This design comes from an exercise in tuning for small area and a short achievable clock period on the open sky130 flow, not from production work.
Function was checked by simulation only, so behaviour that the tests miss may differ from the original.
The series may have gaps, and a smaller design here may also do less where the tests do not look.

==> flow/design.v <==
module ALU(
    input [31:0] a,
    input [31:0] b,
    input [3:0] func,
    output reg [31:0] res,
    output isZero
);
    assign isZero = ~|res;
    always @ (*) begin
    case (func)
        4'd0: res = a + b;
        4'd1: res = a - b;
        4'd2: res = a * b;
        4'd3: res = (b == 32'h0) ? 32'hffffffff : a / b;
        4'd4: res = a & b;
        4'd5: res = a | b;
        4'd6: res = a ^ b;
        4'd7: res = ~a;
        4'd8: res = a << b;
        4'd9: res = a >> b;
        4'd10: res = {31'h0, $signed(a) < $signed(b)};
        4'd11: res = {31'h0, a < b};
        default:
            res = 32'h0;
    endcase
end
endmodule
module RegFile(
    input clk,
    input [3:0] raddr1,
    input [3:0] raddr2,
    input wen,
    input [3:0] waddr,
    input [31:0] wdata,
    output [31:0] rdata1,
    output [31:0] rdata2
);
    reg [31:0] memory [0:15];
    assign rdata1 = memory[raddr1];
    assign rdata2 = memory[raddr2];
    always @ (posedge clk) begin
        if (wen)
            memory[waddr] <= wdata;
    end
endmodule
module GPPM(
    input clk,
    input [3:0] raddr1,
    input [3:0] raddr2,
    input wen,
    input [3:0] waddr,
    input wdsrc,
    input [3:0] func,
    input [31:0] constant,
    output isZero,
    output [31:0] result
);
    wire [31:0] rdata1;
    wire [31:0] rdata2;
    wire [31:0] wdata;
    wire [31:0] ares;
    assign result=ares;
    assign wdata = (wdsrc)? ares : constant;
    RegFile rf (
        .clk (clk),
        .raddr1 (raddr1),
        .raddr2 (raddr2),
        .wen (wen),
        .waddr (waddr),
        .wdata (wdata),
        .rdata1 (rdata1),
        .rdata2 (rdata2)
    );
    ALU alu (
        .a (rdata1),
        .b (rdata2),
        .func (func),
        .res (ares),
        .isZero (isZero)
    );
endmodule
==> flow/run.sh <==
#!/bin/bash
# synth_recipe.tcl (not shown) runs the flow's synth.tcl, then flattens the netlist and writes it again
# the make line also repeats each setting of config.mk as NAME=value (left out here)
make -C /OpenROAD-flow-scripts/flow DESIGN_CONFIG=/design/flow/config.mk WORK_HOME=/design/flow/orfs CLKGATE_MAP_FILE= SYNTH_SCRIPT=/design/flow/synth_recipe.tcl finish
==> flow/config.mk <==
export PLATFORM = sky130hd
export DESIGN_NAME = GPPM
export DESIGN_NICKNAME = GPPM
export VERILOG_FILES = /design/flow/design.v
export SDC_FILE = /design/flow/constraint.sdc
export NUM_CORES = 4
export LEC_CHECK = 0
export CAP_MARGIN = 20
export CORE_MARGIN = 2
export CORE_UTILIZATION = 35
export SLEW_MARGIN = 20
==> flow/constraint.sdc <==
create_clock -name core_clock -period 125.0 [get_ports {clk}]
set_input_delay 25.0000 -clock core_clock [delete_from_list [all_inputs] [get_ports {clk}]]
set_output_delay 25.0000 -clock core_clock [all_outputs]
set_load 0.01 [all_outputs]
run_1/layer_met4.png
The bar under the picture is 100 um long. Supply wires on this layer in gray.
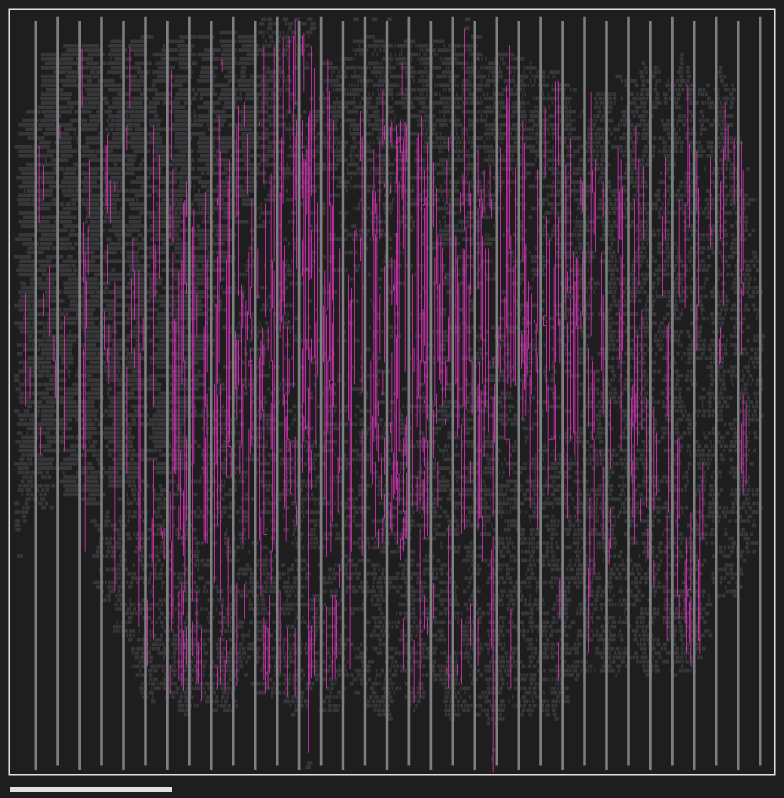
nets with wire on the layer = 327
longest straight run = 231 um
share of all routed wire = 7.7%
WL final: 381000 um
via count: 76.2k

run_1/cell_density.png
The die is cut into 24 by 24 equal tiles; dark purple is low, yellow is high, 0 to 100% covered.
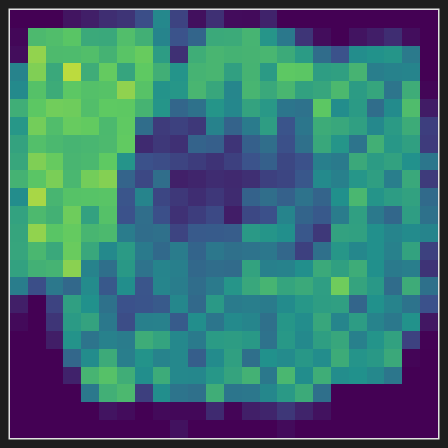
nearly empty tiles = 14%
tiles over 75% full = 4.5%
fullest tile = 90%
final design utilization: 42.2%
initial core utilization: 35.3%
Core Area: 218000 um^2

run_1/worst_path.png
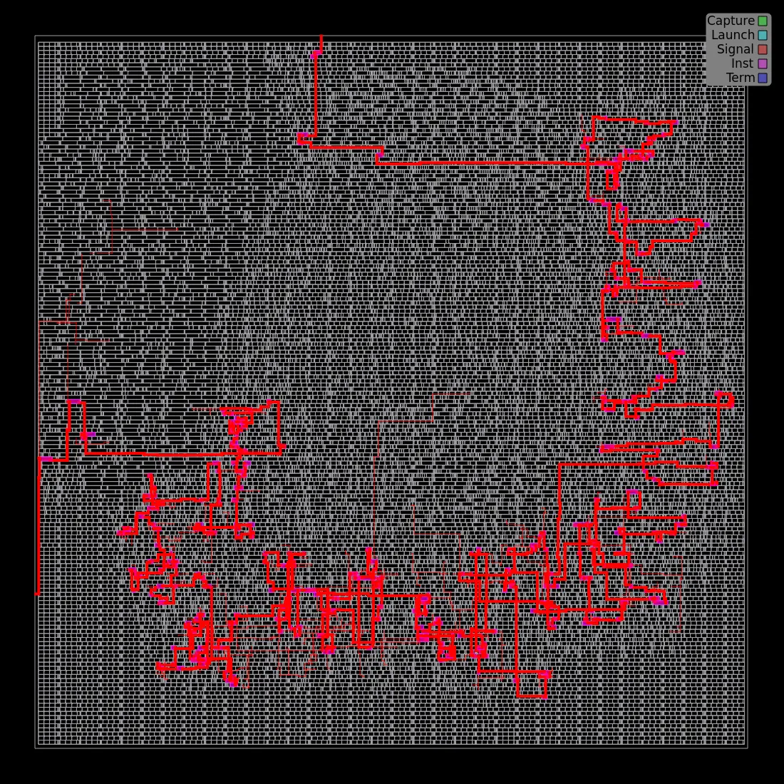
Worst Slack Setup Final: 3.57 ns
minimum clock period: 121.43 ns

==> flow_summary.ini, run 1 <==
[timing]
finalHoldViolCount = 0
setup_violations = 0
worst_hold_slack_ns = 2.37
worst_pin_slew_ns = 1.20
fin_tns_setup_ns = 0

[setup_path]
r2r_slack_ns = 54.04
worstSetupEndpointType = output port
worstSetupPathType = in -> out
slowest_delay_ns = 0.53
worst-path-max-fanout = 22
required_ns = 100.00
path_buf_inv = 47
critPathArrivalTime_ns = 96.43

[final_layout]
multiInputGateArea_um2 = 58300
layout.nets = 10677
area_delta_synth_final_pct = 19.6
top_register = rf.memory
top_regs = rf.memory: 512 flops

[die]
dieHeight_um = 472
num_io_pins = 84

[yosys]
avgSynthCellArea_um2 = 8.98
synthArstFlopShare_pct = 0
syn-num-nets = 9756
synth_mux_area_share_pct = 12.2
yosysWarnings = 2
synth-simple-area-share_pct = 15.7
ys_top_cells_by_area = edfxtp_1, ha_1, fa_1
yosys.area.top_type_share_pct = 20.0
synth.cell_area_um2 = 76700
synth_cells = 8544
ys_ff_latch = 512

[clock_tree]
numClockSinks = 512
h-tree-depth = 2
cts.hold.buffers_added = 0
ctsRootBufferMaster = clkbuf_16
max-clock-path-buffers = 3
cts_resized = 39
clock_latency_ns = 0.58

[route]
post_drt_wl_per_cell_um = 30.9
drtAntennaViolNets = 0
drc_errors = 0
viasPerCell = 6.16

[global_route]
overflow = 0
grt_pass1_vias = 75566
groute.usage.overall_pct = 33.2

[status]
status = timing/DRC/antenna clean

[place]
globalplace.congestion = 1.04
post-dp-hpwl_um = 293000

[job]
drv_cap = 0
[run 1: through the flow]
stage | util, % | cell area (um^2) | setup slack [ns]
after CTS | 41.6 | 90500 | 0.0758
after detailed placement | 40.9 | 88900 | -1.75
after global routing | 42.2 | 91700 | -0.304
after global placement | 40.8 | 88900 | -0.789
final | 42.2 | 91800 | 3.57
after floorplan | - | 76800 | 0.0529
[run 1: synth_stat cells (all sizes together) (47+ instances only)]
cell type	count
edfxtp	512
nor4	55
mux2	107
fa	410
nand2b	63
nor3	222
o21a	149
nand2	933
xnor2	262
and2	47
or3	73
mux2i	123
nand4	64
clkbuf	269
or2	58
o211ai	66
inv	751
ha	751
a211oi	73
o21ai	362
buf	136
nor2	789
xor2	152
mux4	307
a21o	189
nor2b	69
a21oi	538
a221oi	60
a31oi	94
nand3	176
[run 1: tightest hold or removal path, delay by kind of cell (launching register included)]
| family | cells | cell delay (ns) |
|---|---|---|
| AOI/OAI and AO/OA | 3 | 0.34 |
| buffers and inverters | 4 | 0.69 |
| DFF | 1 | 0.34 |
| muxes | 1 | 0.27 |
| and+or+nand+nor | 3 | 0.56 |
[run 1: path summary, 6_finish.rpt]
check | startpoint | cells past startpoint | end
worst max-delay path | raddr2[0] | 341 | isZero
worst min-delay path | rf.memory[6][3] | 11 | rf.memory[9][0]
worst max register to register | rf.memory[13][26] | 337 | rf.memory[0][0]
worst min register to register | rf.memory[6][3] | 11 | rf.memory[9][0]
[run 1: final cells by class]
cell class                      instances  share of cell area, %
Antenna cell                           10                 0.0273
Clock buffer                           58                   1.30
Clock inverter                         20                  0.262
Inverter                              772                   3.16
Multi-Input combinational cell       6857                   63.5
Sequential cell                       512                   16.8
Tap cell                             2854                   3.89
Timing Repair Buffer                 1277                   11.1
[run 1: routing by layer]
layer | up-vias | routed length, um | track usage, %
li1 | 33028 | - | -
met1 | 37763 | 144000 | 40.5
met2 | 4282 | 172000 | 53.3
met3 | 1061 | 35800 | 6.79
met4 | 16 | 29300 | 21.0
met5 | - | 106 | 0
==> run 2: a larger rewrite; changed files in full <==
==> flow/design.v <==
module ALU(
    input [31:0] a,
    input [31:0] b,
    input [3:0] func,
    output [31:0] res,
    output isZero
);
    wire        sub = (func != 4'd0);
    wire [32:0] sum = {1'b0, a} + {1'b0, b ^ {32{sub}}} + {32'h0, sub};
    wire        ltu = ~sum[32];
    wire        lts = (a[31] ^ b[31]) ? a[31] : sum[31];
    wire [31:0] a_rev;
    genvar gi;
    generate for (gi = 0; gi < 32; gi = gi + 1) begin : rev
        assign a_rev[gi] = a[31-gi];
    end endgenerate
    wire        shl = ~func[0];
    wire [31:0] sh_in = shl ? a_rev : a;
    wire [31:0] sh_out = (|b[31:5]) ? 32'h0 : (sh_in >> b[4:0]);
    wire [31:0] sh_rev;
    generate for (gi = 0; gi < 32; gi = gi + 1) begin : rev2
        assign sh_rev[gi] = sh_out[31-gi];
    end endgenerate
    wire [31:0] prod = a * b;
    wire [31:0] quo;
    DIV div (.a(a), .b(b), .q(quo));
    reg [31:0] r;
    always @(*) begin
        case (func)
            4'd0, 4'd1: r = sum[31:0];
            4'd2: r = prod;
            4'd4: r = a & b;
            4'd5:  r = a | b;
            4'd6: r = a ^ b;
            4'd7: r = ~a;
            4'd8: r = sh_rev;
            4'd9: r = sh_out;
            4'd10: r = {31'h0, lts};
            4'd11: r = {31'h0, ltu};
            default: r = 32'h0;
        endcase
    end
    wire isdiv = (func == 4'd3);
    assign res = isdiv ? quo : r;
    assign isZero = isdiv ? (ltu & (|b)) : ~|r;
endmodule
module DIV(input [31:0] a, input [31:0] b, output [31:0] q);
wire [33:0] B1 = {2'b0,b}; wire [33:0] B2 = {1'b0,b,1'b0}; wire [33:0] B3 = B1 + B2;
wire [1:0] p15 = a[31:30];
wire [2:0] d1_15 = {1'b0,p15} - {1'b0,B1[1:0]};
wire c1_15 = (b <= 32'd3) & ~d1_15[2];
wire [2:0] d2_15 = {1'b0,p15} - {1'b0,B2[1:0]};
wire c2_15 = (b <= 32'd1) & ~d2_15[2];
wire [2:0] d3_15 = {1'b0,p15} - {1'b0,B3[1:0]};
wire c3_15 = (b <= 32'd1) & ~d3_15[2];
assign q[31] = c2_15;
assign q[30] = c3_15 | (c1_15 & ~c2_15);
wire [1:0] r15 = c3_15 ? d3_15[1:0] : c2_15 ? d2_15[1:0] : c1_15 ? d1_15[1:0] : p15;
wire [3:0] p14 = {r15, a[29:28]};
wire [4:0] d1_14 = {1'b0,p14} - {1'b0,B1[3:0]};
wire c1_14 = (b <= 32'd15) & ~d1_14[4];
wire [4:0] d2_14 = {1'b0,p14} - {1'b0,B2[3:0]};
wire c2_14 = (b <= 32'd7) & ~d2_14[4];
wire [4:0] d3_14 = {1'b0,p14} - {1'b0,B3[3:0]};
wire c3_14 = (b <= 32'd5) & ~d3_14[4];
assign q[29] = c2_14;
assign q[28] = c3_14 | (c1_14 & ~c2_14);
wire [3:0] r14 = c3_14 ? d3_14[3:0] : c2_14 ? d2_14[3:0] : c1_14 ? d1_14[3:0] : p14;
wire [5:0] p13 = {r14, a[27:26]};
wire [6:0] d1_13 = {1'b0,p13} - {1'b0,B1[5:0]};
wire c1_13 = (b <= 32'd63) & ~d1_13[6];
wire [6:0] d2_13 = {1'b0,p13} - {1'b0,B2[5:0]};
wire c2_13 = (b <= 32'd31) & ~d2_13[6];
wire [6:0] d3_13 = {1'b0,p13} - {1'b0,B3[5:0]};
wire c3_13 = (b <= 32'd21) & ~d3_13[6];
assign q[27] = c2_13;
assign q[26] = c3_13 | (c1_13 & ~c2_13);
wire [5:0] r13 = c3_13 ? d3_13[5:0] : c2_13 ? d2_13[5:0] : c1_13 ? d1_13[5:0] : p13;
wire [7:0] p12 = {r13, a[25:24]};
wire [8:0] d1_12 = {1'b0,p12} - {1'b0,B1[7:0]};
wire c1_12 = (b <= 32'd255) & ~d1_12[8];
wire [8:0] d2_12 = {1'b0,p12} - {1'b0,B2[7:0]};
wire c2_12 = (b <= 32'd127) & ~d2_12[8];
wire [8:0] d3_12 = {1'b0,p12} - {1'b0,B3[7:0]};
wire c3_12 = (b <= 32'd85) & ~d3_12[8];
assign q[25] = c2_12;
assign q[24] = c3_12 | (c1_12 & ~c2_12);
wire [7:0] r12 = c3_12 ? d3_12[7:0] : c2_12 ? d2_12[7:0] : c1_12 ? d1_12[7:0] : p12;
wire [9:0] p11 = {r12, a[23:22]};
wire [10:0] d1_11 = {1'b0,p11} - {1'b0,B1[9:0]};
wire c1_11 = (b <= 32'd1023) & ~d1_11[10];
wire [10:0] d2_11 = {1'b0,p11} - {1'b0,B2[9:0]};
wire c2_11 = (b <= 32'd511) & ~d2_11[10];
wire [10:0] d3_11 = {1'b0,p11} - {1'b0,B3[9:0]};
wire c3_11 = (b <= 32'd341) & ~d3_11[10];
assign q[23] = c2_11;
assign q[22] = c3_11 | (c1_11 & ~c2_11);
wire [9:0] r11 = c3_11 ? d3_11[9:0] : c2_11 ? d2_11[9:0] : c1_11 ? d1_11[9:0] : p11;
wire [11:0] p10 = {r11, a[21:20]};
wire [12:0] d1_10 = {1'b0,p10} - {1'b0,B1[11:0]};
wire c1_10 = (b <= 32'd4095) & ~d1_10[12];
wire [12:0] d2_10 = {1'b0,p10} - {1'b0,B2[11:0]};
wire c2_10 = (b <= 32'd2047) & ~d2_10[12];
wire [12:0] d3_10 = {1'b0,p10} - {1'b0,B3[11:0]};
wire c3_10 = (b <= 32'd1365) & ~d3_10[12];
assign q[21] = c2_10;
assign q[20] = c3_10 | (c1_10 & ~c2_10);
wire [11:0] r10 = c3_10 ? d3_10[11:0] : c2_10 ? d2_10[11:0] : c1_10 ? d1_10[11:0] : p10;
wire [13:0] p9 = {r10, a[19:18]};
wire [14:0] d1_9 = {1'b0,p9} - {1'b0,B1[13:0]};
wire c1_9 = (b <= 32'd16383) & ~d1_9[14];
wire [14:0] d2_9 = {1'b0,p9} - {1'b0,B2[13:0]};
wire c2_9 = (b <= 32'd8191) & ~d2_9[14];
wire [14:0] d3_9 = {1'b0,p9} - {1'b0,B3[13:0]};
wire c3_9 = (b <= 32'd5461) & ~d3_9[14];
assign q[19] = c2_9;
assign q[18] = c3_9 | (c1_9 & ~c2_9);
wire [13:0] r9 = c3_9 ? d3_9[13:0] : c2_9 ? d2_9[13:0] : c1_9 ? d1_9[13:0] : p9;
wire [15:0] p8 = {r9, a[17:16]};
wire [16:0] d1_8 = {1'b0,p8} - {1'b0,B1[15:0]};
wire c1_8 = (b <= 32'd65535) & ~d1_8[16];
wire [16:0] d2_8 = {1'b0,p8} - {1'b0,B2[15:0]};
wire c2_8 = (b <= 32'd32767) & ~d2_8[16];
wire [16:0] d3_8 = {1'b0,p8} - {1'b0,B3[15:0]};
wire c3_8 = (b <= 32'd21845) & ~d3_8[16];
assign q[17] = c2_8;
assign q[16] = c3_8 | (c1_8 & ~c2_8);
wire [15:0] r8 = c3_8 ? d3_8[15:0] : c2_8 ? d2_8[15:0] : c1_8 ? d1_8[15:0] : p8;
wire [17:0] p7 = {r8, a[15:14]};
wire [18:0] d1_7 = {1'b0,p7} - {1'b0,B1[17:0]};
wire c1_7 = (b <= 32'd262143) & ~d1_7[18];
wire [18:0] d2_7 = {1'b0,p7} - {1'b0,B2[17:0]};
wire c2_7 = (b <= 32'd131071) & ~d2_7[18];
wire [18:0] d3_7 = {1'b0,p7} - {1'b0,B3[17:0]};
wire c3_7 = (b <= 32'd87381) & ~d3_7[18];
assign q[15] = c2_7;
assign q[14] = c3_7 | (c1_7 & ~c2_7);
wire [17:0] r7 = c3_7 ? d3_7[17:0] : c2_7 ? d2_7[17:0] : c1_7 ? d1_7[17:0] : p7;
wire [19:0] p6 = {r7, a[13:12]};
wire [20:0] d1_6 = {1'b0,p6} - {1'b0,B1[19:0]};
wire c1_6 = (b <= 32'd1048575) & ~d1_6[20];
wire [20:0] d2_6 = {1'b0,p6} - {1'b0,B2[19:0]};
wire c2_6 = (b <= 32'd524287) & ~d2_6[20];
wire [20:0] d3_6 = {1'b0,p6} - {1'b0,B3[19:0]};
wire c3_6 = (b <= 32'd349525) & ~d3_6[20];
assign q[13] = c2_6;
assign q[12] = c3_6 | (c1_6 & ~c2_6);
wire [19:0] r6 = c3_6 ? d3_6[19:0] : c2_6 ? d2_6[19:0] : c1_6 ? d1_6[19:0] : p6;
wire [21:0] p5 = {r6, a[11:10]};
wire [22:0] d1_5 = {1'b0,p5} - {1'b0,B1[21:0]};
wire c1_5 = (b <= 32'd4194303) & ~d1_5[22];
wire [22:0] d2_5 = {1'b0,p5} - {1'b0,B2[21:0]};
wire c2_5 = (b <= 32'd2097151) & ~d2_5[22];
wire [22:0] d3_5 = {1'b0,p5} - {1'b0,B3[21:0]};
wire c3_5 = (b <= 32'd1398101) & ~d3_5[22];
assign q[11] = c2_5;
assign q[10] = c3_5 | (c1_5 & ~c2_5);
wire [21:0] r5 = c3_5 ? d3_5[21:0] : c2_5 ? d2_5[21:0] : c1_5 ? d1_5[21:0] : p5;
wire [23:0] p4 = {r5, a[9:8]};
wire [24:0] d1_4 = {1'b0,p4} - {1'b0,B1[23:0]};
wire c1_4 = (b <= 32'd16777215) & ~d1_4[24];
wire [24:0] d2_4 = {1'b0,p4} - {1'b0,B2[23:0]};
wire c2_4 = (b <= 32'd8388607) & ~d2_4[24];
wire [24:0] d3_4 = {1'b0,p4} - {1'b0,B3[23:0]};
wire c3_4 = (b <= 32'd5592405) & ~d3_4[24];
assign q[9] = c2_4;
assign q[8] = c3_4 | (c1_4 & ~c2_4);
wire [23:0] r4 = c3_4 ? d3_4[23:0] : c2_4 ? d2_4[23:0] : c1_4 ? d1_4[23:0] : p4;
wire [25:0] p3 = {r4, a[7:6]};
wire [26:0] d1_3 = {1'b0,p3} - {1'b0,B1[25:0]};
wire c1_3 = (b <= 32'd67108863) & ~d1_3[26];
wire [26:0] d2_3 = {1'b0,p3} - {1'b0,B2[25:0]};
wire c2_3 = (b <= 32'd33554431) & ~d2_3[26];
wire [26:0] d3_3 = {1'b0,p3} - {1'b0,B3[25:0]};
wire c3_3 = (b <= 32'd22369621) & ~d3_3[26];
assign q[7] = c2_3;
assign q[6] = c3_3 | (c1_3 & ~c2_3);
wire [25:0] r3 = c3_3 ? d3_3[25:0] : c2_3 ? d2_3[25:0] : c1_3 ? d1_3[25:0] : p3;
wire [27:0] p2 = {r3, a[5:4]};
wire [28:0] d1_2 = {1'b0,p2} - {1'b0,B1[27:0]};
wire c1_2 = (b <= 32'd268435455) & ~d1_2[28];
wire [28:0] d2_2 = {1'b0,p2} - {1'b0,B2[27:0]};
wire c2_2 = (b <= 32'd134217727) & ~d2_2[28];
wire [28:0] d3_2 = {1'b0,p2} - {1'b0,B3[27:0]};
wire c3_2 = (b <= 32'd89478485) & ~d3_2[28];
assign q[5] = c2_2;
assign q[4] = c3_2 | (c1_2 & ~c2_2);
wire [27:0] r2 = c3_2 ? d3_2[27:0] : c2_2 ? d2_2[27:0] : c1_2 ? d1_2[27:0] : p2;
wire [29:0] p1 = {r2, a[3:2]};
wire [30:0] d1_1 = {1'b0,p1} - {1'b0,B1[29:0]};
wire c1_1 = (b <= 32'd1073741823) & ~d1_1[30];
wire [30:0] d2_1 = {1'b0,p1} - {1'b0,B2[29:0]};
wire c2_1 = (b <= 32'd536870911) & ~d2_1[30];
wire [30:0] d3_1 = {1'b0,p1} - {1'b0,B3[29:0]};
wire c3_1 = (b <= 32'd357913941) & ~d3_1[30];
assign q[3] = c2_1;
assign q[2] = c3_1 | (c1_1 & ~c2_1);
wire [29:0] r1 = c3_1 ? d3_1[29:0] : c2_1 ? d2_1[29:0] : c1_1 ? d1_1[29:0] : p1;
wire [31:0] p0 = {r1, a[1:0]};
wire [32:0] d1_0 = {1'b0,p0} - {1'b0,B1[31:0]};
wire c1_0 = 1'b1 & ~d1_0[32];
wire [32:0] d2_0 = {1'b0,p0} - {1'b0,B2[31:0]};
wire c2_0 = (b <= 32'd2147483647) & ~d2_0[32];
wire [32:0] d3_0 = {1'b0,p0} - {1'b0,B3[31:0]};
wire c3_0 = (b <= 32'd1431655765) & ~d3_0[32];
assign q[1] = c2_0;
assign q[0] = c3_0 | (c1_0 & ~c2_0);
endmodule
module RegFile(
    input clk,
    input [3:0] raddr1,
    input [3:0] raddr2,
    input wen,
    input [3:0] waddr,
    input [31:0] wdata,
    output [31:0] rdata1,
    output [31:0] rdata2
);
    reg [31:0] memory [0:15];
    assign rdata1 = memory[raddr1];
    assign rdata2 = memory[raddr2];
    always @ (posedge clk) begin
        if (wen)
            memory[waddr] <= wdata;
    end
endmodule
module GPPM(
    input clk,
    input [3:0] raddr1,
    input [3:0] raddr2,
    input wen,
    input [3:0] waddr,
    input wdsrc,
    input [3:0] func,
    input [31:0] constant,
    output isZero,
    output [31:0] result
);
    wire [31:0] rdata1;
    wire [31:0] rdata2;
    wire [31:0] wdata;
    wire [31:0] ares;
    assign result=ares;
    assign wdata = (wdsrc)? ares : constant;
    RegFile rf (
        .clk (clk),
        .raddr1 (raddr1),
        .raddr2 (raddr2),
        .wen (wen),
        .waddr (waddr),
        .wdata (wdata),
        .rdata1 (rdata1),
        .rdata2 (rdata2)
    );
    ALU alu (
        .a (rdata1),
        .b (rdata2),
        .func (func),
        .res (ares),
        .isZero (isZero)
    );
endmodule
==> flow/config.mk <==
export PLATFORM = sky130hd
export DESIGN_NAME = GPPM
export DESIGN_NICKNAME = GPPM
export VERILOG_FILES = /design/flow/design.v
export SDC_FILE = /design/flow/constraint.sdc
export NUM_CORES = 4
export LEC_CHECK = 0
export ABC_AREA = 1
export CAP_MARGIN = 20
export CORE_MARGIN = 2
export CORE_UTILIZATION = 35
export SLEW_MARGIN = 20
run_2/placement_by_type.png
Fill, decap, tap and diode cells in gray.
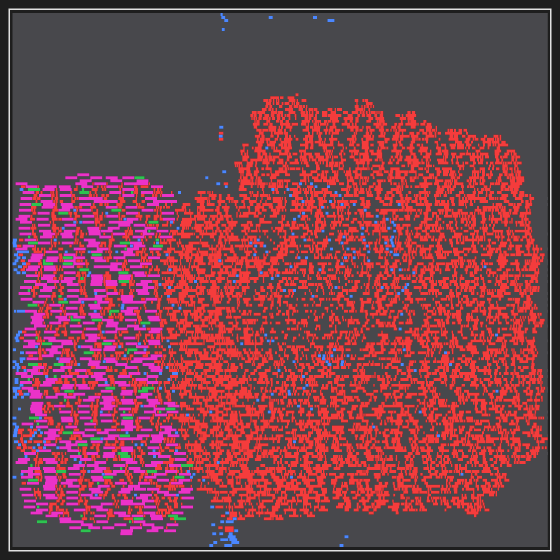
green -> clock drivers and dummy loads  # cells 82, share of their area 1.7%
blue -> other buffers and delay cells  # cells 313, share of their area 3.0%
magenta -> flops  # cells 512, share of their area 18%
red -> combinational and other logic  # cells 10290, share of their area 78%
Core Area: 240000 um^2
final design utilization: 37.7%
row cnt: 180
Seq/total area: 17.0%

run_2/layer_met4.png
The bar under the picture is 100 um long. Supply wires on this layer in gray.
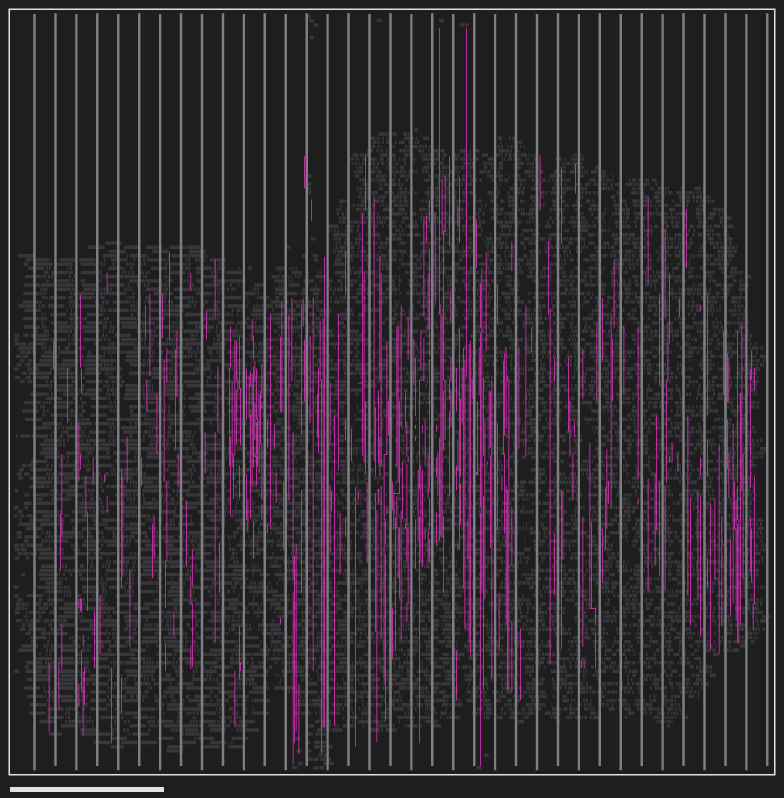
nets with wire on the layer = 227
main direction = vertical
WL final: 335000 um
via count: 81.0k

run_2/cell_density.png
The die is cut into 25 by 25 equal tiles; dark purple is low, yellow is high, 0 to 100% covered.
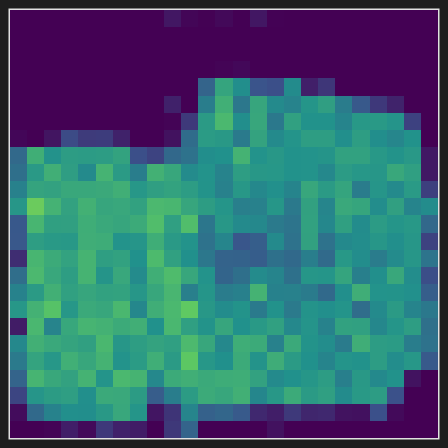
mean over tiles = 35%
emptiest ninth of the die = upper left
tiles over 75% full = 0.30%
nearly empty tiles = 26%
initial core utilization: 35.1%

==> flow_summary.ini, run 2 <==
[place]
io_buffers = 83
globalplace.congestion = 1.05
post-dp-hpwl_um = 244000

[timing]
rsz0062_at_grt = no
fin_skew_ns = 0.0143
fin_tns_setup_ns = 0
maxSlewViolCount = 0
min_period_ns = 109.06
finalHoldViolCount = 0
finalCritPeriodShare_pct = 87.2
setup_violations = 0
worst_pin_slew_ns = 1.32

[final_layout]
area_delta_synth_final_pct = 7.39
drive_gt1_share_pct = 5.52
layout.nets = 12795
top_regs = rf.memory: 512 flops
largest_reg_flops = 512
top_register = rf.memory
mostFrequentLayoutCells = nand2_1, inv_1, o21ai_0, a21oi_1, ha_1

[yosys]
synth_seq_area_share_pct = 18.2
avgSynthCellArea_um2 = 7.51
synth_most_common_cell = nand2_1
ys_top_cells_by_area = edfxtp_1, ha_1, fa_1
synth.cell_area_um2 = 84400
yosysWarnings = 2
synthArstFlopShare_pct = 0
syn-num-nets = 12871
synth_cells = 11240
yosys.area.top_type_share_pct = 18.2
synth_common_cells = nand2_1, inv_1, o21ai_0
ys_ff_latch = 512
ys.flop_type = edfxtp_1

[route]
dr.pass1.iters = 7
viasPerCell = 5.63
drc_errors = 0
post_drt_wl_per_cell_um = 23.3
drtAntennaViolNets = 0

[global_route]
overflow = 0
grt_max_degree = 92
grt_pass1_vias = 77016
antenna_found_initial = 22
groute.usage.overall_pct = 26.5
grt_pass1_wl_um = 494000

[job]
drv_cap = 0

[setup_path]
worst-path-max-fanout = 86
slowest_delay_ns = 0.91
timing.critical_path.from = raddr2[2]
required_ns = 100.00
critPathArrivalTime_ns = 84.06
path_buf_inv = 48
r2r_start = rf.memory[13][6]
crit_family = compound AO/OA/AOI/OAI gates
worstSetupPathType = in -> out
worstSetupEndpointType = output port
crit_top_cell = nand2_1

[clock_tree]
ctsRootBufferMaster = clkbuf_16
cts.hold.buffers_added = 0
cts_tree = built
numClockSinks = 512
postCtsSetupRepairBufs = 0
cts.clk_slew.worst_paths_ns = 0.07
clock_latency_ns = 0.59
cts_resized = 0
h-tree-depth = 2
max-clock-path-buffers = 3

[die]
dieHeight_um = 495
num_io_pins = 84

[worst_hold_path]
hp-start = rf.memory[11][25]
hp-class = reg -> reg

[status]
status = timing/DRC/antenna clean
-- run 2: cell families (layout without fill, tap and decap cells) --
family | count (synthesis) | count (layout) | share of synthesized area [%]
flops | 512 | 512 | 18.2
other cells | 0 | 7 | 0
simple gates | 3228 | 3228 | 15.8
fa+ha+maj | 1580 | 1580 | 27.5
mux | 39 | 39 | 0.510
xor+xnor | 614 | 614 | 6.37
compound gates | 3319 | 3319 | 22.4
buf+inv | 1948 | 1905 | 9.24
-- run 2: path summary, 6_finish.rpt --
check | endpoint | slack (ns) | depth (start not counted)
setup / recovery | result[0] | 15.94 | 312
hold / removal | rf.memory[6][25] | 2.39 | 12
setup reg to reg | rf.memory[8][0] | 67.17 | 311
hold reg to reg | rf.memory[6][25] | 2.39 | 12
-- run 2: metal layers --
metal  share of wire, %  global-route usage (%)
met5              0.040                       0
met1                 41                    34.4
met4                5.8                    13.1
met2                 44                    42.6
met3                8.7                    4.34
-- run 2: metrics by stage --
| stage | instance area, um^2 | std cells | setup slack, ns | hold WS, ns | utilization [%] |
|---|---|---|---|---|---|
| after floorplan | 84400 | 11240 | 31.47 | 1.59 | - |
| after global placement | 89200 | 14300 | 18.24 | 2.28 | 37.1 |
| after detailed placement | 89200 | 14300 | 17.18 | 2.31 | 37.1 |
| after CTS | 90700 | 14382 | 17.04 | 2.34 | 37.7 |
| after global routing | 90700 | 14385 | 10.39 | 2.52 | 37.7 |
| final | 90700 | 14389 | 15.94 | 2.39 | 37.7 |
-- run 2: tightest hold or removal path: stages (launching register included) --
cell      delay (ns)
edfxtp_1        0.37
inv_1           0.08
a21oi_1         0.07
o221ai_1        0.18
nand2_1         0.05
buf_4           0.26
o21ai_0         0.20
nor3b_1         0.06
o221ai_1        0.06
nand2_1         0.10
o21ai_0         0.21
buf_4           0.20
mux2_2          0.35
-- run 2: final cells by class --
type                            count  area [um^2]
Antenna cell                        7         17.5
Clock buffer                       54         1240
Clock inverter                     28          241
Fill cell                       25191       150000
Inverter                         1510         5690
Multi-Input combinational cell   8780        61600
Sequential cell                   512        15400
Tap cell                         3185         3990
Timing Repair Buffer              313         2560
--- run 3: outline of the changes from run 2 ---
flow/design.v: 262 -> 4537 lines; modules unchanged: 2
  ALU: edited, 46 -> 48 lines
  DIV: edited, 162 -> 3591 lines
  MUL: new, 834 lines
  RADD: new, 10 lines
==> module RADD as of run 3 <==
module RADD #(parameter W = 32) (input [W-1:0] x, input [W-1:0] y, input ci, output [W-1:0] s, output co);
    wire [W:0] c;
    assign c[0] = ci;
    genvar i;
    generate for (i = 0; i < W; i = i + 1) begin : stage
        assign s[i] = x[i] ^ y[i] ^ c[i];
        assign c[i+1] = (x[i] & y[i]) | (x[i] & c[i]) | (y[i] & c[i]);
    end endgenerate
    assign co = c[W];
endmodule
==> module ALU as of run 3 <==
module ALU(
    input [31:0] a,
    input [31:0] b,
    input [3:0] func,
    output [31:0] res,
    output isZero
);
    wire        sub = (func != 4'd0);
    wire [32:0] sum;
    RADD #(32) add (.x(a), .y(b ^ {32{sub}}), .ci(sub), .s(sum[31:0]), .co(sum[32]));
    wire        ltu = ~sum[32];
    wire        lts = (a[31] ^ b[31]) ? a[31] : sum[31];
    wire [31:0] a_rev;
    genvar gi;
    generate for (gi = 0; gi < 32; gi = gi + 1) begin : rev
        assign a_rev[gi] = a[31-gi];
    end endgenerate
    wire        shl = ~func[0];
    wire [31:0] sh_in = shl ? a_rev : a;
    wire [31:0] sh_out = (|b[31:5]) ? 32'h0 : (sh_in >> b[4:0]);
    wire [31:0] sh_rev;
    generate for (gi = 0; gi < 32; gi = gi + 1) begin : rev2
        assign sh_rev[gi] = sh_out[31-gi];
    end endgenerate
    wire [31:0] prod;
    MUL mul (.a(a), .b(b), .p(prod));
    wire [31:0] quo;
    DIV div (.a(a), .b(b), .q(quo));
    reg [31:0] r;
    always @(*) begin
        case (func)
            4'd0, 4'd1: r = sum[31:0];
            4'd2: r = prod;
            4'd4: r = a & b;
            4'd5:  r = a | b;
            4'd6: r = a ^ b;
            4'd7: r = ~a;
            4'd8: r = sh_rev;
            4'd9: r = sh_out;
            4'd10: r = {31'h0, lts};
            4'd11: r = {31'h0, ltu};
            default: r = 32'h0;
        endcase
    end
    wire isdiv = (func == 4'd3);
    assign res = isdiv ? quo : r;
    assign isZero = isdiv ? (ltu & (|b)) : ~|r;
endmodule
run_3/detail.png
The bar under the picture is 10 um long. Window x 249 to 289, y 141 to 181 um. Cells in gray, sequential cells in the stronger gray; small squares are vias.
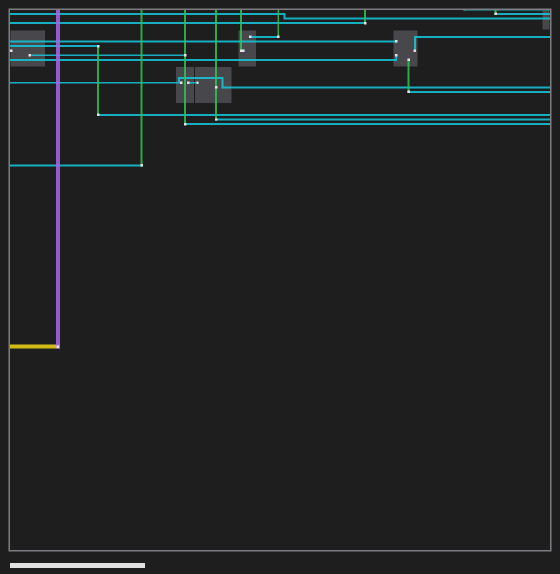
green -> metal 2
purple -> metal 4
cyan -> metal 1
yellow -> metal 3
most frequent = inv_1 (2), buf_4 (2), a21oi_1 (1)
sequential cells in the window = 0
cells with their middle in the window = 5

run_3/worst_path.png
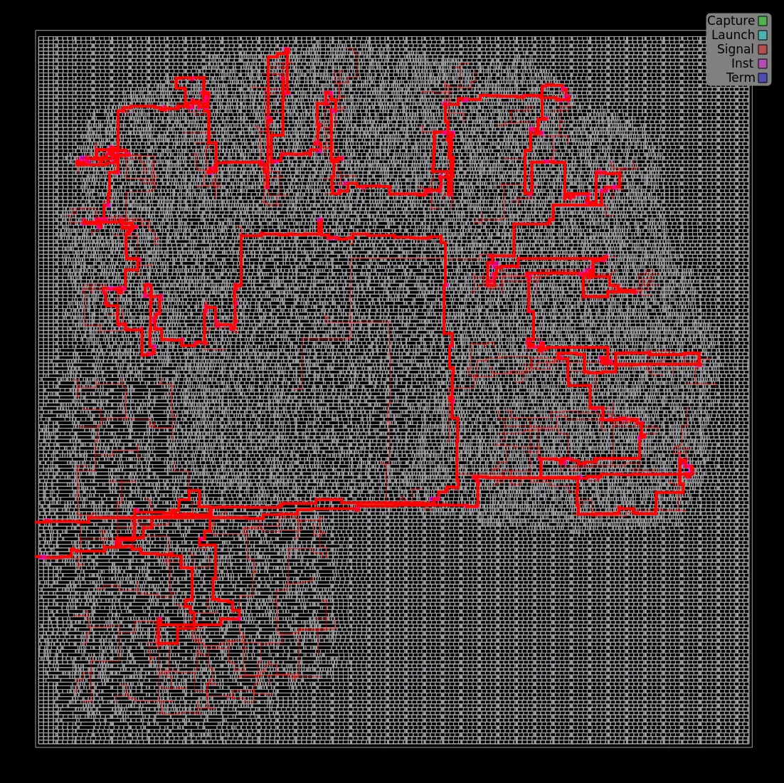
fin cells: 18.5k
Worst Slack Setup Final: 39.99 ns

run_3/placement_by_type.png
Fill, decap, tap and diode cells in gray.
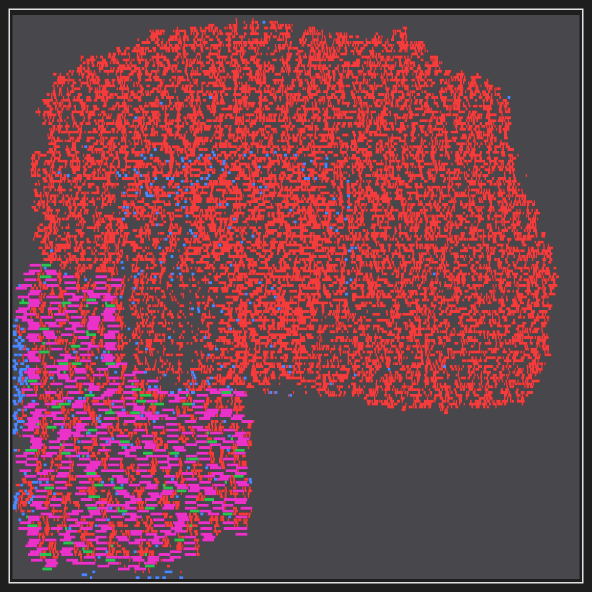
green -> clock drivers and dummy loads  # cells 90, share of their area 1.6%
red -> combinational and other logic  # cells 13763, share of their area 80%
magenta -> flops  # cells 512, share of their area 15%
blue -> other buffers and delay cells  # cells 342, share of their area 2.8%
Seq/total area: 14.8%
Core Area: 283000 um^2
post-route cell area: 104000 um^2

==> flow_summary.ini, run 3 <==
[status]
status = timing/DRC/antenna clean

[route]
wl_met2_um = 181000
drc_errors = 0
viasPerCell = 5.59
drt_first_iter_violations = 11998
dr.pass1.iters = 7
top_layer = met5
wl_um = 429000
met3_wirelength_um = 47300
vias = 103148
drtAntennaViolNets = 0
wl_met1_um = 175000
post_drt_wl_per_cell_um = 23.3

[clock_tree]
cts.clk_slew.worst_paths_ns = 0.06
cts_buffers = 51
ctsRootBufferMaster = clkbuf_16
cts_resized = 0
postCtsSetupRepairBufs = 0
numClockSinks = 512
cts.hold.buffers_added = 0
h-tree-depth = 2
clock_latency_ns = 0.62
cts_tree = built
max-clock-path-buffers = 3

[timing]
finalCritPeriodShare_pct = 68.0
rsz0062_at_grt = no
relSlewSlack_pct = 12.9
fin_tns_setup_ns = 0
setup_violations = 0
finalHoldViolCount = 0
maxSlewViolCount = 0
fin_skew_ns = 0.0451
fmax_mhz = 11.8
min_period_ns = 85.01
worst_hold_slack_ns = 2.31
worst_pin_slew_ns = 1.29

[setup_path]
timing.critical_path.from = raddr2[0]
required_ns = 100.00
critPathArrivalTime_ns = 60.01
reg2regPathDepth = 224
r2r_start = rf.memory[5][31]
worstSetupPathType = in -> out
r2r_end = rf.memory[10][0]
worstSetupEndpointType = output port
r2r_slack_ns = 91.31
slowest_stage = a21oi_4
crit_top_cell = nand2_1
worst-path-max-fanout = 131
slowest_delay_ns = 0.78
start_kind = primary input

[place]
globalplace.congestion = 1.04
post-dp-hpwl_um = 315000
place_area_um2 = 103000
io_buffers = 83

[final_layout]
layout.nets = 15230
largest_reg_flops = 512
fin_util_pct = 36.9
drive_gt1_share_pct = 21.4
final_common_cell = nand2_1
mostFrequentLayoutCells = nand2_1, nand3_1, inv_1, nand2_2, o21ai_0
top_register = rf.memory
top_regs = rf.memory: 512 flops
area_delta_synth_final_pct = 4.50

[yosys]
ys_ff_latch = 512
synth_seq_area_share_pct = 15.4
synth_common_cells = nand2_1, nand3_1, inv_1
yosysWarnings = 2
syn-num-nets = 15475
synth_cell_type_count = 104
synth_cells = 14915
synthArstFlopShare_pct = 0
synth.cell_area_um2 = 99700
synth_most_common_cell = nand2_1
yosys.area.top_type = nand2_1
avgSynthCellArea_um2 = 6.69
yosys.area.top_type_share_pct = 15.4
ys_top_cells_by_area = nand2_1, edfxtp_1, nand2_2
ys.flop_type = edfxtp_1
synth_edf_count = 512

[global_route]
groute.usage.overall_pct = 28.5
grt_pass1_vias = 94287
grt_pass1_wl_um = 622000
overflow = 0
antenna_found_initial = 29
grt_max_degree = 132

[worst_hold_path]
hp-start = rf.memory[4][15]
min_delay_worst_endpoint = rf.memory[9][15]
holdPathStages = 10
hp-class = reg -> reg

[die]
dieArea_um2 = 289000
start_util_pct = 35.3
die_w_um = 538
dieHeight_um = 538
num_io_pins = 84
num_rows = 195

[job]
drv_cap = 0
[run 3: layout make-up]
| type | instances | area, um^2 |
|---|---|---|
| Antenna cell | 7 | 17.5 |
| Tap cell | 3743 | 4680 |
| Multi-Input combinational cell | 12175 | 73400 |
| Clock inverter | 26 | 254 |
| Clock buffer | 64 | 1350 |
| Inverter | 1588 | 6370 |
| Fill cell | 30353 | 179000 |
| Timing Repair Buffer | 342 | 2790 |
| Sequential cell | 512 | 15400 |
[run 3: worst max-delay path by stage]
| stage | depth (start not counted) | slack, ns | endpoint |
|---|---|---|---|
| 6_report | 224 | 39.99 | result[0] |
| 5_1_grt | 223 | 37.36 | result[0] |
| 4_1_cts | 218 | 40.92 | result[0] |
| 3_5_place_dp | 223 | 41.01 | result[0] |
| 3_3_place_gp | 211 | 41.39 | result[0] |
| 2_1_floorplan | 227 | 46.50 | result[0] |
[run 3: metrics by stage]
stage | std cells | setup slack [ns]
finish | 18457 | 39.99
global route | 18450 | 37.36
CTS | 18450 | 40.92
detailed placement | 18360 | 41.01
global placement | 18358 | 41.39
floorplan | 14915 | 46.50
[run 3: routing by layer]
metal / track usage, % / up-vias
li1: - / 48449
met1: 37.7 / 47998
met2: 43.4 / 5539
met3: 6.31 / 1124
met4: 14.8 / 38
met5: 0 / -
[run 3: kinds of logic (layout without fill, tap and decap cells)]
group	count (synthesis)	count (layout)	share of synthesized area [%]
AOI/OAI and AO/OA	2340	2340	13.6
xor gates and xnor gates	697	697	6.20
adders and majority gates	509	509	8.26
buffers and inverters	2228	2020	11.4
DFF	512	512	15.4
muxes	19	19	0.192
other	0	7	0
and+or+nand+nor	8610	8610	44.9
[run 3: worst max-delay path: cells and delay by family]
kind | cells | cell delay (ns)
fa+ha+maj | 1 | 0.23
simple gates | 183 | 24.70
buf+inv | 34 | 7.85
compound gates | 6 | 1.72
--- run 4 (diff from run 3) ---
--- a/flow/config.mk
+++ b/flow/config.mk
@@ -9,4 +9,5 @@
 export CAP_MARGIN = 20
 export CORE_MARGIN = 2
 export CORE_UTILIZATION = 35
+export PLACE_DENSITY = 0.7
 export SLEW_MARGIN = 20
run_4/cell_density.png
The die is cut into 27 by 27 equal tiles; dark purple is low, yellow is high, 0 to 100% covered.
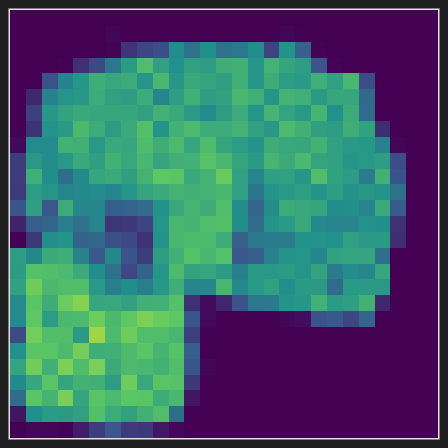
mean over tiles = 34%
emptiest ninth of the die = lower right
fullest tile = 85%
tiles over 75% full = 2.2%
nearly empty tiles = 34%
initial core utilization: 35.3%
final design utilization: 36.9%

run_4/placement_by_type.png
Fill, decap, tap and diode cells in gray.
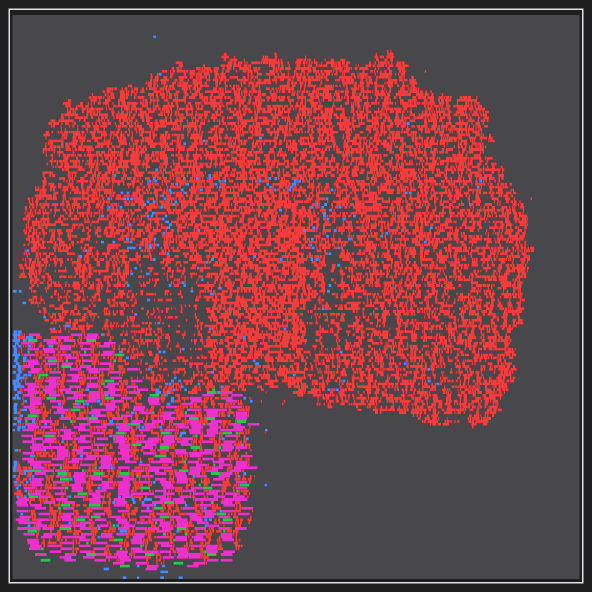
green -> clock drivers and dummy loads  # cells 102, share of their area 1.7%
red -> combinational and other logic  # cells 13763, share of their area 80%
magenta -> flops  # cells 512, share of their area 15%
blue -> other buffers and delay cells  # cells 341, share of their area 2.8%
Seq/total area: 14.7%
post-route cell area: 104000 um^2
row cnt: 195

run_4/layer_met4.png
The bar under the picture is 200 um long. Supply wires on this layer in gray.
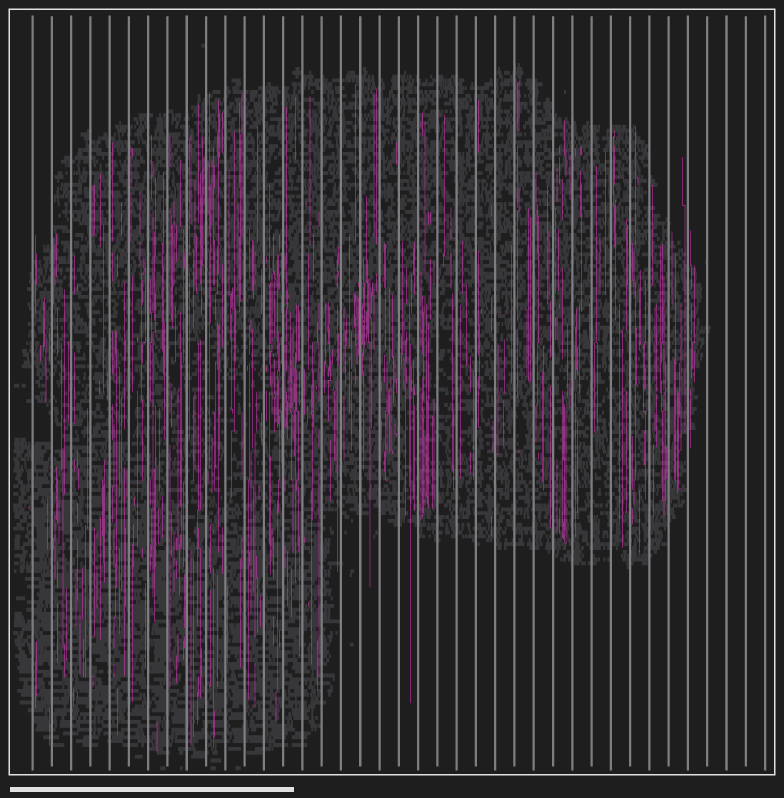
main direction = vertical
share of all routed wire = 6.8%
longest straight run = 253 um
nets with wire on the layer = 348
wire length on this layer = 28.5 mm
via count: 105k
WL final: 420000 um

==> flow_summary.ini, run 4 <==
[yosys]
yosys.area.top_type_share_pct = 15.4
synth_common_cells = nand2_1, nand3_1, inv_1
ys_ff_latch = 512
synth_mux_area_share_pct = 0.192
ys_top_cells_by_area = nand2_1, edfxtp_1, nand2_2
ys.flop_type = edfxtp_1
synth_most_common_cell = nand2_1
synth_seq_area_share_pct = 15.4
synthArstFlopShare_pct = 0
synth-compound-area-share_pct = 13.6
synth.cell_area_um2 = 99700
synth_top_family_by_area = simple AND/OR/NAND/NOR gates
synth_edf_count = 512
yosys.area.top_type = nand2_1
synth_cells = 14915
yosysWarnings = 2
syn-num-nets = 15475
synth_adder_area_share_pct = 8.26
synthXorXnorAreaFrac_pct = 6.20
synth_cell_type_count = 104
synth-simple-area-share_pct = 44.9

[final_layout]
area_delta_synth_final_pct = 4.57
top_register = rf.memory
mostFrequentLayoutCells = nand2_1, nand3_1, inv_1, nand2_2, o21ai_0
drive_gt1_share_pct = 21.4
largest_reg_flops = 512
final_common_cell = nand2_1
layout.nets = 15233

[timing]
fin_skew_ns = 0.0353
min_period_ns = 84.96
fin_tns_setup_ns = 0
finalCritPeriodShare_pct = 68.0
rsz0062_at_grt = no
maxSlewViolCount = 0
finalHoldViolCount = 0
relSlewSlack_pct = 8.71
worst_pin_slew_ns = 1.36

[global_route]
met1_usage_pct = 36.4
top_usage_layer = met2
grt_max_degree = 164
grt_pass1_vias = 95474
groute.usage.overall_pct = 27.9
grt_util_met2_pct = 41.4
overflow = 0
antenna_found_initial = 24

[clock_tree]
cts.clk_slew.worst_paths_ns = 0.07
ctsRootBufferMaster = clkbuf_16
postCtsSetupRepairBufs = 0
cts.hold.buffers_added = 0
h-tree-depth = 2
clock_latency_ns = 0.63
cts_buffers = 55
numClockSinks = 512
cts_tree = built
cts_resized = 0
max-clock-path-buffers = 3

[setup_path]
required_ns = 100.00
worstSetupPathType = in -> out
r2r_slack_ns = 90.96
start_kind = primary input
crit_top_cell = nand2_1
worstSetupEndpointType = output port
path_buf_inv = 27
slowest_stage = a21oi_4
slowest_delay_ns = 0.73
worst-path-max-fanout = 63

[route]
drc_errors = 0
viasPerCell = 5.67
post_drt_wl_per_cell_um = 22.8
drt_first_iter_violations = 13220
dr.pass1.iters = 7
drtAntennaViolNets = 0

[worst_hold_path]
hp-class = reg -> reg

[place]
io_buffers = 83
post-dp-hpwl_um = 309000
globalplace.congestion = 1.03

[die]
die_w_um = 538
dieHeight_um = 538
dieArea_um2 = 289000
num_io_pins = 84
core_um2 = 283000

[status]
status = timing/DRC/antenna clean

[job]
drv_cap = 0
-- run 4: cell counts after synthesis --
Identical to the previous run, type by type.
-- run 4: layout make-up --
| type | instances | area, um^2 |
|---|---|---|
| Fill cell | 29900 | 178000 |
| Multi-Input combinational cell | 12175 | 73400 |
| Sequential cell | 512 | 15400 |
| Inverter | 1588 | 6370 |
| Tap cell | 3743 | 4680 |
| Timing Repair Buffer | 341 | 2790 |
| Clock buffer | 63 | 1410 |
| Clock inverter | 39 | 273 |
| Antenna cell | 12 | 30.0 |
-- run 4: worst paths after layout --
kind | start | to | cells past startpoint
worst max register to register | rf.memory[5][11] | rf.memory[4][0] | 210
worst max-delay path | raddr2[0] | result[0] | 210
worst min register to register | rf.memory[15][31] | rf.memory[0][30] | 10
worst min-delay path | rf.memory[15][31] | rf.memory[0][30] | 10
-- run 4: logic make-up (layout without fill, tap and decap cells) --
logic type / Yosys count / count (layout)
multiplexers: 19 / 19
AND/OR/NAND/NOR: 8610 / 8610
buffers and inverters: 2228 / 2031
flip-flops: 512 / 512
XOR/XNOR: 697 / 697
other: 0 / 12
AO/OA/AOI/OAI: 2340 / 2340
adder cells (fa/ha/maj): 509 / 509
-- run 4: per-layer routing --
layer	wire length (um)	part of all wire (%)	vias to the layer above
li1	-	-	48479
met1	164000	39	48488
met2	173000	41	6429
met3	55000	13	1277
met4	28500	6.8	28
met5	169	0.040	-
-- run 4: worst reg2reg max path, delay by kind of cell (launching register included) --
family	cells	cell delay, ns
AO/OA/AOI/OAI	8	1.90
buffers and inverters	23	5.65
flip-flops	1	0.36
adder cells (fa/ha/maj)	1	0.37
AND/OR/NAND/NOR	178	25.49
-- run 4: per-stage QoR --
| step | hold slack [ns] | setup WS, ns | area [um^2] |
|---|---|---|---|
| 5_1_grt | 2.31 | 37.89 | 104000 |
| 6_report | 2.30 | 40.04 | 104000 |
| 3_5_place_dp | 2.23 | 41.14 | 103000 |
| 4_1_cts | 2.23 | 41.05 | 104000 |
| 2_1_floorplan | 1.52 | 46.50 | 99700 |
| 3_3_place_gp | 2.23 | 41.62 | 103000 |
--- run 5 (diff from run 4) ---
--- a/flow/config.mk
+++ b/flow/config.mk
@@ -6,8 +6,7 @@
 export NUM_CORES = 4
 export LEC_CHECK = 0
 export ABC_AREA = 1
-export CAP_MARGIN = 20
+export CAP_MARGIN = 70
 export CORE_MARGIN = 2
 export CORE_UTILIZATION = 35
-export PLACE_DENSITY = 0.7
-export SLEW_MARGIN = 20
+export SLEW_MARGIN = 70
run_5/clk_routes.png
The bar under the picture is 200 um long.
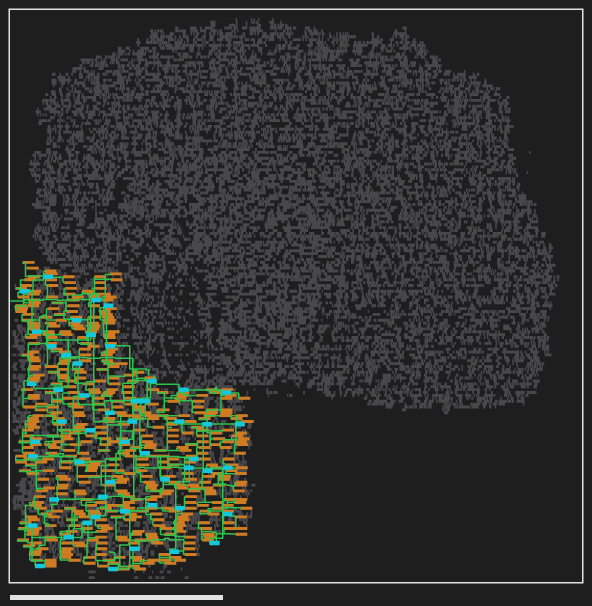
orange -> flip-flops  # count 512
cyan -> clock drivers  # count 52
green -> clock wires  # length 6660 um
routed clock nets = 53
clk latency of the worst-skew pair: 0.63 ns

run_5/placement_by_type.png
Fill, decap, tap and diode cells in gray.
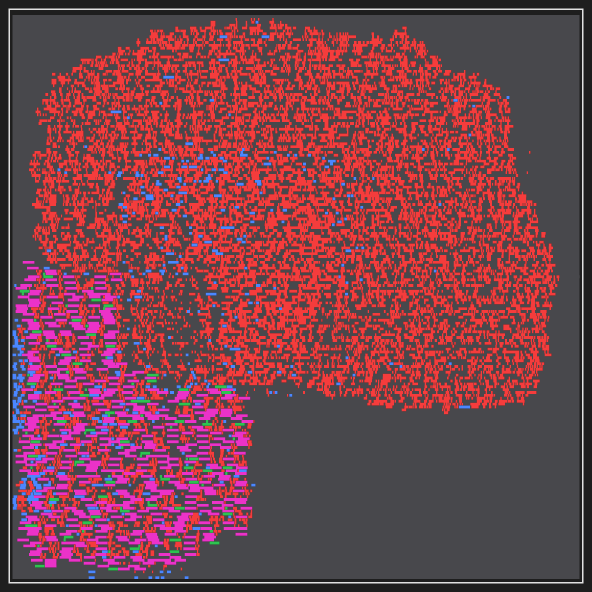
magenta -> flops  # cells 512, share of their area 15%
red -> combinational and other logic  # cells 13763, share of their area 79%
blue -> other buffers and delay cells  # cells 419, share of their area 4.5%
green -> clock drivers and dummy loads  # cells 98, share of their area 1.6%
final design utilization: 37.9%
post-route cell area: 107000 um^2
Seq/total area: 14.3%

run_5/layer_met4.png
The bar under the picture is 200 um long. Supply wires on this layer in gray.
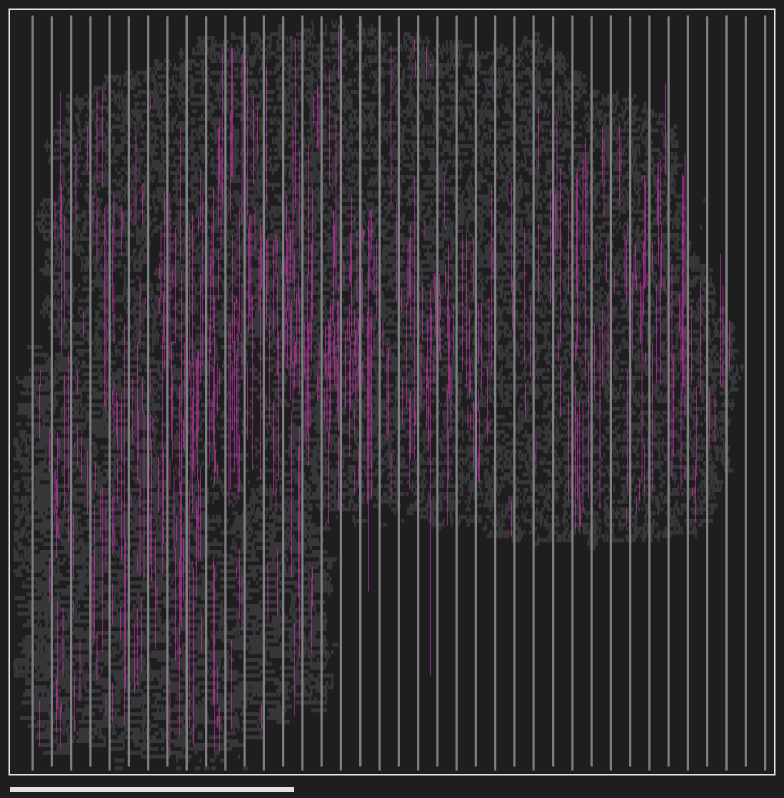
share of all routed wire = 5.8%
longest straight run = 283 um
nets with wire on the layer = 310
wire length on this layer = 25.1 mm
WL final: 431000 um
via count: 104k

==> flow_summary.ini, run 5 <==
[status]
status = timing/DRC/antenna clean

[global_route]
overflow = 0
groute.usage.overall_pct = 28.8
grt_pass1_wl_um = 628000
grt_pass1_vias = 95049
antenna_found_initial = 26
grt_max_degree = 76

[timing]
worst_hold_slack_ns = 2.00
setup_violations = 0
fin_tns_setup_ns = 0
fin_skew_ns = 0.0343
finalCritPeriodShare_pct = 66.1
rsz0062_at_grt = no
worst_pin_slew_ns = 0.504
fmax_mhz = 12.1
relSlewSlack_pct = 66.4
maxSlewViolCount = 0
finalHoldViolCount = 0
min_period_ns = 82.66

[yosys]
synth-simple-area-share_pct = 44.9
synth_top_family_by_area = simple AND/OR/NAND/NOR gates
synth_edf_count = 512
synth_mux_area_share_pct = 0.192
synth_adder_area_share_pct = 8.26
synth-compound-area-share_pct = 13.6
synth_common_cells = nand2_1, nand3_1, inv_1
ys.flop_type = edfxtp_1
yosys.area.top_type_share_pct = 15.4
synthArstFlopShare_pct = 0
syn-num-nets = 15475
synth_seq_area_share_pct = 15.4
synth_cells = 14915
synth.cell_area_um2 = 99700
synthXorXnorAreaFrac_pct = 6.20
yosysWarnings = 2
synth_cell_type_count = 104
ys_top_cells_by_area = nand2_1, edfxtp_1, nand2_2
ys_ff_latch = 512
synth_most_common_cell = nand2_1
avgSynthCellArea_um2 = 6.69
yosys.area.top_type = nand2_1

[worst_hold_path]
min_delay_worst_endpoint = rf.memory[11][15]
holdPathStages = 10
hp-start = rf.memory[4][15]
hp-class = reg -> reg

[die]
core_um2 = 283000
num_io_pins = 84
dieHeight_um = 538
start_util_pct = 35.3
dieArea_um2 = 289000
num_rows = 195
die_w_um = 538

[route]
drtAntennaViolNets = 0
drc_errors = 0
viasPerCell = 5.60
dr.pass1.iters = 7
post_drt_wl_per_cell_um = 23.3
drt_first_iter_violations = 12289

[final_layout]
top_register = rf.memory
area_delta_synth_final_pct = 7.49
mostFrequentLayoutCells = nand2_1, nand3_1, nand2_2, inv_1, o21ai_0
drive_gt1_share_pct = 22.8
final_cells = 18540
top_regs = rf.memory: 512 flops
largest_reg_flops = 512
final_common_cell = nand2_1
layout.nets = 15308

[place]
io_buffers = 83
post-dp-hpwl_um = 323000
placed_cells = 18428
globalplace.congestion = 1.04

[clock_tree]
postCtsSetupRepairBufs = 0
cts.hold.buffers_added = 0
ctsRootBufferMaster = clkbuf_16
numClockSinks = 512
cts_buffers = 52
cts_resized = 0
cts.clk_slew.worst_paths_ns = 0.06
max-clock-path-buffers = 3
h-tree-depth = 2
cts_tree = built

[setup_path]
slowest_stage = clkdlybuf4s50_1
worstSetupPathType = in -> out
required_ns = 100.00
crit_top_cell = nand2_2
r2r_end = rf.memory[2][0]
worstSetupEndpointType = output port
start_kind = primary input
critPathArrivalTime_ns = 57.66
worst-path-max-fanout = 49
reg2regPathDepth = 223
slowest_delay_ns = 0.49
r2r_slack_ns = 93.41
r2r_start = rf.memory[5][31]

[job]
drv_cap = 0
==> run 5: cell count changes in the layout (fill, tap and decap cells not counted), sizes merged <==
cell           change
clkinvlp           -1
bufinv             -1
clkbuf             +6
buf               +73
clkdlybuf4s50      -1
clkinv             +1
inv                -4
clkdlybuf4s18      +1
diode              -7
==> run 5: final cells by class <==
class	instances	area, um^2
Fill cell	30121	176000
Antenna cell	5	12.5
Sequential cell	512	15400
Inverter	1588	6430
Clock buffer	64	1370
Multi-Input combinational cell	12175	74400
Timing Repair Buffer	419	4640
Clock inverter	34	270
Tap cell	3743	4680
==> run 5: logic make-up (layout without fill, tap and decap cells) <==
family          after synthesis  in the layout
simple gates               8610           8610
flops                       512            512
other cells                   0              5
buf+inv                    2228           2105
mux                          19             19
compound gates             2340           2340
xor+xnor                    697            697
fa+ha+maj                   509            509
==> run 5: how the worst max path moves through the flow <==
stage	start	endpoint	slack (ns)
floorplan	raddr2[0]	result[0]	46.50
global placement	raddr2[0]	result[0]	41.39
detailed placement	raddr2[0]	result[0]	43.11
CTS	raddr2[0]	result[0]	43.04
global route	raddr2[0]	result[1]	39.69
finish	raddr2[0]	result[1]	42.34
==> run 5: layer usage <==
layer / share of wire (%) / routed length [um] / GRT usage (%)
met4: 5.8 / 25100 / 13.9
met5: 0.028 / 119 / 0
met1: 41 / 176000 / 38.4
met3: 11 / 48200 / 5.96
met2: 42 / 182000 / 43.9
==> run 5: critical path: cells and delay by family <==
kind | cells | cell delay, ns
AND/OR/NAND/NOR | 184 | 23.60
buffers and inverters | 36 | 7.05
adder cells (fa/ha/maj) | 1 | 0.26
AO/OA/AOI/OAI | 7 | 1.36
==> run 5: through the flow <==
stage	utilization (%)	area (um^2)	worst slack, ns
4_1_cts	37.8	107000	43.04
5_1_grt	37.9	107000	39.69
6_report	37.9	107000	42.34
3_5_place_dp	37.2	105000	43.11
2_1_floorplan	-	99700	46.50
3_3_place_gp	36.3	103000	41.39
--- run 6 (diff from run 5) ---
--- a/flow/design.v
+++ b/flow/design.v
@@ -26,15 +26,25 @@
     MUL mul (.a(a), .b(b), .p(prod));
     wire [31:0] quo;
     DIV div (.a(a), .b(b), .q(quo));
+    reg [3:0] tt;
+    always @(*) begin
+        case (func[1:0])
+            2'd0: tt = 4'b1000;    
+            2'd1: tt = 4'b1110;    
+            2'd2: tt = 4'b0110;    
+            default: tt = 4'b0011;  
+        endcase
+    end
+    wire [31:0] lu;
+    generate for (gi = 0; gi < 32; gi = gi + 1) begin : lut
+        assign lu[gi] = tt[{a[gi], b[gi]}];
+    end endgenerate
     reg [31:0] r;
     always @(*) begin
         case (func)
             4'd0, 4'd1: r = sum[31:0];
             4'd2: r = prod;
-            4'd4: r = a & b;
-            4'd5:  r = a | b;
-            4'd6: r = a ^ b;
-            4'd7: r = ~a;
+            4'd4, 4'd5, 4'd6, 4'd7: r = lu;
             4'd8: r = sh_rev;
             4'd9: r = sh_out;
             4'd10: r = {31'h0, lts};
run_6/placement_by_type.png
Fill, decap, tap and diode cells in gray.
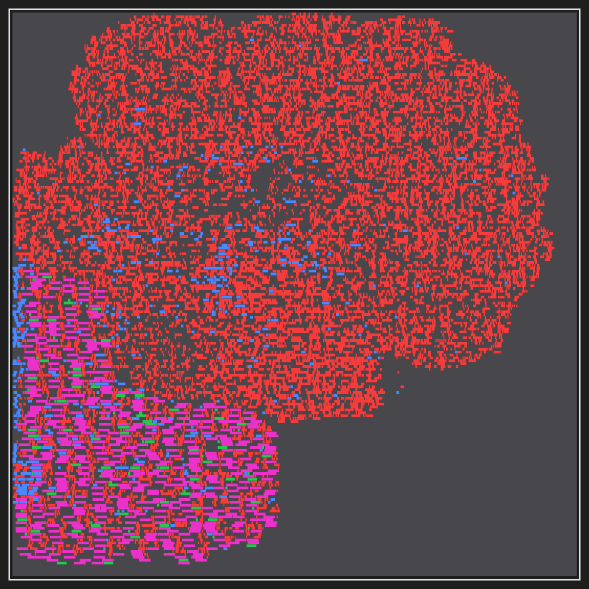
green -> clock drivers and dummy loads  # cells 98, share of their area 1.6%
red -> combinational and other logic  # cells 13579, share of their area 78%
magenta -> flops  # cells 512, share of their area 15%
blue -> other buffers and delay cells  # cells 458, share of their area 5.1%
Core Area: 282000 um^2
Seq/total area: 14.4%
post-route cell area: 107000 um^2

run_6/cell_density.png
The die is cut into 27 by 27 equal tiles; dark purple is low, yellow is high, 0 to 100% covered.
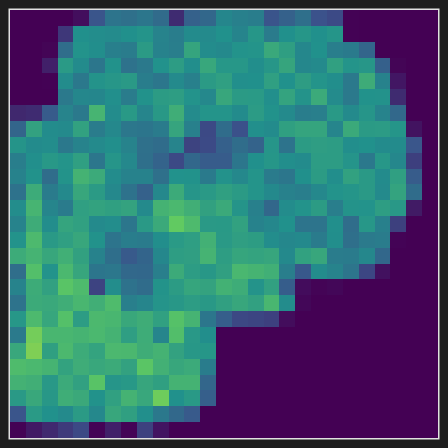
mean over tiles = 36%
emptiest ninth of the die = lower right
fullest tile = 80%
initial core utilization: 35.1%
final design utilization: 38.0%

run_6/detail.png
The bar under the picture is 10 um long. Window x 248 to 288, y 141 to 181 um. Cells in gray, sequential cells in the stronger gray; small squares are vias.
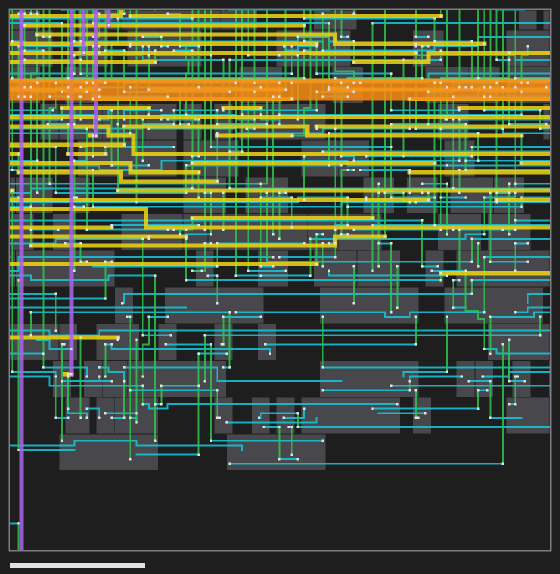
orange -> metal 5
cyan -> metal 1
green -> metal 2
yellow -> metal 3
purple -> metal 4
sequential cells in the window = 0
most frequent = xor2_1 (21), inv_1 (19), o22ai_1 (18)
cells with their middle in the window = 85

==> flow_summary.ini, run 6 <==
[setup_path]
crit_top_cell = nand2_1
required_ns = 100.00
slowest_delay_ns = 0.62
start_kind = primary input
worstSetupEndpointType = output port
worst-path-max-fanout = 50
reg2regPathDepth = 228
slowest_stage = clkdlybuf4s50_1
worstSetupPathType = in -> out

[die]
num_io_pins = 84
dieArea_um2 = 287000
dieHeight_um = 535
die_w_um = 535
num_rows = 195

[yosys]
ys_top_cells_by_area = edfxtp_1, nand2_1, nand2_2
yosys.area.top_type_share_pct = 15.6
synth_most_common_cell = nand2_1
synth.cell_area_um2 = 98800
syn-num-nets = 15230
synth_seq_area_share_pct = 15.6
synth_cells = 14742
ys.flop_type = edfxtp_1
synth_edf_count = 512
yosysWarnings = 2
ys_ff_latch = 512
synth_common_cells = nand2_1, nand3_1, nand2_2
synthArstFlopShare_pct = 0
avgSynthCellArea_um2 = 6.70

[clock_tree]
clock_latency_ns = 0.64
numClockSinks = 512
ctsRootBufferMaster = clkbuf_16
h-tree-depth = 2
max-clock-path-buffers = 3
postCtsSetupRepairBufs = 0
cts.clk_slew.worst_paths_ns = 0.06
cts.hold.buffers_added = 0
cts_resized = 0
cts_tree = built

[timing]
relSlewSlack_pct = 65.1
fin_skew_ns = 0.0745
setup_violations = 0
rsz0062_at_grt = no
maxSlewViolCount = 0
worst_pin_slew_ns = 0.523
finalHoldViolCount = 0
fin_tns_setup_ns = 0
min_period_ns = 82.42
fmax_mhz = 12.1

[global_route]
groute.usage.overall_pct = 31.4
grt_pass1_vias = 95570
grt_max_degree = 75
met1_usage_pct = 43.1
overflow = 0
antenna_found_initial = 31
grt_util_met2_pct = 45.4
use_met3_pct = 8.24
grt_pass1_wl_um = 668000
top_usage_layer = met2

[final_layout]
drive_gt1_share_pct = 23.6
fill_cells = 30229
multiInputGateArea_um2 = 73800
largest_reg_flops = 512
final_common_cell = nand2_1
layout.nets = 15093
mostFrequentLayoutCells = nand2_1, nand3_1, nand2_2, inv_1, o21ai_0
regArea_um2 = 15400
top_register = rf.memory
top_regs = rf.memory: 512 flops

[place]
globalplace.congestion = 1.05
io_buffers = 83
post-dp-hpwl_um = 348000

[route]
wl_um = 468000
viasPerCell = 5.73
dr.pass1.iters = 9
vias = 105465
drtAntennaViolNets = 0
post_drt_wl_per_cell_um = 25.4
drt_first_iter_violations = 14428

[worst_hold_path]
holdPathStages = 10
hp-class = reg -> reg

[status]
status = timing/DRC/antenna clean

[job]
drv_cap = 0
==> run 6: changes by cell type after synthesis, sizes merged, moves of 39 or more <==
cell / change
inv: -74
a21oi: +39
nand2: -54
ha: -72
nor2: -65
==> run 6: kinds of logic (layout without fill, tap and decap cells) <==
group	count (synthesis)	after routing	synth area share (%)
buf+inv	2195	2100	11.4
other cells	0	14	0
flops	512	512	15.6
xor+xnor	720	720	6.47
mux	22	22	0.223
fa+ha+maj	437	437	7.42
simple gates	8458	8458	44.7
compound gates	2398	2398	14.2
==> run 6: critical path, delay by kind of cell <==
family,cells,cell delay [ns]
and+or+nand+nor,179,23.24
buffers and inverters,37,6.38
AOI/OAI and AO/OA,9,2.13
adders and majority gates,1,0.27
==> run 6: path summary, 6_finish.rpt <==
| path | start | to | slack [ns] |
|---|---|---|---|
| worst max-delay path | raddr2[2] | result[0] | 42.58 |
| worst max register to register | rf.memory[5][27] | rf.memory[3][0] | 93.47 |
| worst min-delay path | rf.memory[12][29] | rf.memory[4][29] | 1.96 |
| worst min register to register | rf.memory[12][29] | rf.memory[4][29] | 1.96 |
==> run 6: stage by stage <==
| step | hold slack [ns] | cell area [um^2] | setup slack [ns] | cells |
|---|---|---|---|---|
| after global placement | 2.12 | 102000 | 40.94 | 18193 |
| after floorplan | 1.43 | 98800 | 46.13 | 14742 |
| after CTS | 1.93 | 106000 | 43.12 | 18374 |
| final | 1.96 | 107000 | 42.58 | 18404 |
| after global routing | 2.02 | 107000 | 40.53 | 18391 |
| after detailed placement | 1.91 | 105000 | 43.20 | 18276 |
==> run 6: layout make-up <==
class,count,area share [%]
clock buffer,66,1.31
multi-input combinational,12035,69.0
timing repair buffer,458,4.87
sequential,512,14.4
inverter,1544,5.81
clock inverter,32,0.228
antenna,14,0.0328
tap,3743,4.38
==> run 6: layer usage <==
layer | part of all wire (%) | routed length, um | vias to the layer above
met5 | 0.085 | 398 | -
met4 | 5.7 | 26900 | 36
met3 | 13 | 60800 | 1169
met2 | 40 | 188000 | 6377
met1 | 41 | 192000 | 49689
li1 | - | - | 48194
--- run 7 (diff from run 6) ---
--- a/flow/design.v
+++ b/flow/design.v
@@ -57,7 +57,8 @@
     assign isZero = isdiv ? (ltu & (|b)) : ~|r;
 endmodule
 module DIV(input [31:0] a, input [31:0] b, output [31:0] q);
-wire [33:0] B1 = {2'b0,b}; wire [33:0] B2 = {1'b0,b,1'b0}; wire [33:0] B3 = B1 + B2;
+wire [33:0] B1 = {2'b0,b}; wire [33:0] B2 = {1'b0,b,1'b0}; wire [33:0] B3;
+RADD #(33) b3 (.x(B1[32:0]), .y(B2[32:0]), .ci(1'b0), .s(B3[32:0]), .co(B3[33]));
 wire [1:0] p15 = a[31:30];
 wire t1 = p15[0] ^ B1[0];
 wire t2 = p15[1] ^ B1[1];
run_7/detail.png
The bar under the picture is 10 um long. Window x 248 to 288, y 141 to 181 um. Cells in gray, sequential cells in the stronger gray; small squares are vias.
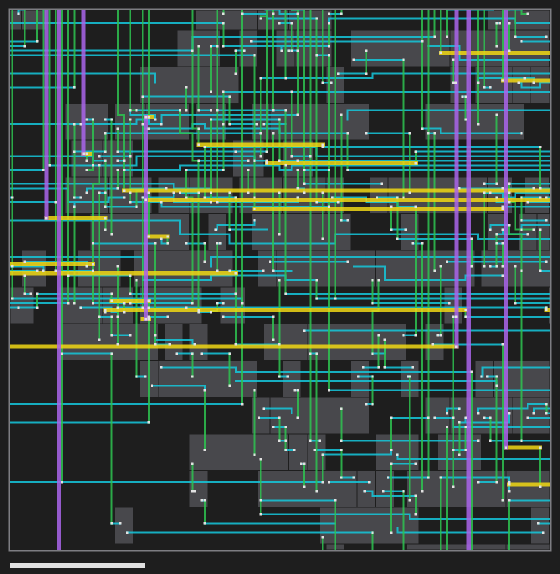
yellow -> metal 3
purple -> metal 4
green -> metal 2
cyan -> metal 1
most frequent = inv_1 (29), fa_1 (20), xor2_1 (16)
cells with their middle in the window = 91
sequential cells in the window = 0

run_7/placement_by_type.png
Fill, decap, tap and diode cells in gray.
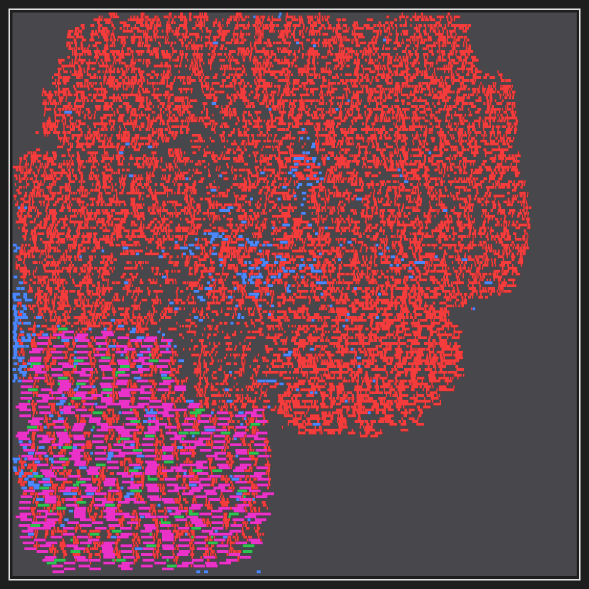
magenta -> flops  # cells 512, share of their area 15%
red -> combinational and other logic  # cells 13625, share of their area 79%
blue -> other buffers and delay cells  # cells 419, share of their area 4.5%
green -> clock drivers and dummy loads  # cells 99, share of their area 1.7%
final design utilization: 37.7%
post-route cell area: 106000 um^2
Seq/total area: 14.5%

run_7/worst_path.png
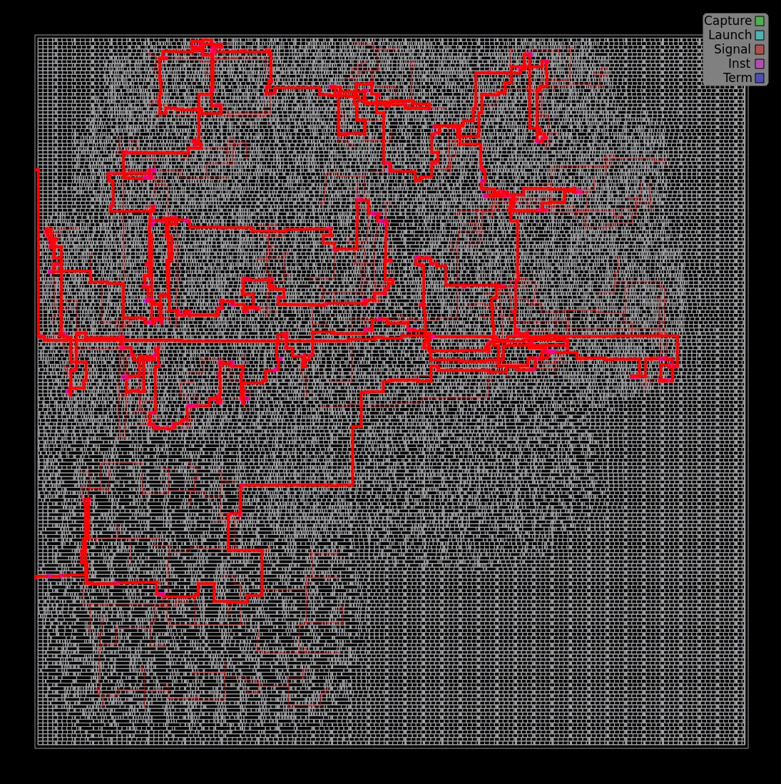
Worst Slack Setup Final: 41.84 ns
setup tns final: 0 ns
minimum clock period: 83.16 ns
fin cells: 18.4k

==> flow_summary.ini, run 7 <==
[yosys]
synth_common_cells = nand2_1, nand3_1, inv_1
synth_seq_area_share_pct = 15.6
synthArstFlopShare_pct = 0
synth.cell_area_um2 = 98900
yosys.area.top_type = nand2_1
syn-num-nets = 15314
synth_edf_count = 512
ys.flop_type = edfxtp_1
yosysWarnings = 2
synth_most_common_cell = nand2_1
synth_cell_type_count = 106
avgSynthCellArea_um2 = 6.68
ys_ff_latch = 512
yosys.area.top_type_share_pct = 15.6

[setup_path]
reg2regPathDepth = 209
slowest_delay_ns = 0.64
r2r_slack_ns = 93.04
required_ns = 100.00
worstSetupPathType = in -> out
slowest_stage = clkdlybuf4s50_1
r2r_start = rf.memory[5][30]

[clock_tree]
cts_tree = built
max-clock-path-buffers = 3
cts_resized = 0
h-tree-depth = 2
cts.clk_slew.worst_paths_ns = 0.06
cts_buffers = 55
numClockSinks = 512

[route]
drt_first_iter_violations = 13899
viasPerCell = 5.73
top_layer = met5
drtAntennaViolNets = 0
dr.pass1.iters = 10
wl_um = 468000
wl_met2_um = 190000
post_drt_wl_per_cell_um = 25.4
wl_met1_um = 191000

[place]
place_area_um2 = 104000
globalplace.congestion = 1.05
place_ws_ns = 42.69

[timing]
finalHoldViolCount = 0
finalCritPeriodShare_pct = 66.5
fin_skew_ns = 0.0451
rsz0062_at_grt = no
maxSlewViolCount = 0
relSlewSlack_pct = 66.4
worst_pin_slew_ns = 0.504
fmax_mhz = 12.0

[global_route]
grt_pass1_wl_um = 666000
grt_pass1_vias = 94645
grt_max_degree = 75
groute.usage.overall_pct = 31.3

[final_layout]
final_common_cell = nand2_1
layout.nets = 15116
top_register = rf.memory
drive_gt1_share_pct = 21.6
top_regs = rf.memory: 512 flops
mostFrequentLayoutCells = nand2_1, nand3_1, nand2_2, inv_1, o21ai_0
largest_reg_flops = 512

[die]
die_w_um = 535
dieHeight_um = 535
core_um2 = 282000
num_io_pins = 84
dieArea_um2 = 287000
start_util_pct = 35.1
num_rows = 195

[worst_hold_path]
holdPathStages = 12
min_delay_worst_endpoint = rf.memory[10][30]
hp-class = reg -> reg
hp-start = rf.memory[6][31]

[job]
drv_cap = 0

[status]
status = timing/DRC/antenna clean
## run 7: cell count changes in the layout (fill, tap and decap cells not counted), sizes merged, moves of 37 or more
cell   before   now
o21ai    1216  1179
a21oi     525   436
buf       376   338
nand2    5474  5539
inv      1426  1381
nand3    1699  1887
xor2      610   557
## run 7: cell type report
cell class	instances	area (um^2)
clock buffers	68	1430
well taps	3743	4680
fillers	30291	176000
inverters	1470	5760
flip-flops and latches	512	15400
repair buffers	419	4600
multi-input cells	12155	73900
clock inverters	31	272
diodes	10	25.0
## run 7: per-layer routing
layer,up-vias,GRT usage [%]
met1,49712,42.6
met3,1089,7.84
met2,6267,45.6
met4,12,15.4
li1,48387,-
met5,-,0
## run 7: worst max path at each step
stage	startpoint	end	slack (ns)	cells after the start
2_1_floorplan	raddr2[0]	result[0]	46.14	235
3_3_place_gp	raddr2[2]	result[0]	40.06	215
3_5_place_dp	raddr2[2]	result[0]	42.69	224
4_1_cts	raddr2[2]	result[0]	42.63	226
5_1_grt	raddr2[2]	result[0]	39.77	217
6_report	raddr2[2]	result[0]	41.84	214
## run 7: logic make-up after synthesis
group | share of synthesized area [%]
muxes | 0.162
adders and majority gates | 7.83
AOI/OAI and AO/OA | 13.4
DFF | 15.6
and+or+nand+nor | 45.7
buffers and inverters | 11.3
xor gates and xnor gates | 6.07
## run 7: per-stage QoR
stage	utilization [%]	cells
finish	37.7	18408
floorplan	-	14811
CTS	37.5	18384
detailed placement	36.9	18285
global placement	36.0	18238
global route	37.7	18398
## run 7: critical path, delay by kind of cell
kind            cells  cell delay, ns
compound gates      7            1.08
simple gates      175           24.43
xor+xnor            1            0.35
fa+ha+maj           1            0.23
buf+inv            30            6.66
==> run 8: too many edits to list; what changed since run 7 <==
flow/design.v: 4548 -> 6086 lines; modules unchanged: 2
  ALU: edited, 58 -> 47 lines
  DIV: edited, 3592 -> 5151 lines
  MUL: edited, 834 -> 834 lines
  removed: RADD
==> module ALU as of run 8 <==
module ALU(
    input [31:0] a,
    input [31:0] b,
    input [3:0] func,
    output [31:0] res,
    output isZero
);
    wire        sub = (func != 4'd0);
    wire [32:0] sum = {1'b0, a} + {1'b0, b ^ {32{sub}}} + {32'h0, sub};
    wire        ltu = ~sum[32];
    wire        lts = (a[31] ^ b[31]) ? a[31] : sum[31];
    wire [31:0] a_rev;
    genvar gi;
    generate for (gi = 0; gi < 32; gi = gi + 1) begin : rev
        assign a_rev[gi] = a[31-gi];
    end endgenerate
    wire        shl = ~func[0];
    wire [31:0] sh_in = shl ? a_rev : a;
    wire [31:0] sh_out = (|b[31:5]) ? 32'h0 : (sh_in >> b[4:0]);
    wire [31:0] sh_rev;
    generate for (gi = 0; gi < 32; gi = gi + 1) begin : rev2
        assign sh_rev[gi] = sh_out[31-gi];
    end endgenerate
    wire [31:0] prod;
    MUL mul (.a(a), .b(b), .p(prod));
    wire [31:0] quo;
    DIV div (.a(a), .b(b), .q(quo));
    reg [31:0] r;
    always @(*) begin
        case (func)
            4'd0, 4'd1: r = sum[31:0];
            4'd2: r = prod;
            4'd4: r = a & b;
            4'd5:  r = a | b;
            4'd6: r = a ^ b;
            4'd7: r = ~a;
            4'd8: r = sh_rev;
            4'd9: r = sh_out;
            4'd10: r = {31'h0, lts};
            4'd11: r = {31'h0, ltu};
            default: r = 32'h0;
        endcase
    end
    wire isdiv = (func == 4'd3);
    assign res = isdiv ? quo : r;
    assign isZero = isdiv ? (ltu & (|b)) : ~|r;
endmodule
--- a/flow/config.mk
+++ b/flow/config.mk
@@ -7,6 +7,6 @@
 export LEC_CHECK = 0
 export ABC_AREA = 1
-export CAP_MARGIN = 70
+export CAP_MARGIN = 20
 export CORE_MARGIN = 2
 export CORE_UTILIZATION = 35
-export SLEW_MARGIN = 70
+export SLEW_MARGIN = 20
run_8/placement_by_type.png
Fill, decap, tap and diode cells in gray.
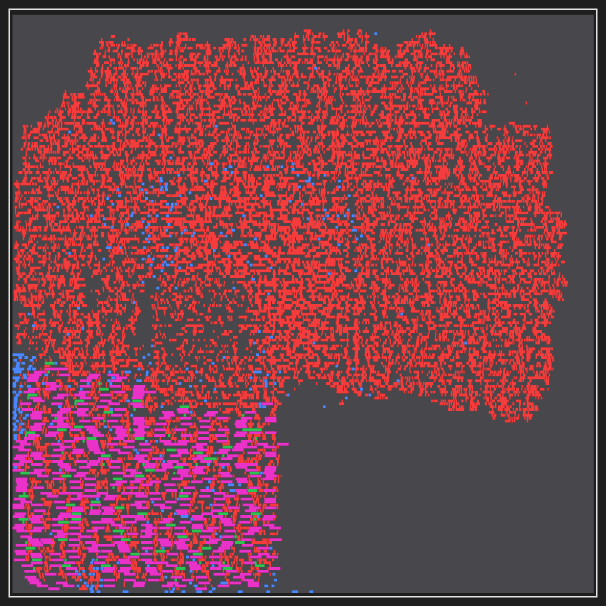
green -> clock drivers and dummy loads  # cells 94, share of their area 1.5%
red -> combinational and other logic  # cells 15250, share of their area 81%
magenta -> flops  # cells 512, share of their area 15%
blue -> other buffers and delay cells  # cells 354, share of their area 2.8%
Core Area: 298000 um^2
final design utilization: 36.8%
row cnt: 200
post-route cell area: 109000 um^2
Seq/total area: 14.1%

run_8/cell_density.png
The die is cut into 28 by 28 equal tiles; dark purple is low, yellow is high, 0 to 100% covered.
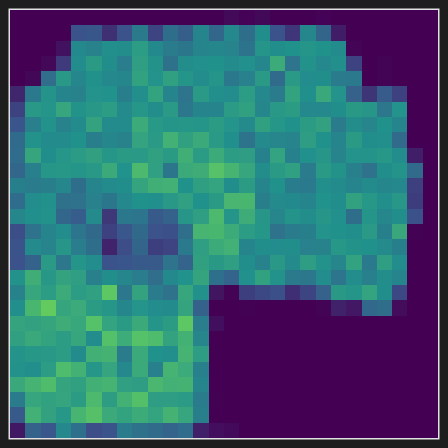
fullest tile = 76%
emptiest ninth of the die = lower right
densest ninth of the die = lower left
nearly empty tiles = 27%
tiles over 75% full = 0.10%
mean over tiles = 34%
initial core utilization: 35.2%

run_8/clk_routes.png
The bar under the picture is 200 um long.
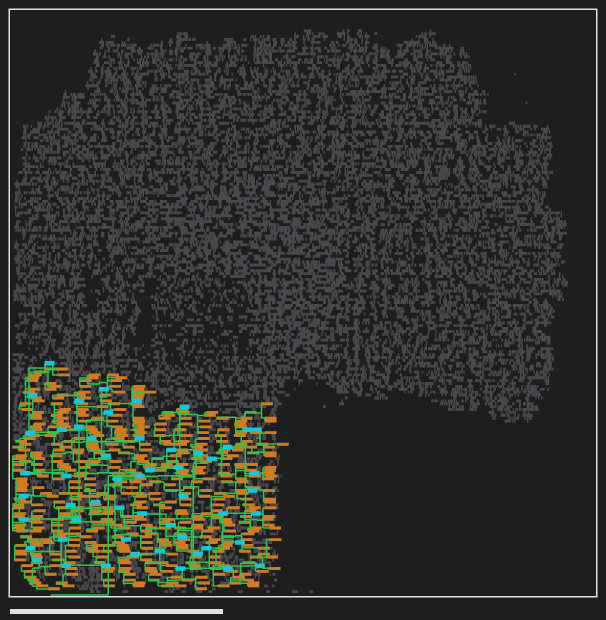
orange -> flip-flops  # count 512
green -> clock wires  # length 6250 um
cyan -> clock drivers  # count 53
routed clock nets = 54
clk latency of the worst-skew pair: 0.62 ns

==> flow_summary.ini, run 8 <==
[clock_tree]
ctsRootBufferMaster = clkbuf_16
cts.clk_slew.worst_paths_ns = 0.06
cts_resized = 0
max-clock-path-buffers = 3
postCtsSetupRepairBufs = 0
cts_buffers = 53
cts_tree = built
h-tree-depth = 2
cts.hold.buffers_added = 0
numClockSinks = 512

[yosys]
ys_ff_latch = 512
ys.flop_type = edfxtp_1
yosys.area.top_type_share_pct = 16.9
synth.cell_area_um2 = 105000
synth_seq_area_share_pct = 14.7
ys_top_cells_by_area = nand2_1, edfxtp_1, nand3_1
syn-num-nets = 16968
synth_common_cells = nand2_1, nand3_1, inv_1
synth_most_common_cell = nand2_1
avgSynthCellArea_um2 = 6.38
synthArstFlopShare_pct = 0
synth_edf_count = 512
yosysWarnings = 2
synth_cell_type_count = 102
yosys.area.top_type = nand2_1
synth_cells = 16420

[die]
num_io_pins = 84
die_w_um = 551
dieHeight_um = 551
dieArea_um2 = 304000

[route]
viasPerCell = 5.69
drtAntennaViolNets = 0
wl_um = 480000
post_drt_wl_per_cell_um = 23.8
drc_errors = 0
drt_first_iter_violations = 14994
dr.pass1.iters = 9
vias = 114806

[setup_path]
required_ns = 100.00
worstSetupEndpointType = output port
slowest_stage = nand2_2
slowest_delay_ns = 0.80
critPathArrivalTime_ns = 61.40
worst-path-max-fanout = 156
start_kind = primary input
worstSetupPathType = in -> out
crit_top_cell = nand2_1

[timing]
rsz0062_at_grt = no
worst_pin_slew_ns = 1.26
finalHoldViolCount = 0
finalCritPeriodShare_pct = 69.1
fin_tns_setup_ns = 0
maxSlewViolCount = 0
min_period_ns = 86.40
fin_skew_ns = 0.0373
fmax_mhz = 11.6
relSlewSlack_pct = 15.9
setup_violations = 0

[final_layout]
top_register = rf.memory
drive_gt1_share_pct = 16.9
final_common_cell = nand2_1
top_regs = rf.memory: 512 flops
mostFrequentLayoutCells = nand2_1, nand3_1, inv_1, o21ai_0, nand2_2
area_delta_synth_final_pct = 4.33
final_cells = 20164
layout.nets = 16719
largest_reg_flops = 512

[global_route]
antenna_found_initial = 26
grt_max_degree = 164
grt_pass1_wl_um = 690000
overflow = 0
groute.usage.overall_pct = 30.3
grt_pass1_vias = 102799

[place]
globalplace.congestion = 1.03
placed_cells = 20055
place_area_um2 = 108000
io_buffers = 83
post-dp-hpwl_um = 352000

[status]
status = timing/DRC/antenna clean

[worst_hold_path]
hp-class = reg -> reg

[job]
drv_cap = 0
==> run 8: cell types whose count changed in the layout (fill, tap and decap cells not counted), moves of 56 or more <==
cell | before | now
o21ai_0 | 1031 | 1104
a21oi_1 | 397 | 528
nand4_1 | 153 | 212
buf_6 | 78 | 0
nand2_1 | 4058 | 4710
buf_4 | 160 | 271
nor2_1 | 647 | 926
nand3_1 | 1537 | 1700
a31oi_1 | 43 | 99
xor2_1 | 527 | 595
ha_1 | 175 | 278
inv_1 | 1086 | 1492
nand2_2 | 1091 | 984
==> run 8: path summary, 6_finish.rpt <==
path | from | endpoint | slack, ns | cells past startpoint
worst max-delay path | raddr2[0] | result[0] | 38.60 | 216
worst min-delay path | rf.memory[4][16] | rf.memory[8][16] | 1.98 | 11
worst max register to register | rf.memory[13][31] | rf.memory[6][1] | 89.56 | 212
worst min register to register | rf.memory[4][16] | rf.memory[8][16] | 1.98 | 11
==> run 8: critical path, delay by kind of cell <==
family	cells	cell delay [ns]
buf+inv	20	5.50
simple gates	184	27.49
fa+ha+maj	1	0.38
compound gates	11	2.54
==> run 8: cell type report <==
type                       instances  area [um^2]
clock inverter                    25          165
clock buffer                      69         1430
sequential                       512        15400
multi-input combinational      13418        77500
fill                           32272       188000
tap                             3939         4930
inverter                        1832         7080
timing repair buffer             354         2880
antenna                           15         37.5
==> run 8: kinds of logic after synthesis <==
logic type / Yosys count / share of synthesized area (%)
and+or+nand+nor: 9660 / 45.7
DFF: 512 / 14.7
adders and majority gates: 500 / 7.53
muxes: 17 / 0.166
xor gates and xnor gates: 719 / 6.03
AOI/OAI and AO/OA: 2522 / 14.0
buffers and inverters: 2490 / 11.9
==> run 8: through the flow <==
step                      hold slack, ns  setup slack, ns  util (%)
final                               1.98            38.60      36.8
after global routing                2.05            36.05      36.7
after detailed placement            1.94            39.75      36.2
after global placement              1.90            39.88      36.2
after CTS                           1.92            39.66      36.7
after floorplan                     1.39            46.97         -
==> run 8: metal layers <==
layer  vias up  track usage (%)  routed length, um
met3      1197             6.67              58200
met4        10             17.2              31700
li1      53413                -                  -
met5         -                0                 78
met1     53539             40.3             192000
met2      6647             45.0             197000

==> what the ideal ports hide <==
Ports are ideal in the flow. The routed layouts listed here were re-timed in OpenROAD.
Step 1 assumes that a clkbuf_16 drives the clock port and a buf_2 every other input.
Step 2 also shifts input and output timing later by t, the mid clock arrival at the registers, as if the neighbouring blocks saw the same clock.
Three values: ideal, step 1, step 2; two values: the first two.
run	shift t [ns]	slack for setup (ns)	hold WS [ns]	worst setup path after step 2	cell pins on the clock port's net
run 1	0.609	3.573 / 3.363 / 3.363	2.374 / 2.374 / 2.374	input to output	1
run 2	0.627	15.939 / 15.919 / 15.919	2.388 / 2.388 / 2.388	input to output	1
run 3	0.663	39.993 / 39.956 / 39.956	2.312 / 2.312 / 2.312	input to output	1
run 4	0.674	40.045 / 40.002 / 40.002	2.300 / 2.300 / 2.300	input to output	1
run 5	0.682	42.341 / 42.304 / 42.304	2.003 / 2.003 / 2.003	input to output	1
run 6	0.660	42.577 / 42.550 / 42.550	1.959 / 1.959 / 1.959	input to output	1
run 7	0.669	41.840 / 41.817 / 41.817	1.997 / 1.997 / 1.997	input to output	1
run 8	0.655	38.603 / 38.560 / 38.560	1.981 / 1.981 / 1.981	input to output	1
After both steps setup and hold are still met in every run listed. The setup slack of run 1, which loses most, moves by -0.210 ns with the drivers and by -0.210 ns with both steps.
